This is an optimization exercise on Yosys and OpenROAD, whose aim is a short achievable clock period and few clock cycles, not a production implementation. The RTL was checked by simulation tests, not by an equivalence proof against the original design. Some runs may be left out. An edit can pass the tests and still lose a function that they never use.

<file path="design/flow/config.mk">
export PLATFORM = sky130hd
export DESIGN_NAME = SimTop
export DESIGN_NICKNAME = SimTop
export VERILOG_FILES = /design/flow/design.v
export SDC_FILE = /design/flow/constraint.sdc
export NUM_CORES = 8
export LEC_CHECK = 0
export CAP_MARGIN = 40
export CORE_MARGIN = 2
export CORE_UTILIZATION = 55
export SLEW_MARGIN = 30
export TNS_END_PERCENT = 100
</file>
<file path="design/flow/constraint.sdc">
create_clock -name core_clock -period 15.5 [get_ports {clock}]
set_input_delay 3.1000 -clock core_clock [delete_from_list [all_inputs] [get_ports {clock}]]
set_output_delay 3.1000 -clock core_clock [all_outputs]
set_load 0.01 [all_outputs]
</file>
<file path="design/flow/design.v">
`timescale 1ns / 1ps
 `timescale 1ns / 1ps
module if_stage(
  input  wire          clk,
  input  wire          rst,
  input  wire [15 : 0] fp,
  input  wire [63 : 0] rdata,
  input  wire          upd,
  input  wire [15 : 0] upd_pc,
  input  wire          upd_taken,
  output wire [31 : 0] inst,
  output wire          pred,        
  output wire [15 : 0] tgt,
  output wire          far,         
  output wire          near         
);
  reg  [31 : 0] bt_valid;
  reg  [31 : 0] bt_bit;
  reg  [3 : 0]  bt_tag [0 : 31];
  always @(posedge clk) begin
    if (rst) begin
      bt_valid <= 32'd0;
    end else if (upd) begin
      bt_valid[upd_pc[6 : 2]] <= 1'b1;
    end
    if (upd) begin
      bt_bit[upd_pc[6 : 2]] <= upd_taken;
      bt_tag[upd_pc[6 : 2]] <= upd_pc[10 : 7];
    end
  end
  wire bt_hit   = bt_valid[fp[6 : 2]] & (bt_tag[fp[6 : 2]] == fp[10 : 7]);
  wire bt_taken = bt_bit[fp[6 : 2]];
  wire [31 : 0] lo = rdata[31 : 0];
  wire [31 : 0] hi = rdata[63 : 32];
  wire [7 : 0] up = fp[15 : 8] + 8'd1;
  wire [7 : 0] dn = fp[15 : 8] - 8'd1;
  function [8 : 0] jlow(input [15 : 0] f, input [31 : 0] i);
    jlow = {1'b0, f[7 : 0]} + {1'b0, i[27 : 21], 1'b0};
  endfunction
  function [8 : 0] blow(input [15 : 0] f, input [31 : 0] i);
    blow = {1'b0, f[7 : 0]} + {1'b0, i[27 : 25], i[11 : 8], 1'b0};
  endfunction
  function jnear(input [31 : 0] i);
    jnear = (i[31] ? (&i[19 : 12]) & i[20] & (&i[30 : 28])
                   : ~((|i[19 : 12]) | i[20] | (|i[30 : 28])));
  endfunction
  function bnear(input [31 : 0] i);
    bnear = (i[31] ? i[7] & (&i[30 : 28]) : ~(i[7] | (|i[30 : 28])));
  endfunction
  function bpred(input [31 : 0] i, input hit, input taken);
    bpred = hit ? taken : (i[31] | (i[14 : 12] == 3'b001) | (i[14 : 12] == 3'b111));
  endfunction
  function [15 : 0] target(input [8 : 0] low, input neg, input [15 : 0] f,
                           input [7 : 0] u, input [7 : 0] d);
    target = {(low[8] & ~neg) ? u : (~low[8] & neg) ? d : f[15 : 8], low[7 : 0]};
  endfunction
  wire [8 : 0] jl_lo = jlow(fp, lo), bl_lo = blow(fp, lo);
  wire [8 : 0] jl_hi = jlow(fp, hi), bl_hi = blow(fp, hi);
  wire is_j_lo = (lo[6 : 0] == 7'b1101111);
  wire is_b_lo = (lo[6 : 0] == 7'b1100011);
  wire is_j_hi = (hi[6 : 0] == 7'b1101111);
  wire is_b_hi = (hi[6 : 0] == 7'b1100011);
  wire bp_lo = bpred(lo, bt_hit, bt_taken);
  wire bp_hi = bpred(hi, bt_hit, bt_taken);
  wire pred_lo = is_j_lo & jnear(lo) | is_b_lo & bp_lo & bnear(lo);
  wire pred_hi = is_j_hi & jnear(hi) | is_b_hi & bp_hi & bnear(hi);
  wire far_lo  = is_j_lo & ~jnear(lo) | is_b_lo & bp_lo & ~bnear(lo);
  wire far_hi  = is_j_hi & ~jnear(hi) | is_b_hi & bp_hi & ~bnear(hi);
  wire [15 : 0] t_lo = lo[3] ? target(jl_lo, lo[31], fp, up, dn) : target(bl_lo, lo[31], fp, up, dn);
  wire [15 : 0] t_hi = hi[3] ? target(jl_hi, hi[31], fp, up, dn) : target(bl_hi, hi[31], fp, up, dn);
  assign inst = fp[2] ? hi : lo;
  assign pred = fp[2] ? pred_hi : pred_lo;
  assign far  = fp[2] ? far_hi : far_lo;
  assign tgt  = fp[2] ? t_hi : t_lo;
  assign near = fp[2] ? bnear(hi) : bnear(lo);
endmodule
 `timescale 1ns / 1ps
module id_stage(
  input  wire [31 : 0] inst,
  output wire [4 : 0]  rs1,
  output wire [4 : 0]  rs2,
  output wire [4 : 0]  rd,
  output wire          uses_rs1,
  output wire          uses_rs2,
  output wire          b_is_rs2,    
  output wire [63 : 0] imm,         
  output wire [63 : 0] pcimm,       
  output wire          is_lui,
  output wire          is_auipc,
  output wire          is_jal,
  output wire          is_jalr,
  output wire          is_branch,
  output wire          is_load,
  output wire          is_store,
  output wire          wen,         
  output wire          sub,
  output wire          sel_add,
  output wire          sel_slt,
  output wire          sel_sltu,
  output wire          sel_and,
  output wire          sel_or,
  output wire          sel_xor,
  output wire          sel_sll,
  output wire          sel_sr,
  output wire          sra,
  output wire          word,
  output wire          sel_early
);
  wire [6 : 0] op = inst[6 : 0];
  wire [2 : 0] f3 = inst[14 : 12];
  assign rs1 = inst[19 : 15];
  assign rs2 = inst[24 : 20];
  assign rd  = inst[11 : 7];
  assign is_lui    = (op == 7'b0110111);
  assign is_auipc  = (op == 7'b0010111);
  assign is_jal    = (op == 7'b1101111);
  assign is_jalr   = (op == 7'b1100111);
  assign is_branch = (op == 7'b1100011);
  assign is_load   = (op == 7'b0000011);
  assign is_store  = (op == 7'b0100011);
  wire is_opimm    = (op == 7'b0010011);
  wire is_opimm32  = (op == 7'b0011011);
  wire is_op       = (op == 7'b0110011);
  wire is_op32     = (op == 7'b0111011);
  wire alu_r = is_op | is_op32;
  wire alu_i = is_opimm | is_opimm32;
  wire alu   = alu_r | alu_i;
  assign uses_rs1 = ~(is_lui | is_auipc | is_jal);
  assign uses_rs2 = alu_r | is_branch | is_store;
  assign b_is_rs2 = alu_r | is_branch;
  assign wen      = ~(is_branch | is_store);
  wire [63 : 0] imm_i = {{52{inst[31]}}, inst[31 : 20]};
  wire [63 : 0] imm_s = {{52{inst[31]}}, inst[31 : 25], inst[11 : 7]};
  wire [63 : 0] imm_b = {{52{inst[31]}}, inst[7], inst[30 : 25], inst[11 : 8], 1'b0};
  wire [63 : 0] imm_j = {{44{inst[31]}}, inst[19 : 12], inst[20], inst[30 : 21], 1'b0};
  wire [63 : 0] imm_u = {{32{inst[31]}}, inst[31 : 12], 12'b0};
  assign imm   = is_store ? imm_s : imm_i;
  assign pcimm = is_branch ? imm_b : is_jal ? imm_j : imm_u;
  assign word      = is_op32 | is_opimm32;
  assign sub       = is_op & inst[30] & (f3 == 3'b000) | is_op32 & inst[30] & (f3 == 3'b000);
  assign sel_add   = (alu & (f3 == 3'b000)) | is_load | is_store;
  assign sel_slt   = alu & (f3 == 3'b010);
  assign sel_sltu  = alu & (f3 == 3'b011);
  assign sel_xor   = alu & (f3 == 3'b100);
  assign sel_or    = alu & (f3 == 3'b110);
  assign sel_and   = alu & (f3 == 3'b111);
  assign sel_sll   = alu & (f3 == 3'b001);
  assign sel_sr    = alu & (f3 == 3'b101);
  assign sra       = inst[30];
  assign sel_early = is_lui | is_auipc | is_jal | is_jalr;
endmodule
 `timescale 1ns / 1ps
module exe_stage(
  input  wire [63 : 0] a,           
  input  wire [63 : 0] b,           
  input  wire            sub,         
  input  wire            sel_add,
  input  wire            sel_slt,
  input  wire            sel_sltu,
  input  wire            sel_and,
  input  wire            sel_or,
  input  wire            sel_xor,
  input  wire            sel_sll,
  input  wire            sel_sr,
  input  wire            sra,         
  input  wire            word,        
  input  wire            sel_early,   
  input  wire [63 : 0] early,
  input  wire [2 : 0]    f3,          
  output wire [63 : 0] sum,         
  output wire [63 : 0] result,
  output wire            taken
);
  wire [63 : 0] addsub = sub ? (a - b) : (a + b);
  assign sum = a + b;
  wire eq  = (a == b);
  wire ltu = (a < b);
  wire lt  = ($signed(a) < $signed(b));
  wire [5 : 0]    shamt = word ? {1'b0, b[4 : 0]} : b[5 : 0];
  wire [63 : 0] sa    = word ? {{32{sra & a[31]}}, a[31 : 0]} : a;
  wire [64 : 0]   sr65  = $signed({sra & sa[63], sa}) >>> shamt;
  wire [63 : 0] srv   = sr65[63 : 0];
  wire [63 : 0] slv   = a << shamt;
  wire [63 : 0] r =
      ({64{sel_add}}   & addsub)
    | ({64{sel_slt}}   & {63'd0, lt})
    | ({64{sel_sltu}}  & {63'd0, ltu})
    | ({64{sel_and}}   & (a & b))
    | ({64{sel_or}}    & (a | b))
    | ({64{sel_xor}}   & (a ^ b))
    | ({64{sel_sll}}   & slv)
    | ({64{sel_sr}}    & srv)
    | ({64{sel_early}} & early);
  assign result = word ? {{32{r[31]}}, r[31 : 0]} : r;
  reg t;
  always @(*) begin
    case (f3)
      3'b000:  t = eq;
      3'b001:  t = ~eq;
      3'b100:  t = lt;
      3'b101:  t = ~lt;
      3'b110:  t = ltu;
      3'b111:  t = ~ltu;
      default: t = 1'b0;
    endcase
  end
  assign taken = t;
endmodule
 `timescale 1ns / 1ps
module regfile(
  input  wire            clk,
  input  wire            rst,
  input  wire [4 : 0]    w_addr,
  input  wire [63 : 0] w_data,
  input  wire            w_ena,
  input  wire [4 : 0]    r_addr1,
  output wire [63 : 0] r_data1,
  input  wire [4 : 0]    r_addr2,
  output wire [63 : 0] r_data2
);
  reg [63 : 0] regs [0 : 31];
  integer i;
  always @(posedge clk) begin
    if (rst) begin
      for (i = 0; i < 32; i = i + 1) regs[i] <= 64'h00000000_00000000;
    end else if (w_ena && (w_addr != 5'd0)) begin
      regs[w_addr] <= w_data;
    end
  end
  assign r_data1 = (r_addr1 == 5'd0) ? 64'h00000000_00000000 : regs[r_addr1];
  assign r_data2 = (r_addr2 == 5'd0) ? 64'h00000000_00000000 : regs[r_addr2];
endmodule
 `timescale 1ns / 1ps
module SimTop(
    input         clock,
    input         reset,
    output [63:0] imem_addr,
    input  [63:0] imem_rdata,
    output [63:0] dmem_addr,
    input  [63:0] dmem_rdata,
    output        dmem_wen,
    output [63:0] dmem_wdata,
    output [63:0] dmem_wmask,
    output        commit_valid,
    output [63:0] commit_pc,
    output [31:0] commit_inst,
    output        commit_wen,
    output [4:0]  commit_wdest,
    output [63:0] commit_wdata
);
function [185-1:0] pack(
  input [31:0] ir, input [63:0] imm, input [63:0] pcimm,
  input is_lui, input is_auipc, input is_jal, input is_jalr, input is_load, input is_store,
  input is_branch, input b_is_rs2, input wen, input rfw, input early, input brx,
  input sub, input sel_add, input sel_slt, input sel_sltu, input sel_and, input sel_or,
  input sel_xor, input sel_sll, input sel_sr, input sra, input word, input uses_rs1,
  input uses_rs2);
  pack = {ir, imm, pcimm, is_lui, is_auipc, is_jal, is_jalr, is_load, is_store,
          is_branch, b_is_rs2, wen, rfw, early, brx, sub, sel_add, sel_slt, sel_sltu,
          sel_and, sel_or, sel_xor, sel_sll, sel_sr, sra, word, uses_rs1, uses_rs2};
endfunction
reg  [15:0] fp;                        
reg         d_valid;
reg  [185-1:0] d_dec;
reg         d_pred;
reg  [63:0] d_pc;                      
reg         d_m1x, d_m1m, d_m1w, d_m2x, d_m2m, d_m2w;
reg         d_stall;                   
reg         d_use_alt;                 
reg         d_altok;                   
reg         d_far;                     
reg         a_valid;
reg  [185-1:0] a_dec, a2_dec;       
reg         a_pred, a2_pred;
reg  [15:0] a_addr, a_off;
reg         a_m1w, a_m2w;
wire [15:0] a_next = a_addr + (a_pred ? a_off : 16'd4);    
reg         x_valid;
reg  [63:0] x_pc;
reg  [31:0] x_ir;
reg         x_wen, x_rfw, x_load, x_store, x_jalr, x_early_sel;
reg  [63:0] x_a, x_b, x_sd;
reg         x_fa_m, x_fb_m, x_fs_m;
reg         x_sub, x_sel_add, x_sel_slt, x_sel_sltu, x_sel_and, x_sel_or, x_sel_xor;
reg         x_sel_sll, x_sel_sr, x_sra, x_word;
reg  [63:0] x_early;
reg  [63:0] x_rtgt;                    
reg         x_c_eq, x_c_ne, x_c_lt, x_c_ge, x_c_ltu, x_c_geu;
reg         x_brx;
reg         m_valid;
reg  [63:0] m_pc;
reg  [31:0] m_ir;
reg         m_wen, m_rfw, m_load, m_brx, m_taken;
reg  [63:0] m_res;
reg  [63:0] m_addr;                    
reg         m_dwen;
reg  [63:0] m_wdata;
reg  [7:0]  m_bmask;
reg         w_valid;
reg  [63:0] c_pc, c_data;
reg  [31:0] c_inst;
reg         c_wen;
reg  [2:0]  m_off;                     
reg  [4:0]  w_rd;
reg         w_rfw;
reg  [63:0] w_data;
reg         p_x;
reg         px_jalr;
reg  [63:0] px_sum, px_rtgt;
wire [4:0] x_rd = x_ir[11:7];
wire [4:0] m_rd = m_ir[11:7];
wire [185-1:0] e_dec = d_use_alt ? a2_dec : d_dec;
wire [31:0] e_ir;
wire [63:0] e_imm, e_pcimm;
wire        e_is_lui, e_is_auipc, e_is_jal, e_is_jalr, e_is_load, e_is_store, e_is_branch;
wire        e_b_is_rs2, e_wen, e_rfw, e_early, e_brx;
wire        e_sub, e_sel_add, e_sel_slt, e_sel_sltu, e_sel_and, e_sel_or, e_sel_xor;
wire        e_sel_sll, e_sel_sr, e_sra, e_word, e_uses_rs1, e_uses_rs2;
assign {e_ir, e_imm, e_pcimm, e_is_lui, e_is_auipc, e_is_jal, e_is_jalr,
        e_is_load, e_is_store, e_is_branch, e_b_is_rs2, e_wen, e_rfw, e_early, e_brx,
        e_sub, e_sel_add, e_sel_slt, e_sel_sltu, e_sel_and, e_sel_or, e_sel_xor,
        e_sel_sll, e_sel_sr, e_sra, e_word, e_uses_rs1, e_uses_rs2} = e_dec;
wire        e_pred = d_use_alt ? a2_pred : d_pred;
wire [63:0] e_pc   = d_use_alt ? px_rtgt : d_pc;
wire        e_m1w  = d_use_alt ? a_m1w : d_m1w;
wire        e_m2w  = d_use_alt ? a_m2w : d_m2w;
wire        e_m1x  = d_m1x & ~d_use_alt;
wire        e_m1m  = d_m1m & ~d_use_alt;
wire        e_m2x  = d_m2x & ~d_use_alt;
wire        e_m2m  = d_m2m & ~d_use_alt;
wire [4:0]  e_rd   = e_ir[11:7];
wire [31:0] f_inst;
wire        f_pred, f_far, f_near;
wire [15:0] f_tgt;
if_stage If_stage(
  .clk       (clock),
  .rst       (reset),
  .fp        (fp),
  .rdata     (imem_rdata),
  .upd       (m_valid & m_brx),
  .upd_pc    (m_pc[15:0]),
  .upd_taken (m_taken),
  .inst      (f_inst),
  .pred      (f_pred),
  .tgt       (f_tgt),
  .far       (f_far),
  .near      (f_near)
);
wire [4:0]  f_rs1, f_rs2, f_rd;
wire        f_uses_rs1, f_uses_rs2, f_b_is_rs2;
wire [63:0] f_imm, f_pcimm;
wire        f_is_lui, f_is_auipc, f_is_jal, f_is_jalr, f_is_branch, f_is_load, f_is_store, f_wen;
wire        f_sub, f_sel_add, f_sel_slt, f_sel_sltu, f_sel_and, f_sel_or, f_sel_xor;
wire        f_sel_sll, f_sel_sr, f_sra, f_word, f_sel_early;
id_stage Id_stage(
  .inst      (f_inst),
  .rs1       (f_rs1),
  .rs2       (f_rs2),
  .rd        (f_rd),
  .uses_rs1  (f_uses_rs1),
  .uses_rs2  (f_uses_rs2),
  .b_is_rs2  (f_b_is_rs2),
  .imm       (f_imm),
  .pcimm     (f_pcimm),
  .is_lui    (f_is_lui),
  .is_auipc  (f_is_auipc),
  .is_jal    (f_is_jal),
  .is_jalr   (f_is_jalr),
  .is_branch (f_is_branch),
  .is_load   (f_is_load),
  .is_store  (f_is_store),
  .wen       (f_wen),
  .sub       (f_sub),
  .sel_add   (f_sel_add),
  .sel_slt   (f_sel_slt),
  .sel_sltu  (f_sel_sltu),
  .sel_and   (f_sel_and),
  .sel_or    (f_sel_or),
  .sel_xor   (f_sel_xor),
  .sel_sll   (f_sel_sll),
  .sel_sr    (f_sel_sr),
  .sra       (f_sra),
  .word      (f_word),
  .sel_early (f_sel_early)
);
wire f_brx = f_is_branch & (f_pcimm != 64'd4);
wire [185-1:0] f_dec = pack(f_inst, f_imm, f_pcimm,
  f_is_lui, f_is_auipc, f_is_jal, f_is_jalr, f_is_load, f_is_store, f_is_branch,
  f_b_is_rs2, f_wen, f_wen & (f_rd != 5'd0), f_sel_early, f_brx, f_sub, f_sel_add,
  f_sel_slt, f_sel_sltu, f_sel_and, f_sel_or, f_sel_xor, f_sel_sll, f_sel_sr, f_sra,
  f_word, f_uses_rs1, f_uses_rs2);
wire f_m1x = d_valid & e_rfw & (e_rd == f_rs1);
wire f_m1m = x_valid & x_rfw & (x_rd == f_rs1);
wire f_m1w = m_valid & m_rfw & (m_rd == f_rs1);
wire f_m2x = d_valid & e_rfw & (e_rd == f_rs2);
wire f_m2m = x_valid & x_rfw & (x_rd == f_rs2);
wire f_m2w = m_valid & m_rfw & (m_rd == f_rs2);
wire [63:0] e_earlyv;
wire        f_jnear = (f_imm[11:8] == 4'h0) | (f_imm[11:8] == 4'hf);
wire        f_jpred = f_is_jalr & ((f_rs1 == 5'd0) | (f_m1x & e_early & f_jnear));
wire [7:0]  f_jb_up = e_earlyv[15:8] + 8'd1;
wire [7:0]  f_jb_dn = e_earlyv[15:8] - 8'd1;
wire [8:0]  f_jl_lo = {1'b0, e_earlyv[7:0]} + {1'b0, imem_rdata[27:20]};
wire [8:0]  f_jl_hi = {1'b0, e_earlyv[7:0]} + {1'b0, imem_rdata[59:52]};
wire [8:0]  f_jl    = fp[2] ? f_jl_hi : f_jl_lo;
wire        f_jneg  = f_inst[31];
wire [15:0] f_jsum  = (f_rs1 == 5'd0) ? f_imm[15:0] :
                      {(f_jl[8] & ~f_jneg) ? f_jb_up : (~f_jl[8] & f_jneg) ? f_jb_dn : e_earlyv[15:8],
                       f_jl[7:0]};
wire [15:0] f_jtgt  = {f_jsum[15:1], 1'b0};
wire [15:0] f_alt = (f_pred | f_far) ? fp + 16'd4 : f_tgt;
assign imem_addr = {d_pc[63:16], fp};
wire [63:0] rf_r1, rf_r2;
regfile Regfile(
  .clk     (clock),
  .rst     (reset),
  .w_addr  (w_rd),
  .w_data  (w_data),
  .w_ena   (w_valid & w_rfw),
  .r_addr1 (e_ir[19:15]),
  .r_data1 (rf_r1),
  .r_addr2 (e_ir[24:20]),
  .r_data2 (rf_r2)
);
wire [63:0] d_r1 = e_m1w ? w_data : rf_r1;
wire [63:0] d_r2 = e_m2w ? w_data : rf_r2;
wire stall = d_valid & d_stall & ~d_use_alt;
wire d_redirect = d_valid & d_far & ~d_use_alt & ~stall;
wire [63:0] d_jsum  = (e_m1x ? x_early : 64'd0) + e_imm;
wire [63:0] d_pcadd = e_pc + e_pcimm;
wire [63:0] d_pc4   = e_pc + 64'd4;
wire [63:0] d_npc   = e_is_jalr ? {d_jsum[63:1], 1'b0} : e_pred ? d_pcadd : d_pc4;
assign      e_earlyv = e_is_lui ? e_pcimm : e_is_auipc ? d_pcadd : d_pc4;
wire [63:0] x_av = x_fa_m ? m_res : x_a;
wire [63:0] x_bv = x_fb_m ? m_res : x_b;
wire [63:0] x_sv = x_fs_m ? m_res : x_sd;
wire [63:0] x_sum, x_result;
wire        x_taken;
exe_stage Exe_stage(
  .a         (x_av),
  .b         (x_bv),
  .sub       (x_sub),
  .sel_add   (x_sel_add),
  .sel_slt   (x_sel_slt),
  .sel_sltu  (x_sel_sltu),
  .sel_and   (x_sel_and),
  .sel_or    (x_sel_or),
  .sel_xor   (x_sel_xor),
  .sel_sll   (x_sel_sll),
  .sel_sr    (x_sel_sr),
  .sra       (x_sra),
  .word      (x_word),
  .sel_early (x_early_sel),
  .early     (x_early),
  .f3        (x_ir[14:12]),
  .sum       (x_sum),
  .result    (x_result),
  .taken     (x_taken)
);
function misp(input [63:0] a, input [63:0] b, input c_eq, input c_ne, input c_lt,
              input c_ge, input c_ltu, input c_geu);
  reg eq, lt, ltu;
  begin
    eq   = (a == b);
    ltu  = (a < b);
    lt   = ($signed(a) < $signed(b));
    misp = (c_eq & eq) | (c_ne & ~eq) | (c_lt & lt) | (c_ge & ~lt) | (c_ltu & ltu) | (c_geu & ~ltu);
  end
endfunction
wire x_misp_rr = misp(x_a,   x_b,   x_c_eq, x_c_ne, x_c_lt, x_c_ge, x_c_ltu, x_c_geu);
wire x_misp_mr = misp(m_res, x_b,   x_c_eq, x_c_ne, x_c_lt, x_c_ge, x_c_ltu, x_c_geu);
wire x_misp_rm = misp(x_a,   m_res, x_c_eq, x_c_ne, x_c_lt, x_c_ge, x_c_ltu, x_c_geu);
wire x_misp_mm = x_c_eq | x_c_ge | x_c_geu;        
wire x_misp = x_fa_m ? (x_fb_m ? x_misp_mm : x_misp_mr) : (x_fb_m ? x_misp_rm : x_misp_rr);
wire x_redirect = x_valid & (x_jalr | x_misp);
wire x_alt = a_valid & ~x_jalr;
wire [15:0] x_tlo = x_alt ? a_next : x_rtgt[15:0];
wire        p_j   = p_x & px_jalr;
reg [63:0] x_wdata;
reg [7:0]  x_bmask;
always @(*) begin
  case (x_ir[13:12])
    2'b00:   begin x_wdata = {8{x_sv[7:0]}};  x_bmask = 8'b0000_0001 << x_sum[2:0]; end
    2'b01:   begin x_wdata = {4{x_sv[15:0]}}; x_bmask = 8'b0000_0011 << x_sum[2:0]; end
    2'b10:   begin x_wdata = {2{x_sv[31:0]}}; x_bmask = 8'b0000_1111 << x_sum[2:0]; end
    default: begin x_wdata = x_sv;            x_bmask = 8'b1111_1111; end
  endcase
end
wire x_mem = x_valid & (x_load | x_store);
assign dmem_addr  = m_addr;
assign dmem_wen   = m_dwen;
assign dmem_wdata = m_wdata;
assign dmem_wmask = {{8{m_bmask[7]}}, {8{m_bmask[6]}}, {8{m_bmask[5]}}, {8{m_bmask[4]}},
                     {8{m_bmask[3]}}, {8{m_bmask[2]}}, {8{m_bmask[1]}}, {8{m_bmask[0]}}};
wire [63:0] m_sh = dmem_rdata >> {m_off, 3'b000};
reg  [63:0] m_ld;
always @(*) begin
  case (m_ir[14:12])
    3'b000:  m_ld = {{56{m_sh[7]}},  m_sh[7:0]};
    3'b001:  m_ld = {{48{m_sh[15]}}, m_sh[15:0]};
    3'b010:  m_ld = {{32{m_sh[31]}}, m_sh[31:0]};
    3'b100:  m_ld = {56'd0, m_sh[7:0]};
    3'b101:  m_ld = {48'd0, m_sh[15:0]};
    3'b110:  m_ld = {32'd0, m_sh[31:0]};
    default: m_ld = dmem_rdata;
  endcase
end
wire [63:0] m_data = m_load ? m_ld : m_res;
wire [31:0] g_inst = m_addr[2] ? dmem_rdata[63:32] : dmem_rdata[31:0];
wire [4:0]  g_rs1, g_rs2, g_rd;
wire        g_uses_rs1, g_uses_rs2, g_b_is_rs2;
wire [63:0] g_imm, g_pcimm;
wire        g_is_lui, g_is_auipc, g_is_jal, g_is_jalr, g_is_branch, g_is_load, g_is_store, g_wen;
wire        g_sub, g_sel_add, g_sel_slt, g_sel_sltu, g_sel_and, g_sel_or, g_sel_xor;
wire        g_sel_sll, g_sel_sr, g_sra, g_word, g_sel_early;
id_stage Alt_dec(
  .inst      (g_inst),
  .rs1       (g_rs1),
  .rs2       (g_rs2),
  .rd        (g_rd),
  .uses_rs1  (g_uses_rs1),
  .uses_rs2  (g_uses_rs2),
  .b_is_rs2  (g_b_is_rs2),
  .imm       (g_imm),
  .pcimm     (g_pcimm),
  .is_lui    (g_is_lui),
  .is_auipc  (g_is_auipc),
  .is_jal    (g_is_jal),
  .is_jalr   (g_is_jalr),
  .is_branch (g_is_branch),
  .is_load   (g_is_load),
  .is_store  (g_is_store),
  .wen       (g_wen),
  .sub       (g_sub),
  .sel_add   (g_sel_add),
  .sel_slt   (g_sel_slt),
  .sel_sltu  (g_sel_sltu),
  .sel_and   (g_sel_and),
  .sel_or    (g_sel_or),
  .sel_xor   (g_sel_xor),
  .sel_sll   (g_sel_sll),
  .sel_sr    (g_sel_sr),
  .sra       (g_sra),
  .word      (g_word),
  .sel_early (g_sel_early)
);
wire g_brx = g_is_branch & (g_pcimm != 64'd4);
wire [185-1:0] g_dec = pack(g_inst, g_imm, g_pcimm,
  g_is_lui, g_is_auipc, g_is_jal, g_is_jalr, g_is_load, g_is_store, g_is_branch,
  g_b_is_rs2, g_wen, g_wen & (g_rd != 5'd0), g_sel_early, g_brx, g_sub, g_sel_add,
  g_sel_slt, g_sel_sltu, g_sel_and, g_sel_or, g_sel_xor, g_sel_sll,
  g_sel_sr, g_sra, g_word, g_uses_rs1, g_uses_rs2);
wire g_pred = g_is_jal | (g_is_branch & g_inst[31]);
wire [15:0] g_off = g_is_jal ? {g_inst[15:12], g_inst[20], g_inst[30:21], 1'b0}
                             : {{4{g_inst[31]}}, g_inst[7], g_inst[30:25], g_inst[11:8], 1'b0};
wire g_take = d_valid & d_altok & e_brx & ~d_use_alt & ~stall & ~x_redirect & ~g_is_jalr;
assign commit_valid = w_valid;
assign commit_pc    = c_pc;
assign commit_inst  = c_inst;
assign commit_wen   = c_wen;
assign commit_wdest = c_inst[11:7];
assign commit_wdata = c_data;
wire use_alt_next = x_redirect & x_alt;
always @(posedge clock) begin
  if (reset) begin
    fp        <= 16'h0000;             
    d_valid   <= 1'b0;
    d_pc      <= 64'h00000000_80000000;
    d_use_alt <= 1'b0;
    d_altok   <= 1'b0;
    a_valid   <= 1'b0;
    x_valid   <= 1'b0;
    m_valid   <= 1'b0;
    m_dwen    <= 1'b0;
    w_valid   <= 1'b0;
    p_x       <= 1'b0;
  end else begin
    if (x_redirect)
      fp <= x_tlo;
    else if (p_j)
      fp <= {px_sum[15:1], 1'b0};
    else if (d_redirect)
      fp <= d_pcadd[15:0];
    else if (!stall)
      fp <= f_pred ? f_tgt : f_jpred ? f_jtgt : fp + 16'd4;
    if (x_redirect)
      d_valid <= x_alt;
    else if (p_j | d_redirect)
      d_valid <= 1'b0;
    else if (!stall)
      d_valid <= 1'b1;
    d_use_alt <= use_alt_next;
    d_altok   <= ~x_mem & ~stall & ~x_redirect & ~p_j & ~d_redirect & (f_pred | f_far | f_near);
    a_valid   <= g_take;
    p_x <= x_redirect & ~x_alt;
    if (p_x)
      d_pc <= px_jalr ? {px_sum[63:1], 1'b0} : px_rtgt;
    else if (d_valid & ~stall)
      d_pc <= d_npc;
    x_valid <= d_valid & ~stall & ~x_redirect;
    m_valid <= x_valid;
    m_dwen  <= x_valid & x_store;
    w_valid <= m_valid;
  end
  if (!stall) begin
    d_dec   <= f_dec;
    d_pred  <= f_pred | f_jpred | f_far;
    d_far   <= f_far;
    d_m1x   <= f_m1x;
    d_m1m   <= f_m1m;
    d_m1w   <= f_m1w;
    d_m2x   <= f_m2x;
    d_m2m   <= f_m2m;
    d_m2w   <= f_m2w;
    d_stall <= (f_uses_rs1 & f_m1x & e_is_load) | (f_uses_rs2 & f_m2x & e_is_load);
  end else begin
    d_m1x   <= 1'b0;
    d_m1m   <= d_m1x;
    d_m1w   <= d_m1m;
    d_m2x   <= 1'b0;
    d_m2m   <= d_m2x;
    d_m2w   <= d_m2m;
    d_stall <= 1'b0;
  end
  a_dec   <= g_dec;
  a_pred  <= g_pred;
  a_addr  <= m_addr[15:0];
  a_off   <= g_off;
  a2_dec  <= a_dec;
  a2_pred <= a_pred;
  a_m1w <= m_valid & m_rfw & (m_rd == a_dec[185-13 -: 5]);
  a_m2w <= m_valid & m_rfw & (m_rd == a_dec[185-8 -: 5]);
  x_pc        <= e_pc;
  x_ir        <= e_ir;
  x_wen       <= e_wen;
  x_rfw       <= e_rfw;
  x_load      <= e_is_load;
  x_store     <= e_is_store;
  x_brx       <= e_brx;
  x_jalr      <= e_is_jalr & ~e_pred;
  x_early_sel <= e_early;
  x_a         <= e_m1m ? m_data : d_r1;
  x_b         <= ~e_b_is_rs2 ? e_imm : e_m2m ? m_data : d_r2;
  x_sd        <= e_m2m ? m_data : d_r2;
  x_fa_m      <= e_m1x;
  x_fb_m      <= e_b_is_rs2 & e_m2x;
  x_fs_m      <= e_m2x;
  x_c_eq      <= e_brx & ((e_ir[14:12] == 3'b000) & ~e_pred | (e_ir[14:12] == 3'b001) & e_pred);
  x_c_ne      <= e_brx & ((e_ir[14:12] == 3'b000) & e_pred | (e_ir[14:12] == 3'b001) & ~e_pred);
  x_c_lt      <= e_brx & ((e_ir[14:12] == 3'b100) & ~e_pred | (e_ir[14:12] == 3'b101) & e_pred);
  x_c_ge      <= e_brx & ((e_ir[14:12] == 3'b100) & e_pred | (e_ir[14:12] == 3'b101) & ~e_pred);
  x_c_ltu     <= e_brx & ((e_ir[14:12] == 3'b110) & ~e_pred | (e_ir[14:12] == 3'b111) & e_pred);
  x_c_geu     <= e_brx & ((e_ir[14:12] == 3'b110) & e_pred | (e_ir[14:12] == 3'b111) & ~e_pred);
  x_rtgt      <= e_pred ? d_pc4 : d_pcadd;
  x_sub       <= e_sub;
  x_sel_add   <= e_sel_add;
  x_sel_slt   <= e_sel_slt;
  x_sel_sltu  <= e_sel_sltu;
  x_sel_and   <= e_sel_and;
  x_sel_or    <= e_sel_or;
  x_sel_xor   <= e_sel_xor;
  x_sel_sll   <= e_sel_sll;
  x_sel_sr    <= e_sel_sr;
  x_sra       <= e_sra;
  x_word      <= e_word;
  x_early     <= e_earlyv;
  px_jalr  <= x_jalr;
  px_sum   <= x_sum;
  px_rtgt  <= x_rtgt;
  m_pc    <= x_pc;
  m_ir    <= x_ir;
  m_wen   <= x_wen;
  m_rfw   <= x_rfw;
  m_load  <= x_load;
  m_brx   <= x_brx;
  m_taken <= x_taken;
  m_res   <= x_result;
  m_addr  <= x_mem ? x_sum : {x_sum[63:16], f_alt};
  m_off   <= x_sum[2:0];
  m_wdata <= x_wdata;
  m_bmask <= x_bmask;
  w_rfw  <= m_rfw;
  if (m_valid & m_rfw) begin
    w_rd   <= m_ir[11:7];
    w_data <= m_data;
  end
  c_pc   <= m_pc;
  c_inst <= m_ir;
  c_wen  <= m_wen;
  c_data <= m_data;
end
endmodule
</file>
<file path="design/flow/flow/run.sh">
#!/bin/bash
# Own layout flow: the standard ORFS flow (standard.sh, unchanged
# synthesis and floorplan), with
#  - port buffers of a plain buffer cell (buf_4) rather than the delay cell
#    buffer_ports picks by default; every port is still buffered;
#  - after global routing, antenna diodes also where a net comes within
#    30% of its antenna limit (flow/grt_post.tcl), so that detailed routing
#    seldom needs further antenna repair rounds.
# Each ORFS step writes its own log under orfs/logs/; make's output goes to
# flow_make.log.
set -euo pipefail
MARGIN=$(cat flow/margin.txt)
export POST_GLOBAL_ROUTE_TCL=$PWD/flow/grt_post.tcl
export BUFFER_PORTS_ARGS="-inputs -outputs -buffer_cell sky130_fd_sc_hd__buf_4"
sed "s|CLKGATE_MAP_FILE= |CLKGATE_MAP_FILE= SETUP_SLACK_MARGIN=${MARGIN} |" standard.sh > standard_margin.sh
bash standard_margin.sh finish > flow_make.log 2>&1
</file>
<file path="design/flow/flow/grt_post.tcl">
# Run after ORFS's global routing (POST_GLOBAL_ROUTE_TCL): add antenna diodes
# with a 30% ratio margin, then rewrite the route guides for detailed routing.
puts "Repair antennas with margin..."
repair_antennas -ratio_margin 30 -iterations 3
check_placement -verbose
check_antennas
write_guides $::env(RESULTS_DIR)/route.guide
</file>
<file path="design/flow/flow/margin.txt">
11
</file>
<file path="design/flow/standard.sh">
#!/bin/bash
# synth_recipe.tcl (not shown) runs the flow's synth.tcl, then flattens the netlist and writes it again
# the make line also repeats each setting of config.mk as NAME=value (left out here)
make -C /OpenROAD-flow-scripts/flow DESIGN_CONFIG=/design/flow/config.mk WORK_HOME=/design/flow/orfs CLKGATE_MAP_FILE= SYNTH_SCRIPT=/design/flow/synth_recipe.tcl "${@:-finish}"
</file>
==> run_1/power_grid.png <==
Pins as bars on the die edge. Tap cells in gray.
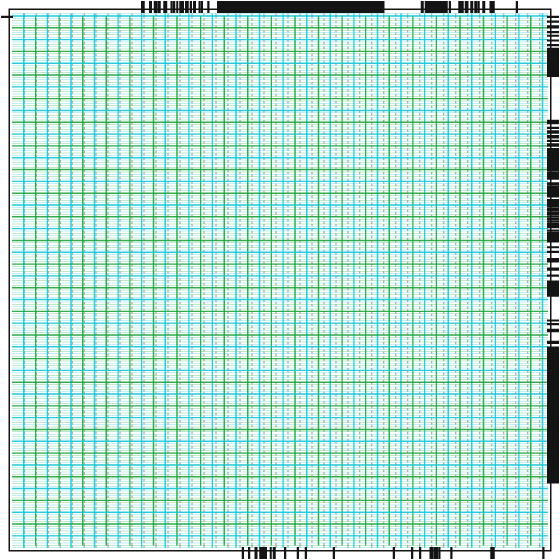
Green marks VDD. Cyan marks VSS.
554 signal pins sit on the boundary. The core has 226 rows. 227 met1 rails follow the rows. 45 straps on met5.
die height: 622 um
core area: 379,000 sq um

==> run_1/placement_by_type.png <==
Drawn at 1 px/um.
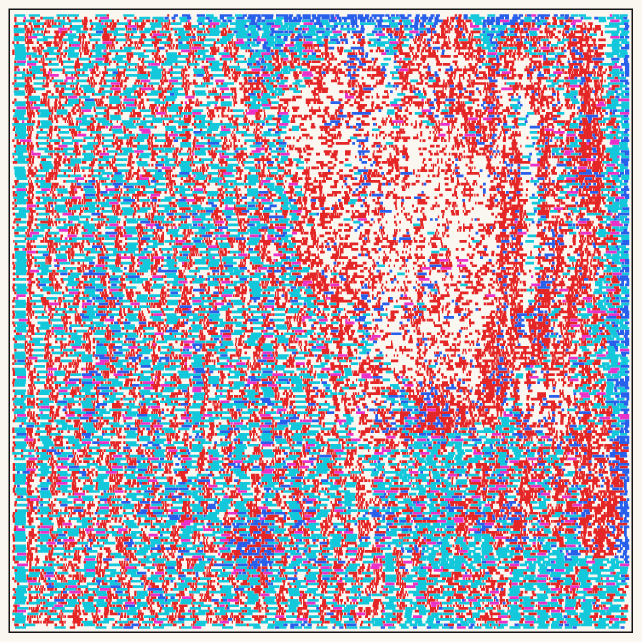
Magenta marks clock drivers and dummy loads, cells 743, share of their area 5.4%. Cyan marks flops, cells 3,686, share of their area 39%. Red marks combinational and other logic, cells 18,014, share of their area 45%. Blue marks other buffers and delay cells, cells 2,176, share of their area 10%.
sequential portion of the cell area: 38.1%
Std-Cell Rows: 226

==> run_1/clk_routes.png <==
Drawn at 1 px/um.
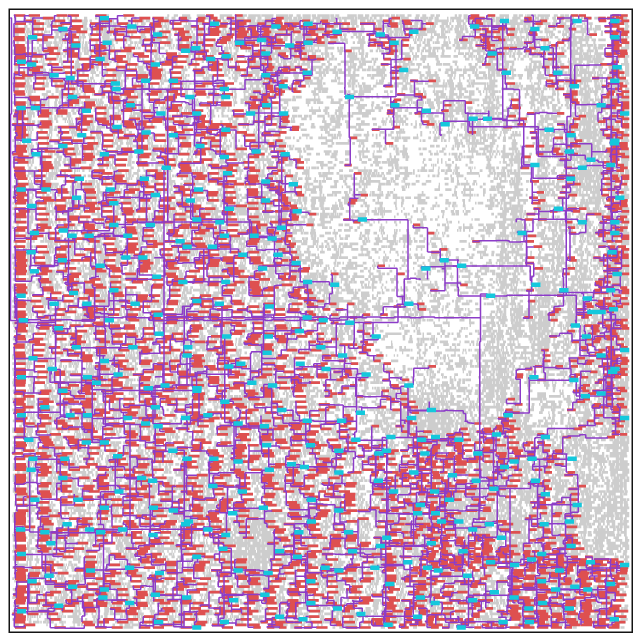
Purple marks clock wires, length 47.1 mm. Red marks flip-flops, count 3,686. Cyan marks clock drivers, count 399.
There are 400 routed clock nets. Position of the flops: all over the die.
Post-Route Skew: 0.104 ns
clk latency of the worst-skew pair: 1.07 ns

==> impl_metrics.ini, run 1 <==
[clocking]
tritoncts = done
cts_setup_buffers = 619
cts_sinks = 3686
clock_path_buffers = 4
cts_resized = 2274
holdBufCountCts = 0

[layout]
num-nonclk-buffers = 2176
diodes = 156
post-route-cell-area_sq_um = 258000
fin_nets = 25000
final_cell_mix = nand2_1, edfxtp_1, nand3_1
seq_area_sq_um = 98200
clock_buffers = 523
multi_input_cells = 17400
drive_gt1_share_pct = 20.1

[outcome]
status = complete, no violations

[synthesis]
synthAdderAreaFrac_pct = 3.48
ys_types = 97
yosysTopAreaCell = edfxtp_1
avgSynthCellArea_sq_um = 8.84
synth_compound_area_share_pct = 13.6
ys_ff_latch = 3686
synth_top_area_share_pct = 33.9
netlist_area_sq_um = 210000
ys_seq_area_share_pct = 46.5
synth_flop_cell = edfxtp_1
synth_top_family_by_area = simple AND/OR/NAND/NOR gates
syn_inst = 23700

[critical_path]
r2r-start = d_use_alt$_SDFF_PP0_
r2r_end = fp[13]$_SDFFE_PP0N_
r2r_setup_slack_ns = 10.24
startpoint_type = input port
crit_type = in2reg
crit_start = imem_rdata[59]

[sta]
slew_violations = 0
max_freq_mhz = 183
timing.final.crit_share_pct = 35.3
period_needed_ns = 5.47
finalHoldViolCount = 0
holdWs_ns = 0.318
slew_headroom_pct = 26.9

[place]
pre_cts_ws_ns = 8.01
placed_area_sq_um = 220000

[min_path]
worstHoldEndpoint = px_rtgt[34]$_DFF_P_

[global_route]
grt_remaining_overflow = 0
grt_pass1_vias = 185000
grt.total_usage_pct = 50.6

[flow_run]
max_cap_violations = 0

[routing]
ant_nets = 0

[floorplan]
initial_core_util_pct = 55.3
Testbench counts for the RTL of run 1, summed over its fixed seeds: cycles 44,577.
==> run 1: per-stage QoR <==
step / cells / util, %
3_5_place_dp: 27800 / 58.0
2_1_floorplan: 23800 / -
4_1_cts: 29300 / 65.8
6_report: 29800 / 68.0
3_3_place_gp: 27700 / 57.5
==> run 1: flip-flops by register name, summed over array words and instances, names as in the netlist, 87 cells and up, named ones only <==
name and cells:
Regfile.regs 2048, If_stage.bt_tag 128, a2_dec 87, a_dec 87, d_dec 87
==> run 1: per-layer routing <==
layer  global-route usage (%)  wire (um)  share of wire (%)
met4                     45.1     121000                 12
met5                        0        467              0.045
met3                     15.6     152000                 15
met2                     73.7     428000                 41
met1                     60.4     341000                 33
==> run 1: logic make-up after synthesis <==
group / Yosys count
and+or+nand+nor: 11300
AOI/OAI and AO/OA: 4225
DFF: 3686
buffers and inverters: 2697
muxes: 846
adders and majority gates: 578
xor gates and xnor gates: 394
other: 1
--- run 2 (diff from run 1) ---
--- a/design/flow/design.v
+++ b/design/flow/design.v
@@ -5,4 +5,4 @@
   input  wire          rst,
-  input  wire [15 : 0] fp,
   input  wire [63 : 0] rdata,
+  output reg  [15 : 0] fa,           
   input  wire          upd,
@@ -10,7 +10,13 @@
   input  wire          upd_taken,
-  output wire [31 : 0] inst,
-  output wire          pred,        
-  output wire [15 : 0] tgt,
-  output wire          far,         
-  output wire          near         
+  output wire          c_valid,
+  output wire [31 : 0] c_inst,
+  output wire          c_pred,       
+  output wire [15 : 0] c_alt,        
+  output wire          c_fresh,      
+  output wire [31 : 0] q_inst,       
+  output wire [15 : 0] q_alt,        
+  input  wire          take,         
+  input  wire          redir,        
+  input  wire [15 : 0] redir_pc,
+  input  wire          squash        
 );
@@ -30,47 +36,79 @@
   end
-  wire bt_hit   = bt_valid[fp[6 : 2]] & (bt_tag[fp[6 : 2]] == fp[10 : 7]);
-  wire bt_taken = bt_bit[fp[6 : 2]];
-  wire [31 : 0] lo = rdata[31 : 0];
-  wire [31 : 0] hi = rdata[63 : 32];
-  wire [7 : 0] up = fp[15 : 8] + 8'd1;
-  wire [7 : 0] dn = fp[15 : 8] - 8'd1;
-  function [8 : 0] jlow(input [15 : 0] f, input [31 : 0] i);
-    jlow = {1'b0, f[7 : 0]} + {1'b0, i[27 : 21], 1'b0};
+  function bpred(input [31 : 0] i, input [15 : 0] pc, input [31 : 0] valid,
+                 input [31 : 0] bits, input [3 : 0] tag);
+    bpred = (valid[pc[6 : 2]] & (tag == pc[10 : 7])) ? bits[pc[6 : 2]]
+          : (i[31] | (i[14 : 12] == 3'b001) | (i[14 : 12] == 3'b111));
   endfunction
-  function [8 : 0] blow(input [15 : 0] f, input [31 : 0] i);
-    blow = {1'b0, f[7 : 0]} + {1'b0, i[27 : 25], i[11 : 8], 1'b0};
+  function [15 : 0] offset(input [31 : 0] i);
+    offset = i[3] ? {i[15 : 12], i[20], i[30 : 21], 1'b0}                     
+                  : {{4{i[31]}}, i[7], i[30 : 25], i[11 : 8], 1'b0};          
   endfunction
-  function jnear(input [31 : 0] i);
-    jnear = (i[31] ? (&i[19 : 12]) & i[20] & (&i[30 : 28])
-                   : ~((|i[19 : 12]) | i[20] | (|i[30 : 28])));
-  endfunction
-  function bnear(input [31 : 0] i);
-    bnear = (i[31] ? i[7] & (&i[30 : 28]) : ~(i[7] | (|i[30 : 28])));
-  endfunction
-  function bpred(input [31 : 0] i, input hit, input taken);
-    bpred = hit ? taken : (i[31] | (i[14 : 12] == 3'b001) | (i[14 : 12] == 3'b111));
-  endfunction
-  function [15 : 0] target(input [8 : 0] low, input neg, input [15 : 0] f,
-                           input [7 : 0] u, input [7 : 0] d);
-    target = {(low[8] & ~neg) ? u : (~low[8] & neg) ? d : f[15 : 8], low[7 : 0]};
-  endfunction
-  wire [8 : 0] jl_lo = jlow(fp, lo), bl_lo = blow(fp, lo);
-  wire [8 : 0] jl_hi = jlow(fp, hi), bl_hi = blow(fp, hi);
-  wire is_j_lo = (lo[6 : 0] == 7'b1101111);
-  wire is_b_lo = (lo[6 : 0] == 7'b1100011);
-  wire is_j_hi = (hi[6 : 0] == 7'b1101111);
-  wire is_b_hi = (hi[6 : 0] == 7'b1100011);
-  wire bp_lo = bpred(lo, bt_hit, bt_taken);
-  wire bp_hi = bpred(hi, bt_hit, bt_taken);
-  wire pred_lo = is_j_lo & jnear(lo) | is_b_lo & bp_lo & bnear(lo);
-  wire pred_hi = is_j_hi & jnear(hi) | is_b_hi & bp_hi & bnear(hi);
-  wire far_lo  = is_j_lo & ~jnear(lo) | is_b_lo & bp_lo & ~bnear(lo);
-  wire far_hi  = is_j_hi & ~jnear(hi) | is_b_hi & bp_hi & ~bnear(hi);
-  wire [15 : 0] t_lo = lo[3] ? target(jl_lo, lo[31], fp, up, dn) : target(bl_lo, lo[31], fp, up, dn);
-  wire [15 : 0] t_hi = hi[3] ? target(jl_hi, hi[31], fp, up, dn) : target(bl_hi, hi[31], fp, up, dn);
-  assign inst = fp[2] ? hi : lo;
-  assign pred = fp[2] ? pred_hi : pred_lo;
-  assign far  = fp[2] ? far_hi : far_lo;
-  assign tgt  = fp[2] ? t_hi : t_lo;
-  assign near = fp[2] ? bnear(hi) : bnear(lo);
+  localparam EW = 49;
+  reg  [EW - 1 : 0] q [0 : 3];
+  reg  [2 : 0]  qn;
+  reg           jp;                  
+  reg  [15 : 0] jp_t;
+  wire [15 : 0] pc_lo = {fa[15 : 3], 3'b000};
+  wire [15 : 0] pc_hi = {fa[15 : 3], 3'b100};
+  wire [31 : 0] w_lo  = rdata[31 : 0];
+  wire [31 : 0] w_hi  = rdata[63 : 32];
+  wire j_lo = (w_lo[6 : 0] == 7'b1101111), b_lo = (w_lo[6 : 0] == 7'b1100011);
+  wire j_hi = (w_hi[6 : 0] == 7'b1101111), b_hi = (w_hi[6 : 0] == 7'b1100011);
+  wire p_lo = j_lo | b_lo & bpred(w_lo, pc_lo, bt_valid, bt_bit, bt_tag[pc_lo[6 : 2]]);
+  wire p_hi = j_hi | b_hi & bpred(w_hi, pc_hi, bt_valid, bt_bit, bt_tag[pc_hi[6 : 2]]);
+  wire [15 : 0] t_lo = pc_lo + offset(w_lo);
+  wire [15 : 0] t_hi = pc_hi + offset(w_hi);
+  wire [15 : 0] alt_lo = p_lo ? pc_lo + 16'd4 : t_lo;
+  wire [15 : 0] alt_hi = p_hi ? pc_hi + 16'd4 : t_hi;
+  wire          av     = ~squash & ~jp;
+  wire [31 : 0] a0_i   = fa[2] ? w_hi : w_lo;
+  wire          a0_p   = fa[2] ? p_hi : p_lo;
+  wire [15 : 0] a0_t   = fa[2] ? t_hi : t_lo;
+  wire [15 : 0] a0_a   = fa[2] ? alt_hi : alt_lo;
+  wire          a1_v   = ~fa[2] & ~p_lo;
+  wire [EW - 1 : 0] a0_e = {a0_i, a0_p, a0_a};
+  wire [EW - 1 : 0] a1_e = {w_hi, p_hi, alt_hi};
+  assign c_fresh = (qn == 3'd0);
+  assign c_valid = ~c_fresh | av;
+  wire [EW - 1 : 0] c_e = c_fresh ? a0_e : q[0];
+  assign c_inst  = c_e[48 : 17];
+  assign c_pred  = c_e[16];
+  assign c_alt   = c_e[15 : 0];
+  assign q_inst  = q[0][48 : 17];
+  assign q_alt   = q[0][15 : 0];
+  wire acc   = av & (qn <= 3'd2);          
+  wire cq    = take & ~c_fresh;            
+  wire cf    = take & c_fresh & av;        
+  wire [2 : 0] nb = cq ? qn - 3'd1 : qn;   
+  wire          w0_v = acc & (cf ? a1_v : 1'b1);
+  wire [EW - 1 : 0] w0 = cf ? a1_e : a0_e;
+  wire          w1_v = acc & ~cf & a1_v;
+  integer k;
+  always @(posedge clk) begin
+    for (k = 0; k < 4; k = k + 1) begin
+      if (k < nb)
+        q[k] <= cq ? q[(k + 1) % 4] : q[k];
+      else if (k == nb)
+        q[k] <= w0;
+      else if (k == nb + 1)
+        q[k] <= a1_e;
+    end
+    if (rst) begin
+      fa <= 16'h0000;                      
+      qn <= 3'd0;
+      jp <= 1'b0;
+    end else if (redir) begin
+      fa <= redir_pc;
+      qn <= 3'd0;
+      jp <= 1'b0;
+    end else begin
+      qn <= nb + {2'b00, w0_v} + {2'b00, w1_v};
+      jp <= acc & (a0_p | a1_v & p_hi);
+      if (jp)
+        fa <= jp_t;
+      else if (acc)
+        fa <= {fa[15 : 3] + 13'd1, 3'b000};
+    end
+    jp_t <= a0_p ? a0_t : t_hi;
+  end
 endmodule
@@ -261,3 +299,2 @@
 endfunction
-reg  [15:0] fp;                        
 reg         d_valid;
@@ -270,3 +307,7 @@
 reg         d_altok;                   
-reg         d_far;                     
+reg  [15:0] d_altaddr;                 
+reg         d_altv;                    
+reg         m_late;                    
+reg         d_alt_late;                
+reg  [4:0]  d_rs1, d_rs2;              
 reg         a_valid;
@@ -311,3 +352,3 @@
 wire [4:0] m_rd = m_ir[11:7];
-wire [185-1:0] e_dec = d_use_alt ? a2_dec : d_dec;
+wire [185-1:0] e_dec = d_use_alt ? (d_alt_late ? a_dec : a2_dec) : d_dec;
 wire [31:0] e_ir;
@@ -322,3 +363,3 @@
         e_sel_sll, e_sel_sr, e_sra, e_word, e_uses_rs1, e_uses_rs2} = e_dec;
-wire        e_pred = d_use_alt ? a2_pred : d_pred;
+wire        e_pred = d_use_alt ? (~d_alt_late & a2_pred) : d_pred;
 wire [63:0] e_pc   = d_use_alt ? px_rtgt : d_pc;
@@ -331,5 +372,9 @@
 wire [4:0]  e_rd   = e_ir[11:7];
+wire [15:0] fa;
 wire [31:0] f_inst;
-wire        f_pred, f_far, f_near;
-wire [15:0] f_tgt;
+wire        f_valid, f_pred, f_fresh;
+wire [15:0] f_alt, fq_alt;
+wire [31:0] fq_inst;
+wire        f_take, f_redir, f_squash;
+wire [15:0] f_redir_pc;
 if_stage If_stage(
@@ -337,4 +382,4 @@
   .rst       (reset),
-  .fp        (fp),
   .rdata     (imem_rdata),
+  .fa        (fa),
   .upd       (m_valid & m_brx),
@@ -342,7 +387,13 @@
   .upd_taken (m_taken),
-  .inst      (f_inst),
-  .pred      (f_pred),
-  .tgt       (f_tgt),
-  .far       (f_far),
-  .near      (f_near)
+  .c_valid   (f_valid),
+  .c_inst    (f_inst),
+  .c_pred    (f_pred),
+  .c_alt     (f_alt),
+  .c_fresh   (f_fresh),
+  .q_inst    (fq_inst),
+  .q_alt     (fq_alt),
+  .take      (f_take),
+  .redir     (f_redir),
+  .redir_pc  (f_redir_pc),
+  .squash    (f_squash)
 );
@@ -398,16 +449,9 @@
 wire [63:0] e_earlyv;
-wire        f_jnear = (f_imm[11:8] == 4'h0) | (f_imm[11:8] == 4'hf);
-wire        f_jpred = f_is_jalr & ((f_rs1 == 5'd0) | (f_m1x & e_early & f_jnear));
-wire [7:0]  f_jb_up = e_earlyv[15:8] + 8'd1;
-wire [7:0]  f_jb_dn = e_earlyv[15:8] - 8'd1;
-wire [8:0]  f_jl_lo = {1'b0, e_earlyv[7:0]} + {1'b0, imem_rdata[27:20]};
-wire [8:0]  f_jl_hi = {1'b0, e_earlyv[7:0]} + {1'b0, imem_rdata[59:52]};
-wire [8:0]  f_jl    = fp[2] ? f_jl_hi : f_jl_lo;
-wire        f_jneg  = f_inst[31];
-wire [15:0] f_jsum  = (f_rs1 == 5'd0) ? f_imm[15:0] :
-                      {(f_jl[8] & ~f_jneg) ? f_jb_up : (~f_jl[8] & f_jneg) ? f_jb_dn : e_earlyv[15:8],
-                       f_jl[7:0]};
+wire        fq_jalr = (fq_inst[6:0] == 7'b1100111);
+wire        fq_rs10 = (fq_inst[19:15] == 5'd0);
+wire        f_jpred = fq_jalr & ~f_fresh &
+                      (fq_rs10 | (d_valid & e_rfw & e_early & (e_rd == fq_inst[19:15])));
+wire [15:0] f_jsum  = (fq_rs10 ? 16'd0 : e_earlyv[15:0]) + {{4{fq_inst[31]}}, fq_inst[31:20]};
 wire [15:0] f_jtgt  = {f_jsum[15:1], 1'b0};
-wire [15:0] f_alt = (f_pred | f_far) ? fp + 16'd4 : f_tgt;
-assign imem_addr = {d_pc[63:16], fp};
+assign imem_addr = {d_pc[63:16], fa};
 wire [63:0] rf_r1, rf_r2;
@@ -419,5 +463,5 @@
   .w_ena   (w_valid & w_rfw),
-  .r_addr1 (e_ir[19:15]),
+  .r_addr1 (d_rs1),
   .r_data1 (rf_r1),
-  .r_addr2 (e_ir[24:20]),
+  .r_addr2 (d_rs2),
   .r_data2 (rf_r2)
@@ -427,3 +471,2 @@
 wire stall = d_valid & d_stall & ~d_use_alt;
-wire d_redirect = d_valid & d_far & ~d_use_alt & ~stall;
 wire [63:0] d_jsum  = (e_m1x ? x_early : 64'd0) + e_imm;
@@ -432,2 +475,4 @@
 wire [63:0] d_npc   = e_is_jalr ? {d_jsum[63:1], 1'b0} : e_pred ? d_pcadd : d_pc4;
+wire d_jok = e_is_jalr & ~e_pred & ((e_ir[19:15] == 5'd0) | (e_m1x & x_early_sel));
+wire d_redirect = d_valid & d_jok;
 assign      e_earlyv = e_is_lui ? e_pcimm : e_is_auipc ? d_pcadd : d_pc4;
@@ -475,4 +520,5 @@
 wire x_redirect = x_valid & (x_jalr | x_misp);
-wire x_alt = a_valid & ~x_jalr;
-wire [15:0] x_tlo = x_alt ? a_next : x_rtgt[15:0];
+wire x_alt_late = m_late & ~(g_is_jal | g_is_jalr | g_is_branch);
+wire x_alt = (a_valid | x_alt_late) & ~x_jalr;
+wire [15:0] x_tlo = x_alt ? (m_late ? m_addr[15:0] + 16'd4 : a_next) : x_rtgt[15:0];
 wire        p_j   = p_x & px_jalr;
@@ -556,2 +602,8 @@
 wire g_take = d_valid & d_altok & e_brx & ~d_use_alt & ~stall & ~x_redirect & ~g_is_jalr;
+wire f_jr = f_valid & ~stall & f_jpred & ~x_redirect & ~p_j & ~d_redirect;
+assign f_take     = ~stall;
+assign f_redir    = x_redirect | p_j | d_redirect | f_jr;
+assign f_redir_pc = x_redirect ? x_tlo : p_j ? {px_sum[15:1], 1'b0} :
+                    d_redirect ? {d_jsum[15:1], 1'b0} : f_jtgt;
+assign f_squash   = p_j;
 assign commit_valid = w_valid;
@@ -563,5 +615,6 @@
 wire use_alt_next = x_redirect & x_alt;
+wire late_next = d_valid & e_brx & ~d_use_alt & ~d_altok & d_altv & ~x_mem & ~stall &
+                 ~x_redirect;
 always @(posedge clock) begin
   if (reset) begin
-    fp        <= 16'h0000;             
     d_valid   <= 1'b0;
@@ -571,2 +624,4 @@
     a_valid   <= 1'b0;
+    m_late    <= 1'b0;
+    d_alt_late <= 1'b0;
     x_valid   <= 1'b0;
@@ -578,10 +633,2 @@
     if (x_redirect)
-      fp <= x_tlo;
-    else if (p_j)
-      fp <= {px_sum[15:1], 1'b0};
-    else if (d_redirect)
-      fp <= d_pcadd[15:0];
-    else if (!stall)
-      fp <= f_pred ? f_tgt : f_jpred ? f_jtgt : fp + 16'd4;
-    if (x_redirect)
       d_valid <= x_alt;
@@ -590,5 +637,7 @@
     else if (!stall)
-      d_valid <= 1'b1;
+      d_valid <= f_valid;
     d_use_alt <= use_alt_next;
-    d_altok   <= ~x_mem & ~stall & ~x_redirect & ~p_j & ~d_redirect & (f_pred | f_far | f_near);
+    d_alt_late <= use_alt_next & m_late;
+    d_altok   <= ~x_mem & ~stall & ~x_redirect & ~p_j & ~d_redirect & ~f_fresh & ~late_next;
+    m_late    <= late_next;
     a_valid   <= g_take;
@@ -604,6 +653,14 @@
   end
+  if (use_alt_next) begin
+    d_rs1 <= m_late ? g_rs1 : a_dec[185-13 -: 5];
+    d_rs2 <= m_late ? g_rs2 : a_dec[185-8 -: 5];
+  end else if (!stall) begin
+    d_rs1 <= f_rs1;
+    d_rs2 <= f_rs2;
+  end
   if (!stall) begin
     d_dec   <= f_dec;
-    d_pred  <= f_pred | f_jpred | f_far;
-    d_far   <= f_far;
+    d_pred  <= f_pred | f_jpred;
+    d_altaddr <= f_alt;
+    d_altv  <= f_valid;
     d_m1x   <= f_m1x;
@@ -630,4 +687,4 @@
   a2_pred <= a_pred;
-  a_m1w <= m_valid & m_rfw & (m_rd == a_dec[185-13 -: 5]);
-  a_m2w <= m_valid & m_rfw & (m_rd == a_dec[185-8 -: 5]);
+  a_m1w <= m_valid & m_rfw & (m_rd == (m_late ? g_rs1 : a_dec[185-13 -: 5]));
+  a_m2w <= m_valid & m_rfw & (m_rd == (m_late ? g_rs2 : a_dec[185-8 -: 5]));
   x_pc        <= e_pc;
@@ -639,3 +696,3 @@
   x_brx       <= e_brx;
-  x_jalr      <= e_is_jalr & ~e_pred;
+  x_jalr      <= e_is_jalr & ~e_pred & ~d_jok;
   x_early_sel <= e_early;
@@ -677,3 +734,3 @@
   m_res   <= x_result;
-  m_addr  <= x_mem ? x_sum : {x_sum[63:16], f_alt};
+  m_addr  <= x_mem ? x_sum : {x_sum[63:16], late_next ? d_altaddr : fq_alt};
   m_off   <= x_sum[2:0];
==> design/flow/flow/run.sh (replaced) <==
#!/bin/bash
# Own layout flow: the standard ORFS flow (standard.sh, unchanged
# synthesis and floorplan), with
#  - port buffers of a plain buffer cell (buf_4) rather than the delay cell
#    buffer_ports picks by default; every port is still buffered.
# Each ORFS step writes its own log under orfs/logs/; make's output goes to
# flow_make.log.
set -euo pipefail
MARGIN=$(cat flow/margin.txt)
export BUFFER_PORTS_ARGS="-inputs -outputs -buffer_cell sky130_fd_sc_hd__buf_4"
sed "s|CLKGATE_MAP_FILE= |CLKGATE_MAP_FILE= SETUP_SLACK_MARGIN=${MARGIN} |" standard.sh > standard_margin.sh
bash standard_margin.sh finish > flow_make.log 2>&1
--- a/design/flow/config.mk
+++ b/design/flow/config.mk
@@ -7,6 +7,6 @@
 export LEC_CHECK = 0
-export CAP_MARGIN = 40
+export CAP_MARGIN = 20
 export CORE_MARGIN = 2
 export CORE_UTILIZATION = 55
-export SLEW_MARGIN = 30
+export SLEW_MARGIN = 20
 export TNS_END_PERCENT = 100
removed: design/flow/flow/grt_post.tcl
==> run_2/placement_by_type.png <==
Drawn at 1 px/um.
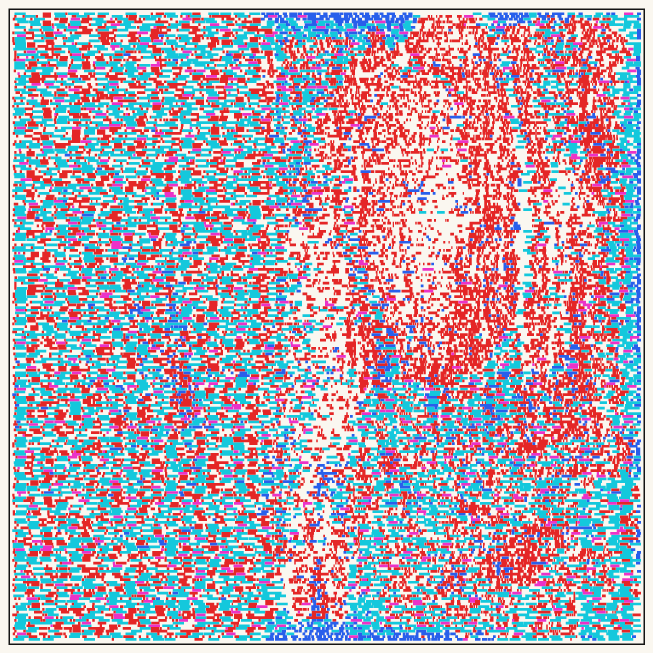
Cyan marks flops, cells 3,938, share of their area 41%. Red marks combinational and other logic, cells 13,250, share of their area 45%. Blue marks other buffers and delay cells, cells 1,813, share of their area 7.6%. Magenta marks clock drivers and dummy loads, cells 793, share of their area 5.7%.

==> run_2/power_grid.png <==
Pins as bars on the die edge. Tap cells in gray.
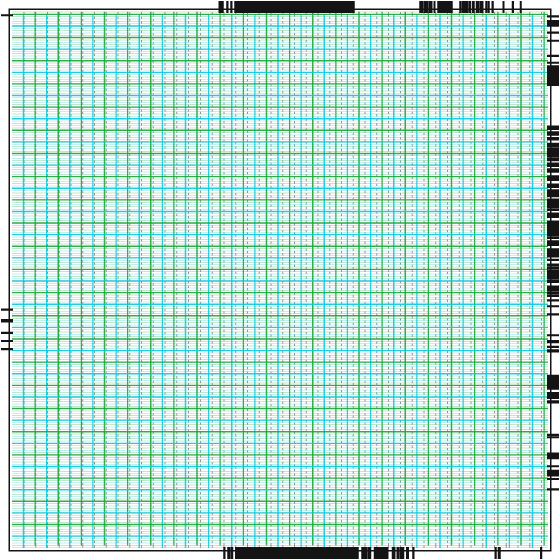
Cyan marks VSS. Green marks VDD.
46 straps on met5. 554 signal pins sit on the boundary. 46 straps on met4. 232 met1 rails follow the rows.

==> run_2/wires.png <==
Drawn at 1 px/um.
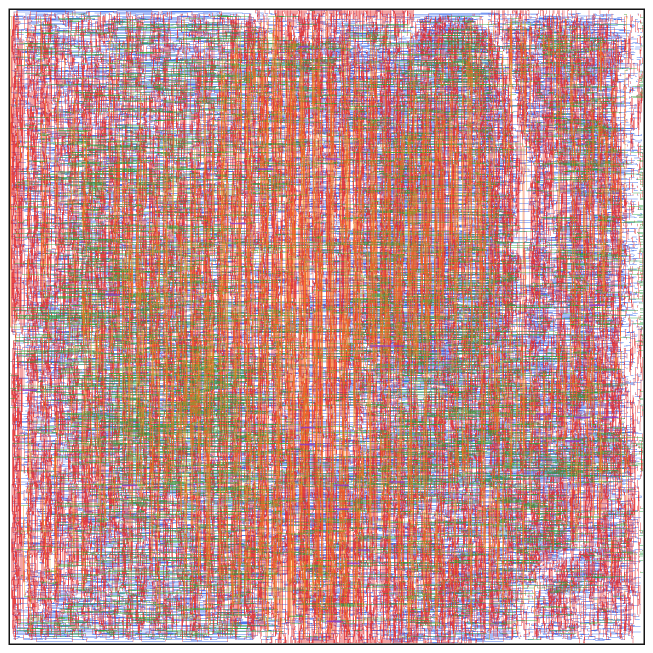
Blue marks metal 1, wire length 323 mm. Orange marks metal 4, wire length 94.4 mm. Green marks metal 3, wire length 107 mm. Purple marks metal 5, wire length 293 um. Red marks metal 2, wire length 416 mm.

==> run 2 against run 1 <==
Compared with the run above:
- clock skew shrank 0.020 ns
- maximum frequency is 9.6% higher
- critical path depth stayed put
- utilization decreased by 1.7 points
- setup slack better by 0.48 ns
- count of clock-buffer cells in the layout rose by 31
- die area grew 3.9%
- still clean on timing, DRC and antenna
- register-to-register slack gained 0.33 ns
==> impl_metrics.ini, run 2 <==
[outcome]
status = complete, no violations

[layout]
fin_nets = 20100
regMostFlops = Regfile.regs
drive_gt1_share_pct = 29.8
final_cell_mix = edfxtp_1, and2_1, mux4_2
seq_area_sq_um = 106000

[floorplan]
initial_core_util_pct = 55.2
rows = 231

[global_route]
grt_util_met1_pct = 55.9
gr-usage-met2_pct = 69.2
grt_remaining_overflow = 0
met3_usage_pct = 11.0
grt_pass1_vias = 163000
grt_busiest_layer = met2

[critical_path]
r2r_setup_slack_ns = 10.57
r2r_end = If_stage.fa[14]$_SDFFE_PP0P_
crit_start = imem_rdata[3]
r2r-start = d_use_alt$_SDFF_PP0_

[sta]
timing.final.crit_share_pct = 32.2
finalHoldViolCount = 0
slew_violations = 0

[synthesis]
avgSynthCellArea_sq_um = 11.6
yosysTopAreaCell = edfxtp_1
synth_top_family_by_area = multiplexers
netlist_area_sq_um = 218000
ys_ff_latch = 3938

[place]
placed_area_sq_um = 227000

[flow_run]
max_cap_violations = 0

[clocking]
tritoncts = done
clock_latency_ns = 1.07

[routing]
ant_nets = 0
top_layer = met5
Testbench counts for the RTL of run 2, summed over its fixed seeds: cycles 44,654.
run 2: stage by stage:
stage	hold slack (ns)	instances
after floorplan	0.310	18800
after global placement	0.310	23400
after detailed placement	0.312	23400
after CTS	0.299	24700
after global routing	0.299	25000
final	0.300	25100
run 2: what timing repair did:
action                                  4_1_cts  5_1_grt
resized for setup                          2065      831
endpoints found under the setup margin     4380     1674
pin swaps                                   342      323
buffers inserted                            501      252
cloned                                       80       17
run 2: kinds of logic after synthesis:
family | count (synthesis)
muxes | 2493
buffers and inverters | 2290
adders and majority gates | 588
DFF | 3938
xor gates and xnor gates | 408
and+or+nand+nor | 5480
AOI/OAI and AO/OA | 3536
other | 1
run 2: cell type report:
type | count | share of cell area [%]
clock inverters | 239 | 1.06
repair buffers | 1813 | 7.42
flip-flops and latches | 3938 | 40.4
well taps | 5242 | 2.51
clock buffers | 554 | 4.46
diodes | 36 | 0.0344
multi-input cells | 12600 | 43.2
inverters | 634 | 0.959
repair inverters | 3 | 0.0129
--- run 3 (diff from run 2) ---
--- a/design/flow/design.v
+++ b/design/flow/design.v
@@ -13,6 +13,6 @@
   output wire          c_pred,       
-  output wire [15 : 0] c_alt,        
   output wire          c_fresh,      
   output wire [31 : 0] q_inst,       
-  output wire [15 : 0] q_alt,        
+  output wire          q_pred,
+  output wire [15 : 0] q_pc,         
   input  wire          take,         
@@ -49,3 +49,3 @@
   reg           jp;                  
-  reg  [15 : 0] jp_t;
+  reg  [15 : 0] jp_pc, jp_off;
   wire [15 : 0] pc_lo = {fa[15 : 3], 3'b000};
@@ -58,6 +58,2 @@
   wire p_hi = j_hi | b_hi & bpred(w_hi, pc_hi, bt_valid, bt_bit, bt_tag[pc_hi[6 : 2]]);
-  wire [15 : 0] t_lo = pc_lo + offset(w_lo);
-  wire [15 : 0] t_hi = pc_hi + offset(w_hi);
-  wire [15 : 0] alt_lo = p_lo ? pc_lo + 16'd4 : t_lo;
-  wire [15 : 0] alt_hi = p_hi ? pc_hi + 16'd4 : t_hi;
   wire          av     = ~squash & ~jp;
@@ -65,7 +61,6 @@
   wire          a0_p   = fa[2] ? p_hi : p_lo;
-  wire [15 : 0] a0_t   = fa[2] ? t_hi : t_lo;
-  wire [15 : 0] a0_a   = fa[2] ? alt_hi : alt_lo;
+  wire [15 : 0] a0_pc  = fa[2] ? pc_hi : pc_lo;
   wire          a1_v   = ~fa[2] & ~p_lo;
-  wire [EW - 1 : 0] a0_e = {a0_i, a0_p, a0_a};
-  wire [EW - 1 : 0] a1_e = {w_hi, p_hi, alt_hi};
+  wire [EW - 1 : 0] a0_e = {a0_i, a0_p, a0_pc};
+  wire [EW - 1 : 0] a1_e = {w_hi, p_hi, pc_hi};
   assign c_fresh = (qn == 3'd0);
@@ -75,5 +70,5 @@
   assign c_pred  = c_e[16];
-  assign c_alt   = c_e[15 : 0];
   assign q_inst  = q[0][48 : 17];
-  assign q_alt   = q[0][15 : 0];
+  assign q_pred  = q[0][16];
+  assign q_pc    = q[0][15 : 0];
   wire acc   = av & (qn <= 3'd2);          
@@ -107,3 +102,3 @@
       if (jp)
-        fa <= jp_t;
+        fa <= jp_pc + jp_off;
       else if (acc)
@@ -111,3 +106,4 @@
     end
-    jp_t <= a0_p ? a0_t : t_hi;
+    jp_pc  <= a0_p ? a0_pc : pc_hi;
+    jp_off <= offset(a0_p ? a0_i : w_hi);
   end
@@ -307,4 +303,2 @@
 reg         d_altok;                   
-reg  [15:0] d_altaddr;                 
-reg         d_altv;                    
 reg         m_late;                    
@@ -375,4 +369,5 @@
 wire        f_valid, f_pred, f_fresh;
-wire [15:0] f_alt, fq_alt;
+wire [15:0] fq_pc;
 wire [31:0] fq_inst;
+wire        fq_pred;
 wire        f_take, f_redir, f_squash;
@@ -390,6 +385,6 @@
   .c_pred    (f_pred),
-  .c_alt     (f_alt),
   .c_fresh   (f_fresh),
   .q_inst    (fq_inst),
-  .q_alt     (fq_alt),
+  .q_pred    (fq_pred),
+  .q_pc      (fq_pc),
   .take      (f_take),
@@ -455,2 +450,4 @@
 wire [15:0] f_jtgt  = {f_jsum[15:1], 1'b0};
+wire [15:0] fq_alt = fq_pred ? fq_pc + 16'd4 :
+                     fq_pc + {{4{fq_inst[31]}}, fq_inst[7], fq_inst[30:25], fq_inst[11:8], 1'b0};
 assign imem_addr = {d_pc[63:16], fa};
@@ -615,4 +612,3 @@
 wire use_alt_next = x_redirect & x_alt;
-wire late_next = d_valid & e_brx & ~d_use_alt & ~d_altok & d_altv & ~x_mem & ~stall &
-                 ~x_redirect;
+wire late_next = d_valid & e_brx & ~d_use_alt & ~d_altok & ~x_mem & ~stall & ~x_redirect;
 always @(posedge clock) begin
@@ -663,4 +659,2 @@
     d_pred  <= f_pred | f_jpred;
-    d_altaddr <= f_alt;
-    d_altv  <= f_valid;
     d_m1x   <= f_m1x;
@@ -734,3 +728,3 @@
   m_res   <= x_result;
-  m_addr  <= x_mem ? x_sum : {x_sum[63:16], late_next ? d_altaddr : fq_alt};
+  m_addr  <= x_mem ? x_sum : {x_sum[63:16], late_next ? (e_pred ? d_pc4[15:0] : d_pcadd[15:0]) : fq_alt};
   m_off   <= x_sum[2:0];
==> run_3/power_grid.png <==
Pins as bars on the die edge. Tap cells in gray.
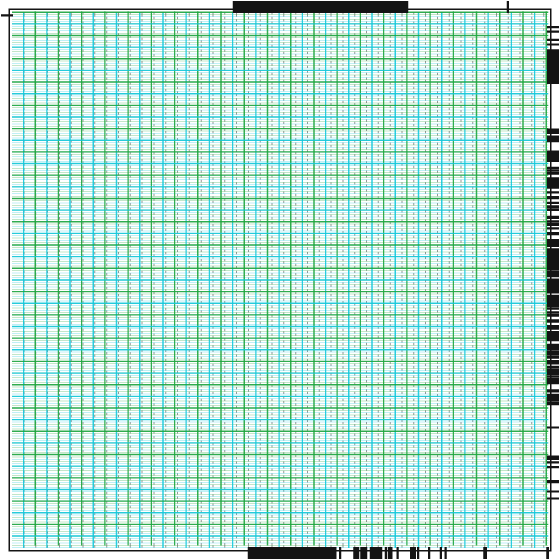
Green marks VDD. Cyan marks VSS.
46 straps on met5. The core has 230 rows. 5,220 tap cells. 231 met1 rails follow the rows.
die height: 631 um
Die Width: 631 um
core area: 392,000 sq um

==> run_3/placement_by_type.png <==
Drawn at 1 px/um.
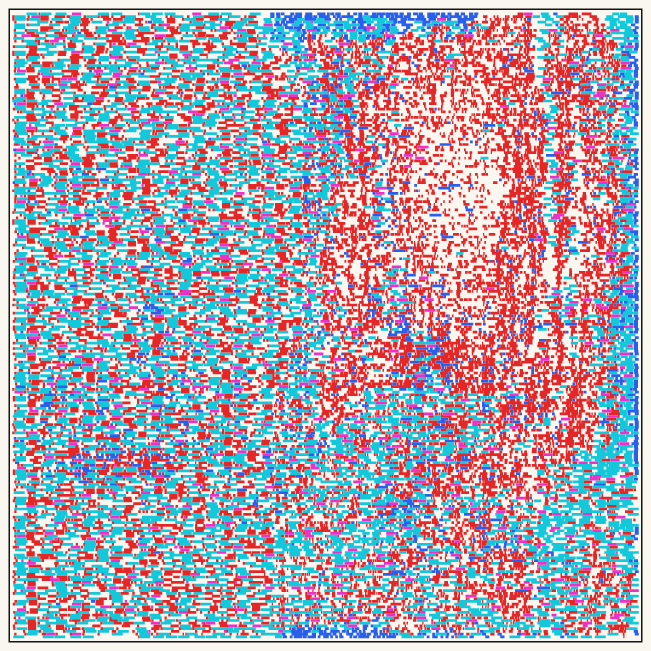
Cyan marks flops, cells 3,935, share of their area 42%. Blue marks other buffers and delay cells, cells 1,886, share of their area 7.8%. Magenta marks clock drivers and dummy loads, cells 795, share of their area 5.6%. Red marks combinational and other logic, cells 13,184, share of their area 45%.
Std-Cell Rows: 230
sequential portion of the cell area: 40.6%
Final Util: 66.3%
Final Instance Area: 260,000 sq um

==> run_3/wires.png <==
Drawn at 1 px/um.
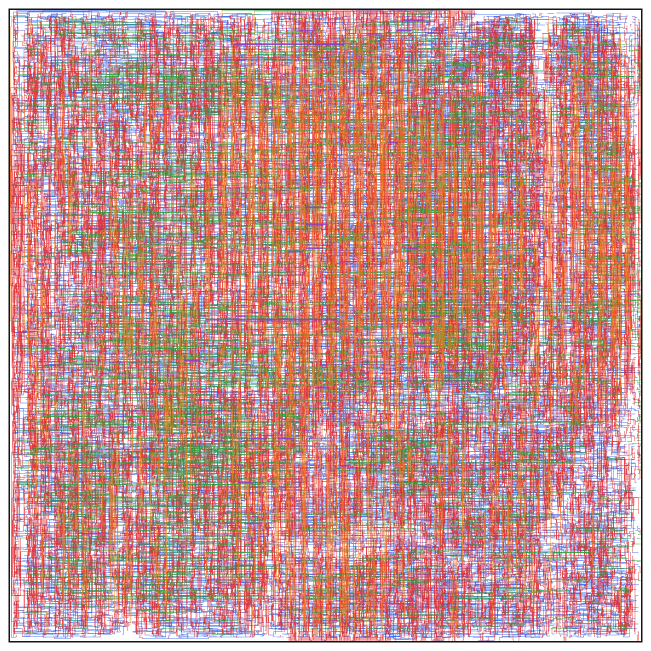
Red marks metal 2, wire length 412 mm. Green marks metal 3, wire length 110 mm. Orange marks metal 4, wire length 91.6 mm. Purple marks metal 5, wire length 613 um. Blue marks metal 1, wire length 317 mm.
total number of vias: 170k
Avg WL per Cell: 37.1 um
Total GRT Usage: 45.2%

==> run 3 against run 2 <==
Compared with the run above:
- clock skew is 0.028 ns higher
- final area is 0.65% lower
- via count is 1.0% lower
- area after synthesis is 0.80% lower
- setup slack better by 0.061 ns
- non-clock buffer count is 73 higher
- largest cell class unchanged
- sequential share of layout area is 0.20 points higher
- critical endpoint is now If_stage.fa[15]$_SDFFE_PP0P_
- final cell count hardly changed
==> impl_metrics.ini, run 3 <==
[clocking]
clock_latency_ns = 1.07
path_clk_slew_ns = 0.06
tritoncts = done
clock_path_buffers = 4

[global_route]
grt_util_met1_pct = 55.1
grt_first_pass_wirelength_mm = 1260
grt_pass1_vias = 161000
grt_remaining_overflow = 0
gr-usage-met2_pct = 68.7
met3_usage_pct = 11.5

[floorplan]
taps = 5220
initial_core_util_pct = 55.1

[synthesis]
netlist_area_sq_um = 216000
yosysTopAreaCell = edfxtp_1
avgSynthCellArea_sq_um = 11.6
ys_types = 103
ys_ff_latch = 3935
synth_top_family_by_area = multiplexers

[layout]
area_share_nonclk_buffers_pct = 7.62
diodes = 69
inv_count = 612
flops_and_latches = 3935
clock_buffers = 548
multi_input_cells = 12600
regMostFlops = Regfile.regs
clockNetworkAreaShare_pct = 5.41
multi_input_area_share_pct = 42.9
layout_commonest_cell = edfxtp_1
num-nonclk-buffers = 1886
dominant_cells = multi-input gates
seq_area_sq_um = 105000
drive_gt1_share_pct = 29.7
final_cell_mix = edfxtp_1, and2_1, nand2_1

[routing]
ant_nets = 0
top_layer = met5
met2WireLength_mm = 412

[sta]
slew_violations = 0
timing.final.crit_share_pct = 31.8
finalHoldViolCount = 0
skew_ns = 0.112

[critical_path]
cp_data_required_time_ns = 16.42
crit_start = d_alt_late$_SDFF_PP0_
r2r-start = d_alt_late$_SDFF_PP0_
r2r_end = If_stage.fa[15]$_SDFFE_PP0P_

[place]
hpwl_mm = 599

[outcome]
status = complete, no violations
Testbench counts for the RTL of run 3, summed over its fixed seeds: cycles 44,654.
-- run 3: critical path: stages, from the launching register on --
cell and delay [ns]:
dfxtp_4 0.44, mux2i_2 0.32, nand2_4 0.09, o21ai_4 0.08, inv_2 0.07, ha_4 0.24
a211o_1 0.33, a2111o_1 0.50, a21oi_2 0.16, buf_4 0.13, xnor2_2 0.07, nand2_1 0.07
o21ai_0 0.08, nand2_1 0.10, o21ai_2 0.08, and2_4 0.18, ha_4 0.30, a21o_1 0.19
a31oi_4 0.05, o211ai_1 0.20, o311a_1 0.22, a31oi_1 0.11, xnor2_1 0.14, a311oi_1 0.32
a21oi_1 0.07, a221oi_1 0.28
-- run 3: stage by stage --
stage	hold slack, ns	utilization [%]	cells	area, sq um
2_1_floorplan	0.310	-	18700	218000
3_3_place_gp	0.310	57.4	23300	225000
3_5_place_dp	0.312	57.4	23300	225000
4_1_cts	0.288	64.3	24600	252000
5_1_grt	0.297	66.3	25100	260000
6_report	0.302	66.3	25100	260000
-- run 3: what timing repair did --
item,in CTS,in global routing
endpoints found under the setup margin,4591,3074
endpoints found under the hold margin,0,0
pin swaps,249,350
buffers inserted,473,366
cloned,88,30
resized for setup,1981,940
--- run 4 (diff from run 3) ---
--- a/design/flow/design.v
+++ b/design/flow/design.v
@@ -189,2 +189,5 @@
   input  wire [63 : 0] b,           
+  input  wire [5 : 0]    b_reg,
+  input  wire [5 : 0]    b_fwd,
+  input  wire            b_sel,
   input  wire            sub,         
@@ -202,6 +205,4 @@
   input  wire [63 : 0] early,
-  input  wire [2 : 0]    f3,          
   output wire [63 : 0] sum,         
-  output wire [63 : 0] result,
-  output wire            taken
+  output wire [63 : 0] result
 );
@@ -209,10 +210,11 @@
   assign sum = a + b;
-  wire eq  = (a == b);
   wire ltu = (a < b);
   wire lt  = ($signed(a) < $signed(b));
-  wire [5 : 0]    shamt = word ? {1'b0, b[4 : 0]} : b[5 : 0];
+  wire [5 : 0]    sh0   = word ? {1'b0, b_reg[4 : 0]} : b_reg[5 : 0];
+  wire [5 : 0]    sh1   = word ? {1'b0, b_fwd[4 : 0]} : b_fwd[5 : 0];
   wire [63 : 0] sa    = word ? {{32{sra & a[31]}}, a[31 : 0]} : a;
-  wire [64 : 0]   sr65  = $signed({sra & sa[63], sa}) >>> shamt;
-  wire [63 : 0] srv   = sr65[63 : 0];
-  wire [63 : 0] slv   = a << shamt;
+  wire [64 : 0]   sr0   = $signed({sra & sa[63], sa}) >>> sh0;
+  wire [64 : 0]   sr1   = $signed({sra & sa[63], sa}) >>> sh1;
+  wire [63 : 0] srv   = b_sel ? sr1[63 : 0] : sr0[63 : 0];
+  wire [63 : 0] slv   = b_sel ? (a << sh1) : (a << sh0);
   wire [63 : 0] r =
@@ -228,15 +230,2 @@
   assign result = word ? {{32{r[31]}}, r[31 : 0]} : r;
-  reg t;
-  always @(*) begin
-    case (f3)
-      3'b000:  t = eq;
-      3'b001:  t = ~eq;
-      3'b100:  t = lt;
-      3'b101:  t = ~lt;
-      3'b110:  t = ltu;
-      3'b111:  t = ~ltu;
-      default: t = 1'b0;
-    endcase
-  end
-  assign taken = t;
 endmodule
@@ -295,3 +284,4 @@
 endfunction
-reg         d_valid;
+reg         d_vreg;
+wire        d_valid;                   
 reg  [185-1:0] d_dec;
@@ -305,2 +295,3 @@
 reg         d_alt_late;                
+reg         a_bad;                     
 reg  [4:0]  d_rs1, d_rs2;              
@@ -324,2 +315,3 @@
 reg         x_brx;
+reg         x_pred;                    
 reg         m_valid;
@@ -344,4 +336,7 @@
 reg  [63:0] px_sum, px_rtgt;
+reg  [63:0] ap_pcadd, ap_pc4;
 wire [4:0] x_rd = x_ir[11:7];
 wire [4:0] m_rd = m_ir[11:7];
+wire d_kill = d_use_alt & d_alt_late & a_bad;
+assign d_valid = d_vreg & ~d_kill;
 wire [185-1:0] e_dec = d_use_alt ? (d_alt_late ? a_dec : a2_dec) : d_dec;
@@ -468,5 +463,5 @@
 wire stall = d_valid & d_stall & ~d_use_alt;
-wire [63:0] d_jsum  = (e_m1x ? x_early : 64'd0) + e_imm;
-wire [63:0] d_pcadd = e_pc + e_pcimm;
-wire [63:0] d_pc4   = e_pc + 64'd4;
+wire [63:0] d_jsum  = (d_m1x ? x_early : 64'd0) + d_dec[185-33 -: 64];    
+wire [63:0] d_pcadd = d_use_alt ? ap_pcadd : d_pc + d_dec[185-97 -: 64];
+wire [63:0] d_pc4   = d_use_alt ? ap_pc4 : d_pc + 64'd4;
 wire [63:0] d_npc   = e_is_jalr ? {d_jsum[63:1], 1'b0} : e_pred ? d_pcadd : d_pc4;
@@ -479,3 +474,2 @@
 wire [63:0] x_sum, x_result;
-wire        x_taken;
 exe_stage Exe_stage(
@@ -483,2 +477,5 @@
   .b         (x_bv),
+  .b_reg     (x_b[5:0]),
+  .b_fwd     (m_res[5:0]),
+  .b_sel     (x_fb_m),
   .sub       (x_sub),
@@ -496,6 +493,4 @@
   .early     (x_early),
-  .f3        (x_ir[14:12]),
   .sum       (x_sum),
-  .result    (x_result),
-  .taken     (x_taken)
+  .result    (x_result)
 );
@@ -517,3 +512,3 @@
 wire x_redirect = x_valid & (x_jalr | x_misp);
-wire x_alt_late = m_late & ~(g_is_jal | g_is_jalr | g_is_branch);
+wire x_alt_late = m_late;
 wire x_alt = (a_valid | x_alt_late) & ~x_jalr;
@@ -599,7 +594,7 @@
 wire g_take = d_valid & d_altok & e_brx & ~d_use_alt & ~stall & ~x_redirect & ~g_is_jalr;
-wire f_jr = f_valid & ~stall & f_jpred & ~x_redirect & ~p_j & ~d_redirect;
+wire f_jr = f_valid & ~stall & f_jpred & ~x_redirect & ~p_j & ~d_redirect & ~d_kill;
 assign f_take     = ~stall;
-assign f_redir    = x_redirect | p_j | d_redirect | f_jr;
+assign f_redir    = x_redirect | p_j | d_redirect | d_kill | f_jr;
 assign f_redir_pc = x_redirect ? x_tlo : p_j ? {px_sum[15:1], 1'b0} :
-                    d_redirect ? {d_jsum[15:1], 1'b0} : f_jtgt;
+                    d_redirect ? {d_jsum[15:1], 1'b0} : d_kill ? px_rtgt[15:0] : f_jtgt;
 assign f_squash   = p_j;
@@ -615,3 +610,3 @@
   if (reset) begin
-    d_valid   <= 1'b0;
+    d_vreg    <= 1'b0;
     d_pc      <= 64'h00000000_80000000;
@@ -629,10 +624,11 @@
     if (x_redirect)
-      d_valid <= x_alt;
-    else if (p_j | d_redirect)
-      d_valid <= 1'b0;
+      d_vreg <= x_alt;
+    else if (p_j | d_redirect | d_kill)
+      d_vreg <= 1'b0;
     else if (!stall)
-      d_valid <= f_valid;
+      d_vreg <= f_valid;
     d_use_alt <= use_alt_next;
     d_alt_late <= use_alt_next & m_late;
-    d_altok   <= ~x_mem & ~stall & ~x_redirect & ~p_j & ~d_redirect & ~f_fresh & ~late_next;
+    d_altok   <= ~x_mem & ~stall & ~x_redirect & ~p_j & ~d_redirect & ~d_kill & ~f_fresh &
+                 ~late_next;
     m_late    <= late_next;
@@ -642,2 +638,4 @@
       d_pc <= px_jalr ? {px_sum[63:1], 1'b0} : px_rtgt;
+    else if (d_kill)
+      d_pc <= px_rtgt;
     else if (d_valid & ~stall)
@@ -676,2 +674,3 @@
   a_dec   <= g_dec;
+  a_bad   <= g_is_jal | g_is_jalr | g_is_branch | g_is_auipc;
   a_pred  <= g_pred;
@@ -705,2 +704,3 @@
   x_rtgt      <= e_pred ? d_pc4 : d_pcadd;
+  x_pred      <= e_pred;
   x_sub       <= e_sub;
@@ -720,2 +720,4 @@
   px_rtgt  <= x_rtgt;
+  ap_pcadd <= x_rtgt + a_dec[185-97 -: 64];
+  ap_pc4   <= x_rtgt + 64'd4;
   m_pc    <= x_pc;
@@ -726,3 +728,3 @@
   m_brx   <= x_brx;
-  m_taken <= x_taken;
+  m_taken <= x_misp ^ x_pred;
   m_res   <= x_result;
--- a/design/flow/flow/run.sh
+++ b/design/flow/flow/run.sh
@@ -4,3 +4,6 @@
 #  - port buffers of a plain buffer cell (buf_4) rather than the delay cell
-#    buffer_ports picks by default; every port is still buffered.
+#    buffer_ports picks by default; every port is still buffered;
+#  - after global routing, one more slew / capacitance repair
+#    (flow/grt_post.tcl), since the aggressive timing repair can leave a net
+#    near its limits.
 # Each ORFS step writes its own log under orfs/logs/; make's output goes to
@@ -10,2 +13,3 @@
 export BUFFER_PORTS_ARGS="-inputs -outputs -buffer_cell sky130_fd_sc_hd__buf_4"
+export POST_GLOBAL_ROUTE_TCL=$PWD/flow/grt_post.tcl
 sed "s|CLKGATE_MAP_FILE= |CLKGATE_MAP_FILE= SETUP_SLACK_MARGIN=${MARGIN} |" standard.sh > standard_margin.sh
==> design/flow/flow/grt_post.tcl (new file) <==
# Run after ORFS's global routing (POST_GLOBAL_ROUTE_TCL): repair slew and
# capacitance once more on global-route parasitics, then legalise and
# re-route the changed nets and rewrite the route guides.
puts "Final slew / capacitance repair..."
estimate_parasitics -global_routing
repair_design -slew_margin 30 -cap_margin 30 -match_cell_footprint -verbose
global_route -start_incremental
detailed_placement
global_route -end_incremental
check_placement -verbose
estimate_parasitics -global_routing
report_check_types -max_slew -max_capacitance
write_guides $::env(RESULTS_DIR)/route.guide
--- a/design/flow/config.mk
+++ b/design/flow/config.mk
@@ -7,6 +7,6 @@
 export LEC_CHECK = 0
-export CAP_MARGIN = 20
+export CAP_MARGIN = 30
 export CORE_MARGIN = 2
 export CORE_UTILIZATION = 55
-export SLEW_MARGIN = 20
+export SLEW_MARGIN = 30
 export TNS_END_PERCENT = 100
==> run_4/placement_by_type.png <==
Drawn at 1 px/um.
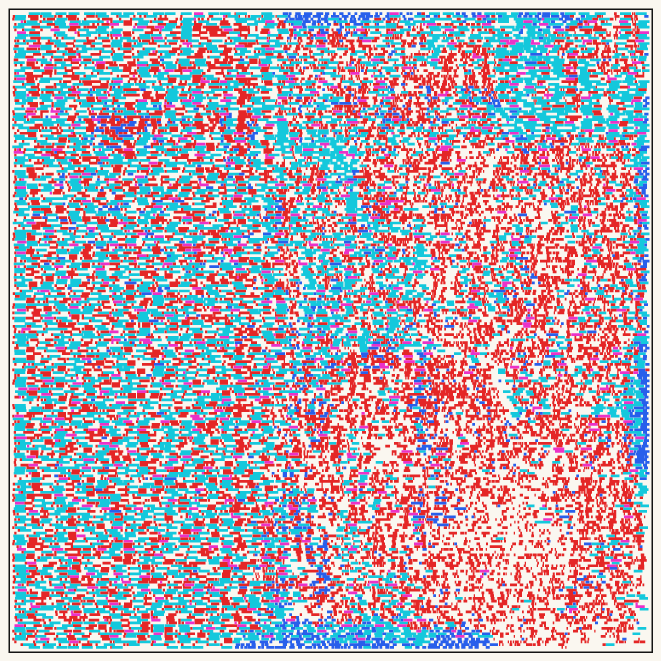
Red marks combinational and other logic, cells 13,865, share of their area 45%. Magenta marks clock drivers and dummy loads, cells 806, share of their area 5.7%. Blue marks other buffers and delay cells, cells 1,556, share of their area 6.4%. Cyan marks flops, cells 4,062, share of their area 42%.
Final Instance Area: 262,000 sq um
Std-Cell Rows: 234
Final Util: 64.5%

==> run_4/power_grid.png <==
Pins as bars on the die edge. Tap cells in gray.
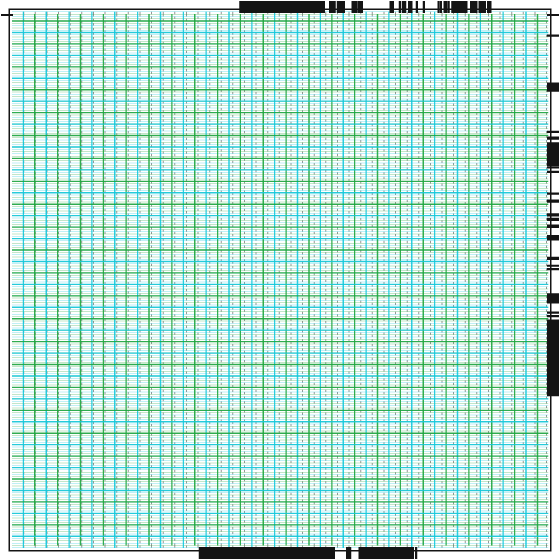
Green marks VDD. Cyan marks VSS.
235 met1 rails follow the rows. The core has 234 rows. 46 straps on met4. 46 straps on met5.

==> run_4/clk_routes.png <==
Drawn at 1 px/um.
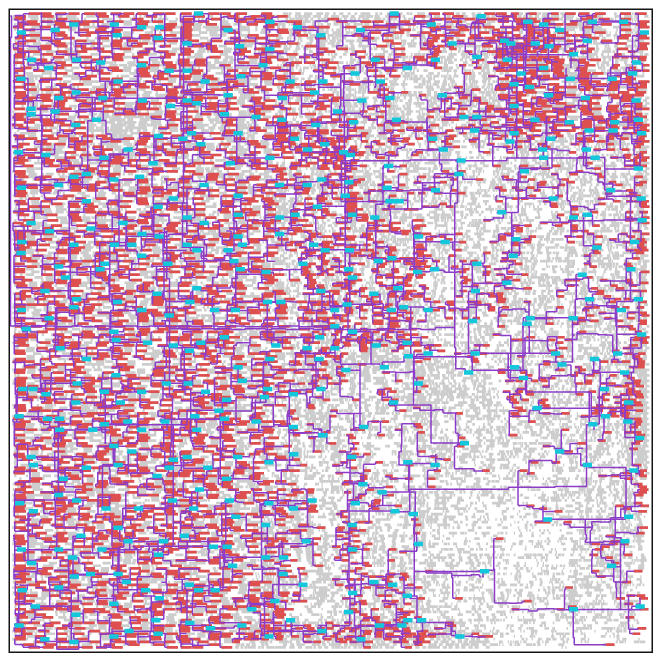
Red marks flip-flops, count 4,062. Purple marks clock wires, length 52.0 mm. Cyan marks clock drivers, count 435.
There are 436 routed clock nets. Position of the flops: all over the die.
clk latency of the worst-skew pair: 1.06 ns
Post-Route Skew: 0.0740 ns

==> run 4 against run 3 <==
Compared with the run above:
- maximum frequency rose by 2.0%
- sequential share of layout area rose by 0.75 points
- area after synthesis rose by 3.4%
- non-clock buffer count fell by 330
- critical path depth fell by 24
- wire length rose by 5.5%
- first-iteration DRC count rose by 14%
- largest cell class unchanged
- final area rose by 0.65%
- critical path type is now reg2out
- setup slack improved by 0.098 ns
==> impl_metrics.ini, run 4 <==
[outcome]
status = complete, no violations

[floorplan]
die_y_um = 641
initial_core_util_pct = 55.1
die_w_um = 641

[sta]
slew_violations = 0
holdWs_ns = 0.310
finalHoldViolCount = 0

[routing]
met2WireLength_mm = 424
wire_per_inst_um = 38.0
ant_nets = 0

[synthesis]
avgSynthCellArea_sq_um = 11.4
netlist_area_sq_um = 223000
yosysTopAreaCell = edfxtp_1

[layout]
drive_gt1_share_pct = 25.6
final_cell_mix = edfxtp_1, and2_1, mux4_2
stdcell_count = 25800

[global_route]
grt_util_met1_pct = 57.4
gr-usage-met2_pct = 69.2
grt_remaining_overflow = 0

[clocking]
cts_setup_buffers = 349

[critical_path]
crit_chain = buf_6
cpLargestDelayFamily = flip-flops
cp_data_required_time_ns = 12.40

[place]
dp_cells = 24400
Testbench counts for the RTL of run 4, summed over its fixed seeds: cycles 44,725.
[run 4: final cells by class]
class,count,area [sq um]
well taps,5428,6790
multi-input cells,13300,113000
diodes,98,245
clock buffers,568,12000
repair buffers,1556,16400
clock inverters,238,2470
repair inverters,2,27.5
inverters,579,2240
fillers,31300,144000
flip-flops and latches,4062,108000
[run 4: kinds of logic (layout without fill, tap and decap cells)]
group / count (synthesis) / in the layout / share of synthesized area (%)
compound gates: 3961 / 3969 / 11.0
xor+xnor: 556 / 556 / 2.18
fa+ha+maj: 654 / 654 / 3.70
buf+inv: 2249 / 2943 / 4.08
flops: 4062 / 4062 / 47.9
mux: 2362 / 2362 / 18.3
other cells: 1 / 162 / 0.00168
simple gates: 5673 / 5679 / 12.9
[run 4: per-stage QoR]
stage	cell area [sq um]
after CTS	258000
after global placement	234000
after detailed placement	234000
final	262000
after floorplan	226000
--- run 5 (diff from run 4) ---
--- a/design/flow/config.mk
+++ b/design/flow/config.mk
@@ -10,2 +10,3 @@
 export CORE_UTILIZATION = 55
+export PLACE_DENSITY = 0.65
 export SLEW_MARGIN = 30
==> run_5/wires.png <==
Drawn at 1 px/um.
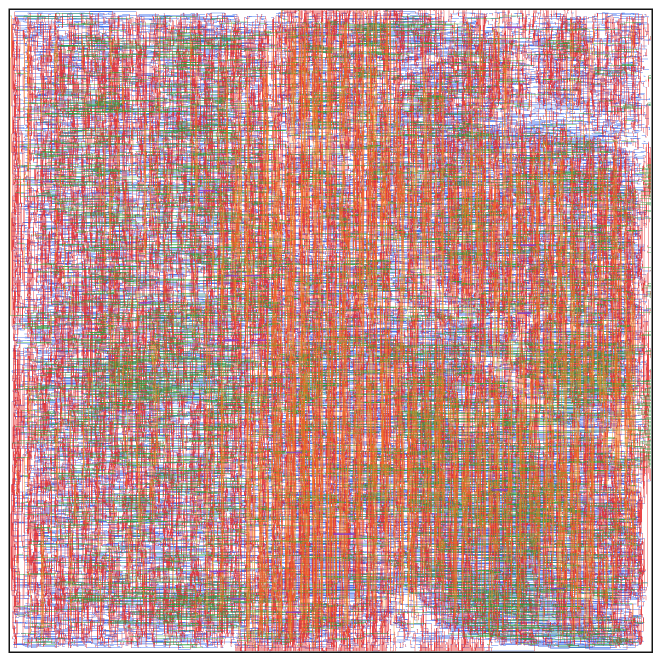
Purple marks metal 5, wire length 224 um. Blue marks metal 1, wire length 334 mm. Orange marks metal 4, wire length 102 mm. Red marks metal 2, wire length 419 mm. Green marks metal 3, wire length 112 mm.

==> run_5/placement_by_type.png <==
Drawn at 1 px/um.
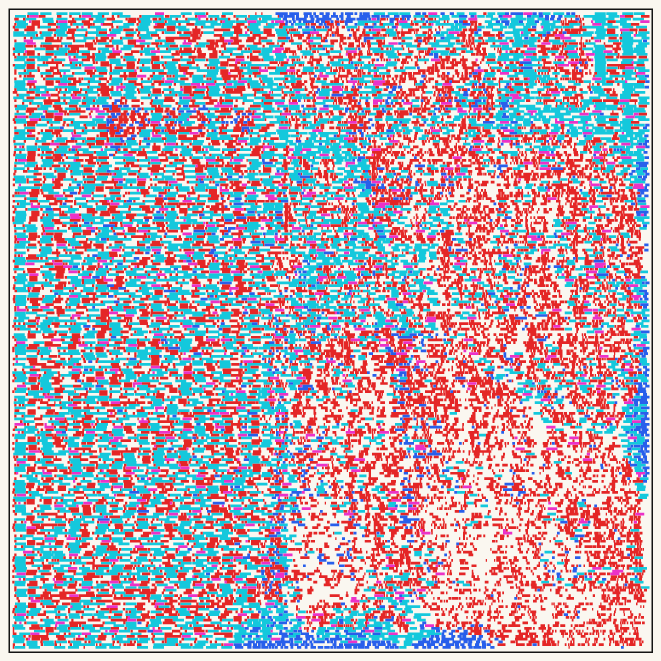
Cyan marks flops, cells 4,062, share of their area 43%. Red marks combinational and other logic, cells 13,867, share of their area 46%. Magenta marks clock drivers and dummy loads, cells 802, share of their area 5.6%. Blue marks other buffers and delay cells, cells 1,506, share of their area 6.3%.

==> run_5/clk_routes.png <==
Drawn at 1 px/um.
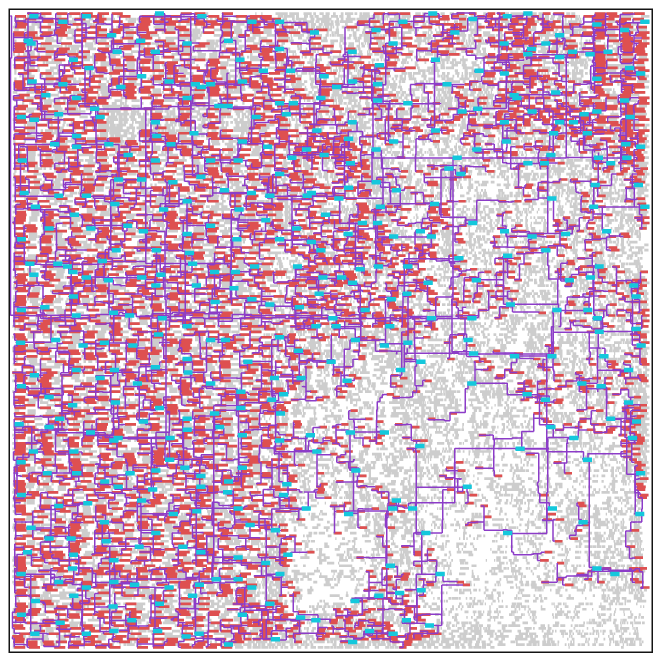
Cyan marks clock drivers, count 433. Purple marks clock wires, length 52.1 mm. Red marks flip-flops, count 4,062.
There are 434 routed clock nets. Position of the flops: all over the die.

==> run 5 against run 4 <==
Compared with the run above:
- maximum frequency is 1.6% lower
- highest routed layer unchanged
- critical path depth increased by 15
- non-clock buffer count decreased by 50
- final cell count decreased by 0.29%
- clock skew increased by 0.0050 ns
==> impl_metrics.ini, run 5 <==
[routing]
met2WireLength_mm = 419
wire_per_inst_um = 37.6
ant_nets = 0

[global_route]
grt_remaining_overflow = 0
gr-usage-met2_pct = 68.5

[critical_path]
crit_chain = buf_12, mux2i_4, ha_2, or2_2, or2_0, a211oi_2, o32ai_4, o31ai_4, a211oi_4, or4_4, a31oi_4, xnor2_2, a2111oi_4, buf_6, buf_12, o22ai_1
cpLargestDelayFamily = compound AO/OA/AOI/OAI gates

[clocking]
clock_latency_ns = 1.06
cts_setup_buffers = 310

[synthesis]
synth-xor-area-share_pct = 2.18
yosysTopAreaCell = edfxtp_1
avgSynthCellArea_sq_um = 11.4
muxShareOfSynthArea_pct = 18.3
synth_top_family_by_area = multiplexers
netlist_area_sq_um = 223000

[layout]
seq_area_sq_um = 108000
final_core_util_pct = 64.4
flops_and_latches = 4062
sh_seq_area_pct = 41.4
final_cell_mix = edfxtp_1, and2_1, mux4_2
clock_buffers = 579
multi_input_area_share_pct = 43.5
stdcell_count = 25700
drive_gt1_share_pct = 25.2
multiInputGateArea_sq_um = 114000
post-route-cell-area_sq_um = 261000
inv_count = 579
num-nonclk-buffers = 1506

[sta]
slew_violations = 0
holdWs_ns = 0.301
skew_ns = 0.0790

[floorplan]
initial_core_util_pct = 55.1
taps = 5428
die_y_um = 641
die_w_um = 641

[outcome]
status = complete, no violations

[place]
dp_cells = 24400
placed_area_sq_um = 234000
[run 5: cell count changes in the layout (fill, tap and decap cells not counted), moves of 11 or more]
| cell | previous run | this run |
|---|---|---|
| buf_4 | 804 | 738 |
| diode_2 | 98 | 74 |
| buf_6 | 565 | 587 |
| dfxtp_2 | 222 | 200 |
| dfxtp_1 | 1049 | 1068 |
| mux2i_2 | 73 | 56 |
| o21ai_1 | 135 | 118 |
| mux2i_1 | 660 | 674 |
| clkinv_2 | 80 | 67 |
| clkbuf_8 | 27 | 38 |
| o21ai_2 | 72 | 83 |
[run 5: worst max path at each step]
stage / slack (ns) / from / cells past startpoint / endpoint
floorplan: 10.25 / reset / 5 / Regfile.regs[14][0]$_SDFFCE_PN0P_
global placement: 8.60 / x_fb_m$_DFF_P_ / 15 / m_res[48]$_DFF_P_
detailed placement: 8.81 / reset / 5 / Regfile.regs[19][33]$_SDFFCE_PN0P_
CTS: 10.73 / c_data[38]$_DFF_P_ / 1 / commit_wdata[38]
finish: 10.59 / x_fa_m$_DFF_P_ / 16 / m_res[48]$_DFF_P_
--- run 6 (diff from run 5) ---
--- a/design/flow/design.v
+++ b/design/flow/design.v
@@ -329,3 +329,4 @@
 reg         c_wen;
-reg  [2:0]  m_off;                     
+reg  [63:0] m_lsel;
+reg  [7:0]  m_lcov, m_lsgn;
 reg  [4:0]  w_rd;
@@ -526,2 +527,20 @@
 end
+reg  [63:0] x_lsel;
+reg  [7:0]  x_lcov, x_lsgn;
+integer xj;
+always @(*) begin
+  x_lsel = 64'd0;
+  x_lcov = 8'd0;
+  x_lsgn = 8'd0;
+  if (x_load) begin
+    for (xj = 0; xj < 8; xj = xj + 1) begin
+      if (xj < (1 << x_ir[13:12])) begin
+        x_lcov[xj] = 1'b1;
+        x_lsel[8 * xj + ((x_sum[2:0] + xj) & 7)] = 1'b1;
+      end
+    end
+    if (~x_ir[14] & (x_ir[13:12] != 2'b11))
+      x_lsgn[(x_sum[2:0] + (1 << x_ir[13:12]) - 1) & 7] = 1'b1;
+  end
+end
 wire x_mem = x_valid & (x_load | x_store);
@@ -532,16 +551,15 @@
                      {8{m_bmask[3]}}, {8{m_bmask[2]}}, {8{m_bmask[1]}}, {8{m_bmask[0]}}};
-wire [63:0] m_sh = dmem_rdata >> {m_off, 3'b000};
+wire [7:0] m_sbits = {dmem_rdata[63], dmem_rdata[55], dmem_rdata[47], dmem_rdata[39],
+                      dmem_rdata[31], dmem_rdata[23], dmem_rdata[15], dmem_rdata[7]};
+wire       m_sign  = |(m_lsgn & m_sbits);
 reg  [63:0] m_ld;
+integer lj, lk;
 always @(*) begin
-  case (m_ir[14:12])
-    3'b000:  m_ld = {{56{m_sh[7]}},  m_sh[7:0]};
-    3'b001:  m_ld = {{48{m_sh[15]}}, m_sh[15:0]};
-    3'b010:  m_ld = {{32{m_sh[31]}}, m_sh[31:0]};
-    3'b100:  m_ld = {56'd0, m_sh[7:0]};
-    3'b101:  m_ld = {48'd0, m_sh[15:0]};
-    3'b110:  m_ld = {32'd0, m_sh[31:0]};
-    default: m_ld = dmem_rdata;
-  endcase
+  for (lj = 0; lj < 8; lj = lj + 1) begin
+    m_ld[8 * lj +: 8] = {8{~m_lcov[lj] & m_sign}};
+    for (lk = 0; lk < 8; lk = lk + 1)
+      m_ld[8 * lj +: 8] = m_ld[8 * lj +: 8] | ({8{m_lsel[8 * lj + lk]}} & dmem_rdata[8 * lk +: 8]);
+  end
 end
-wire [63:0] m_data = m_load ? m_ld : m_res;
+wire [63:0] m_data = m_ld | (m_res & {64{~m_load}});
 wire [31:0] g_inst = m_addr[2] ? dmem_rdata[63:32] : dmem_rdata[31:0];
@@ -731,3 +749,5 @@
   m_addr  <= x_mem ? x_sum : {x_sum[63:16], late_next ? (e_pred ? d_pc4[15:0] : d_pcadd[15:0]) : fq_alt};
-  m_off   <= x_sum[2:0];
+  m_lsel  <= x_lsel;
+  m_lcov  <= x_lcov;
+  m_lsgn  <= x_lsgn;
   m_wdata <= x_wdata;
--- a/design/flow/config.mk
+++ b/design/flow/config.mk
@@ -10,3 +10,2 @@
 export CORE_UTILIZATION = 55
-export PLACE_DENSITY = 0.65
 export SLEW_MARGIN = 30
==> run_6/placement_by_type.png <==
Drawn at 1 px/um.
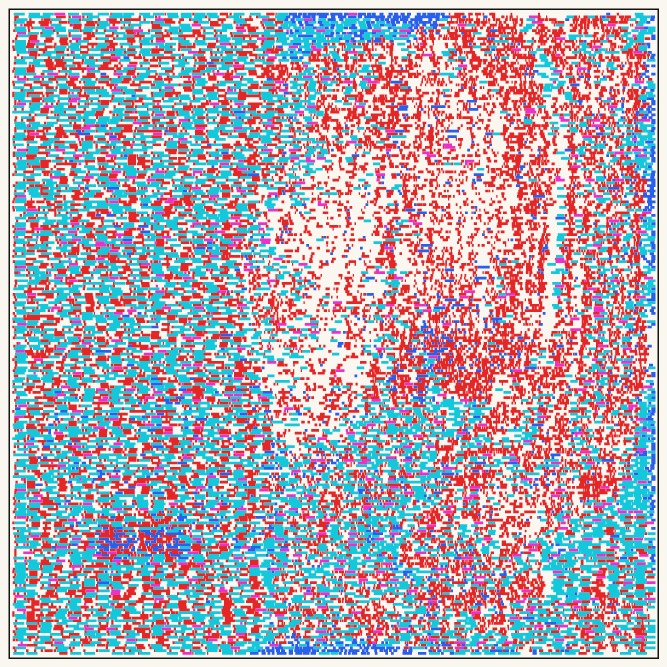
Blue marks other buffers and delay cells, cells 1,513, share of their area 6.3%. Magenta marks clock drivers and dummy loads, cells 806, share of their area 5.6%. Red marks combinational and other logic, cells 14,111, share of their area 46%. Cyan marks flops, cells 4,139, share of their area 42%.

==> run_6/wires.png <==
Drawn at 1 px/um.
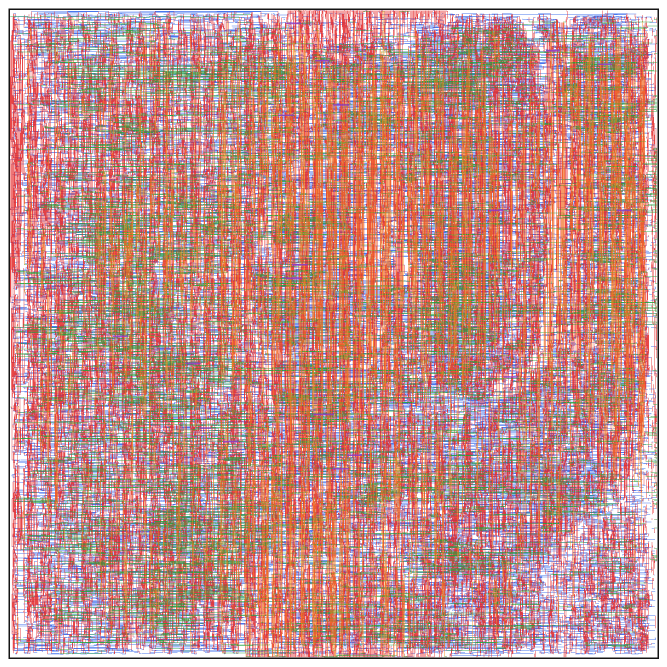
Blue marks metal 1, wire length 341 mm. Orange marks metal 4, wire length 105 mm. Green marks metal 3, wire length 116 mm. Red marks metal 2, wire length 443 mm. Purple marks metal 5, wire length 256 um.
Avg WL per Cell: 38.5 um
Total Wirelength: 1010 mm

==> run_6/power_grid.png <==
Pins as bars on the die edge. Tap cells in gray.
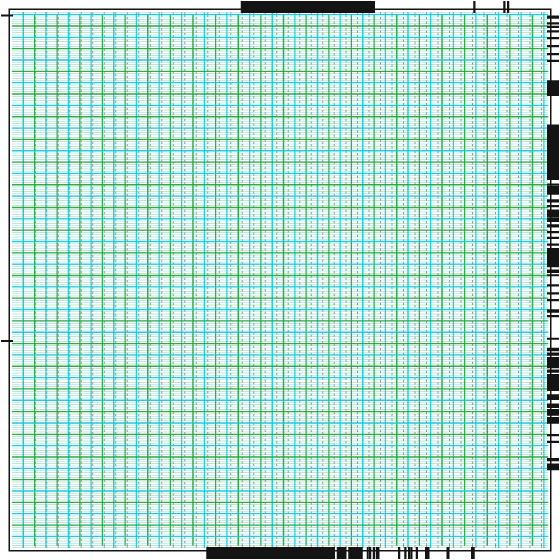
Green marks VDD. Cyan marks VSS.
47 straps on met5. The core has 236 rows. 5,474 tap cells. 554 signal pins sit on the boundary. 237 met1 rails follow the rows.

==> run 6 against run 5 <==
Compared with the run above:
- maximum frequency is 0.23% higher
- wire length rose by 4.1%
- count of clock-buffer cells in the layout increased by 11
- critical path type unchanged
- non-clock buffer count increased by 7
- setup slack gained 0.011 ns
- worst hold slack gained 0.013 ns
==> impl_metrics.ini, run 6 <==
[outcome]
status = complete, no violations

[place]
dp_cells = 24700
placed_area_sq_um = 237000

[layout]
flops_and_latches = 4139
num-nonclk-buffers = 1513
final_cell_mix = edfxtp_1, and2_1, nand2_1
inv_count = 607
final_core_util_pct = 64.2
multiInputGateArea_sq_um = 115000
multi_input_area_share_pct = 43.4
clock_buffers = 590

[global_route]
gr-usage-met2_pct = 71.2

[routing]
ant_nets = 0
met2WireLength_mm = 443

[floorplan]
die_y_um = 647
initial_core_util_pct = 55.2
taps = 5474
die_w_um = 647

[sta]
holdWs_ns = 0.313
skew_ns = 0.0947

[synthesis]
netlist_area_sq_um = 228000
yosysTopAreaCell = edfxtp_1

[critical_path]
crit_end = If_stage.fa[15]$_SDFFE_PP0P_

[clocking]
clock_latency_ns = 1.06
cts_setup_buffers = 321
Testbench counts for the RTL of run 6, summed over its fixed seeds: cycles 44,725.
## run 6: worst min path at each step
stage / startpoint / end / slack, ns / cells past startpoint
2_1_floorplan: m_ir[0]$_DFF_P_ / c_inst[0]$_DFF_P_ / 0.31 / 0
3_3_place_gp: m_pc[25]$_DFF_P_ / c_pc[25]$_DFF_P_ / 0.31 / 0
3_5_place_dp: m_ir[21]$_DFF_P_ / c_inst[21]$_DFF_P_ / 0.31 / 0
4_1_cts: x_pc[49]$_DFF_P_ / m_pc[49]$_DFF_P_ / 0.30 / 0
6_report: x_pc[49]$_DFF_P_ / m_pc[49]$_DFF_P_ / 0.31 / 0
## run 6: cells by family (layout without fill, tap and decap cells)
| group | count (synthesis) | in the layout | synth area share (%) |
|---|---|---|---|
| and+or+nand+nor | 5808 | 5821 | 13.0 |
| DFF | 4139 | 4139 | 47.7 |
| AOI/OAI and AO/OA | 4058 | 4064 | 11.4 |
| buffers and inverters | 2390 | 2926 | 4.28 |
| muxes | 2326 | 2326 | 17.8 |
| adders and majority gates | 679 | 679 | 3.76 |
| xor gates and xnor gates | 550 | 550 | 2.12 |
| other | 1 | 171 | 0.00165 |
--- run 7 (diff from run 6) ---
--- a/design/flow/design.v
+++ b/design/flow/design.v
@@ -444,3 +444,4 @@
                       (fq_rs10 | (d_valid & e_rfw & e_early & (e_rd == fq_inst[19:15])));
-wire [15:0] f_jsum  = (fq_rs10 ? 16'd0 : e_earlyv[15:0]) + {{4{fq_inst[31]}}, fq_inst[31:20]};
+wire [15:0] e_early_lo;
+wire [15:0] f_jsum  = (fq_rs10 ? 16'd0 : e_early_lo) + {{4{fq_inst[31]}}, fq_inst[31:20]};
 wire [15:0] f_jtgt  = {f_jsum[15:1], 1'b0};
@@ -450,5 +451,7 @@
 wire [63:0] rf_r1, rf_r2;
+reg rf_rst;
+always @(posedge clock) rf_rst <= reset;
 regfile Regfile(
   .clk     (clock),
-  .rst     (reset),
+  .rst     (rf_rst),
   .w_addr  (w_rd),
@@ -471,2 +474,6 @@
 assign      e_earlyv = e_is_lui ? e_pcimm : e_is_auipc ? d_pcadd : d_pc4;
+wire [15:0] d_pc4_lo = d_pc[15:0] + 16'd4;
+assign      e_early_lo = e_is_lui ? e_pcimm[15:0] :
+                         e_is_auipc ? (d_use_alt ? ap_pcadd[15:0] : {d_pc[15:12] + e_pcimm[15:12], d_pc[11:0]}) :
+                         (d_use_alt ? ap_pc4[15:0] : d_pc4_lo);
 wire [63:0] x_av = x_fa_m ? m_res : x_a;
==> run_7/placement_by_type.png <==
Drawn at 1 px/um.
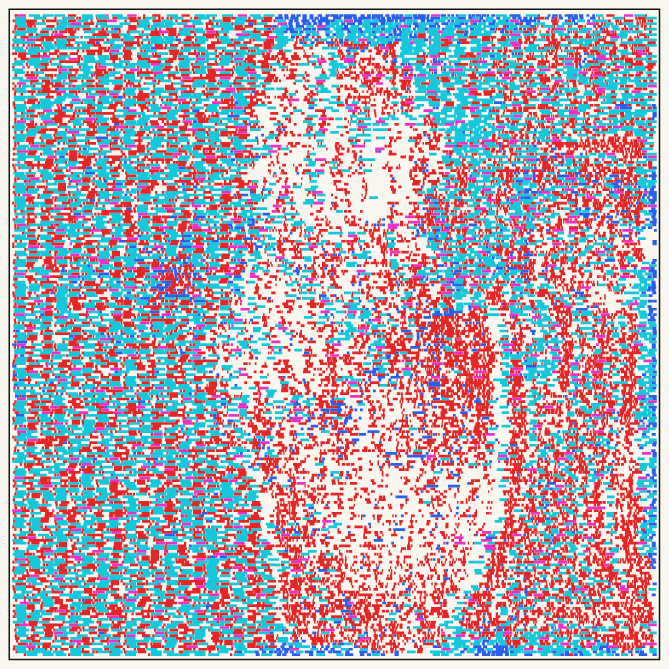
Blue marks other buffers and delay cells, cells 1,542, share of their area 6.1%. Magenta marks clock drivers and dummy loads, cells 811, share of their area 5.7%. Red marks combinational and other logic, cells 14,236, share of their area 46%. Cyan marks flops, cells 4,140, share of their area 43%.
Std-Cell Rows: 236
Final Instance Area: 265,000 sq um
Final Util: 64.0%
sequential portion of the cell area: 41.4%
core area: 414,000 sq um

==> run_7/wires.png <==
Drawn at 1 px/um.
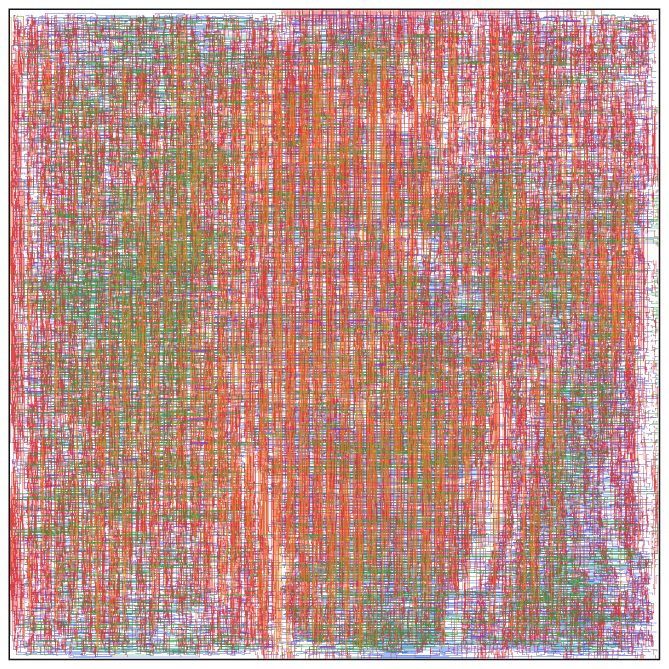
Red marks metal 2, wire length 454 mm. Purple marks metal 5, wire length 401 um. Green marks metal 3, wire length 147 mm. Blue marks metal 1, wire length 356 mm. Orange marks metal 4, wire length 111 mm.
Total GRT Usage: 49.2%
Total Wirelength: 1070 mm

==> run_7/power_grid.png <==
Pins as bars on the die edge. Tap cells in gray.
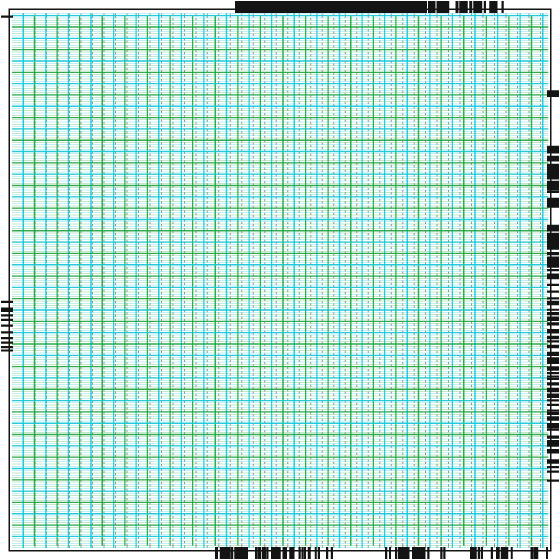
Cyan marks VSS. Green marks VDD.
The core has 236 rows. 47 straps on met5. 237 met1 rails follow the rows.

==> run 7 against run 6 <==
Compared with the run above:
- synthesized cell count rose by 0.79%
- first-iteration DRC count is 8.1% higher
- final cell count increased by 0.54%
- clock skew decreased by 0.0035 ns
- critical path depth is 22 lower
- critical path type is now reg2out
- maximum frequency is 0.89% lower
- area after synthesis is 0.40% higher
- setup slack worse by 0.044 ns
==> impl_metrics.ini, run 7 <==
[routing]
drc_errors = 0
wire_per_inst_um = 40.7
ant_nets = 0

[synthesis]
ys_types = 101
yosysTopAreaCell = edfxtp_1
synth_flop_cell = edfxtp_1
synth_compound_area_share_pct = 11.3
ys_seq_area_share_pct = 47.5
muxShareOfSynthArea_pct = 18.0
synth_top_family_by_area = multiplexers
synthAdderAreaFrac_pct = 3.77
synth-xor-area-share_pct = 2.02
synthSimpleGateAreaFrac_pct = 13.0
netlist_area_sq_um = 229000

[clocking]
clock_latency_ns = 1.06
holdBufCountCts = 0
path_clk_slew_ns = 0.06
cts_setup_buffers = 294
clock_path_buffers = 4

[place]
dp_cells = 24900
gp_congestion = 1.11
placed_area_sq_um = 239000

[layout]
final_cell_mix = edfxtp_1, and2_1, mux4_2
multi_input_area_share_pct = 43.4
num-nonclk-buffers = 1542
areaGrowthSynthToFinish_pct = 15.8
clock_buffers = 576
fin_nets = 21200
regMostFlops = Regfile.regs
flops_and_latches = 4140
drive_gt1_share_pct = 24.3
multiInputGateArea_sq_um = 115000
inv_count = 636

[min_path]
holdCritStartpoint = m_ir[17]$_DFF_P_
min_delay_path_depth = 0
worstHoldEndpoint = c_inst[17]$_DFF_P_
min_path_type = reg2reg

[sta]
skew_ns = 0.0912
holdWs_ns = 0.310
setup_tns_ns = 0

[outcome]
status = complete, no violations

[global_route]
grt_pass1_vias = 175000
grt_busiest_layer = met2
gr-usage-met2_pct = 72.1

[floorplan]
die_w_um = 649
die_y_um = 649
taps = 5474
initial_core_util_pct = 55.3

[critical_path]
crit_end = commit_wdata[8]
Testbench counts for the RTL of run 7, summed over its fixed seeds: cycles 44,725.
==> run 7: changes by cell type in the layout (fill, tap and decap cells not counted), moves of 31 or more <==
cell      delta
a211oi_1    +31
a21o_1      +45
a21oi_1     +68
buf_4      +102
dfxtp_1     -37
dfxtp_4     +36
mux2i_1    +110
nand2_1     -78
nor2_1      +52
o21a_1      +34
o21ai_4     -48
or2_4       +36
==> run 7: metrics by stage <==
| step | setup WS [ns] |
|---|---|
| floorplan | 10.54 |
| global placement | 8.73 |
| detailed placement | 8.72 |
| CTS | 10.68 |
| finish | 10.55 |
==> run 7: metal layers <==
metal	part of all wire, %	wire, um	vias to the layer above
li1	-	-	74900
met3	14	147000	4091
met1	33	356000	91800
met4	10	111000	60
met5	0.037	401	-
met2	42	454000	15700

## Gallery

Clock network drawn from the DEF.
Drawn at 1 px/um.
picture 1
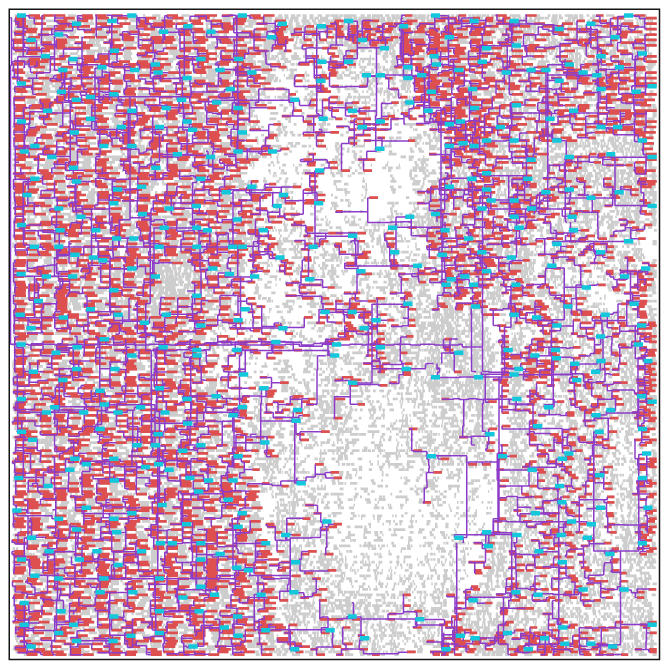
picture 2
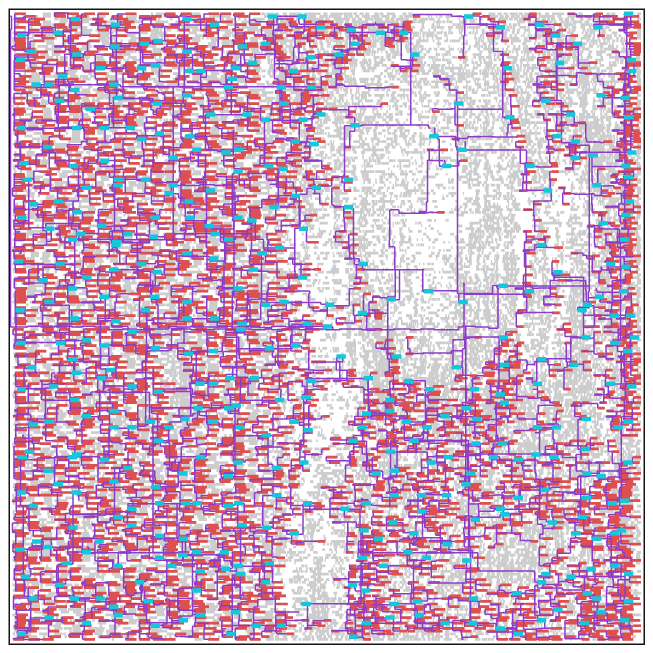
picture 3
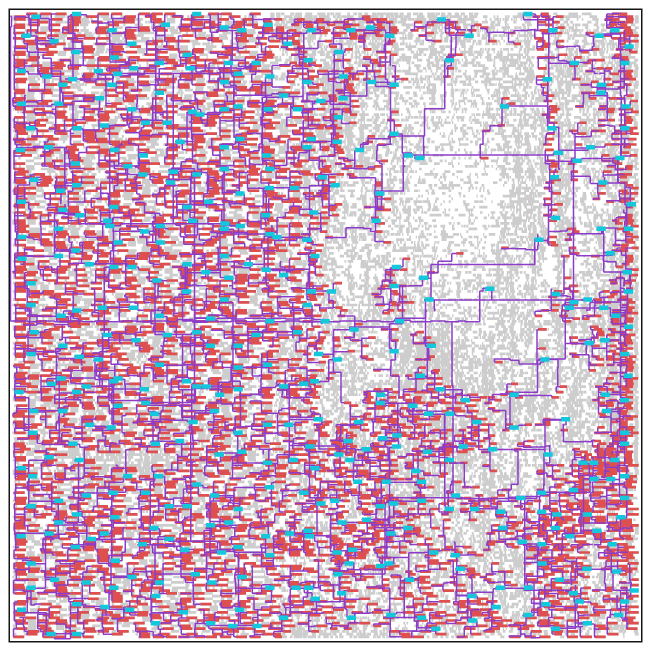
| from | picture |
|---|---|
| run 2 | picture 2 |
| run 7 | picture 1 |
| run 3 | picture 3 |

Key to picture 1:
Cyan marks clock drivers, count 438. Red marks flip-flops, count 4,140. Purple marks clock wires, length 52.8 mm.
Position of the flops: all over the die.

-- separate check: timing with driven ports --
No port has a modelled driver above. Below, the same layouts with a new extraction and two added sets of constraints. Step 1 assumes that a clkbuf_16 drives the clock port and a buf_2 every other input. Step 2, shift: input delay + t, output delay - t, t = (earliest + latest rising clock arrival at the registers) / 2. This alone moves slack from input paths to output paths. Three values: no drivers, after step 1, after step 2; two values: the first two.
run | t (ns) | setup slack, ns | cell pins on the clock port's net
run 1 | 1.153 | 10.027 / 10.098 / 8.945 | 1
run 2 | 1.163 | 10.505 / 10.529 / 9.366 | 1
run 3 | 1.149 | 10.566 / 10.566 / 9.544 | 1
run 4 | 1.147 | 10.663 / 10.535 / 9.571 | 1
run 5 | 1.153 | 10.586 / 10.586 / 9.579 | 1
run 6 | 1.155 | 10.597 / 10.526 / 9.668 | 1
run 7 | 1.161 | 10.553 / 10.412 / 9.828 | 1
After both steps every run listed still meets setup and hold. The setup slack of run 2, which loses most, moves by +0.024 ns with the drivers and by -1.139 ns with both steps.
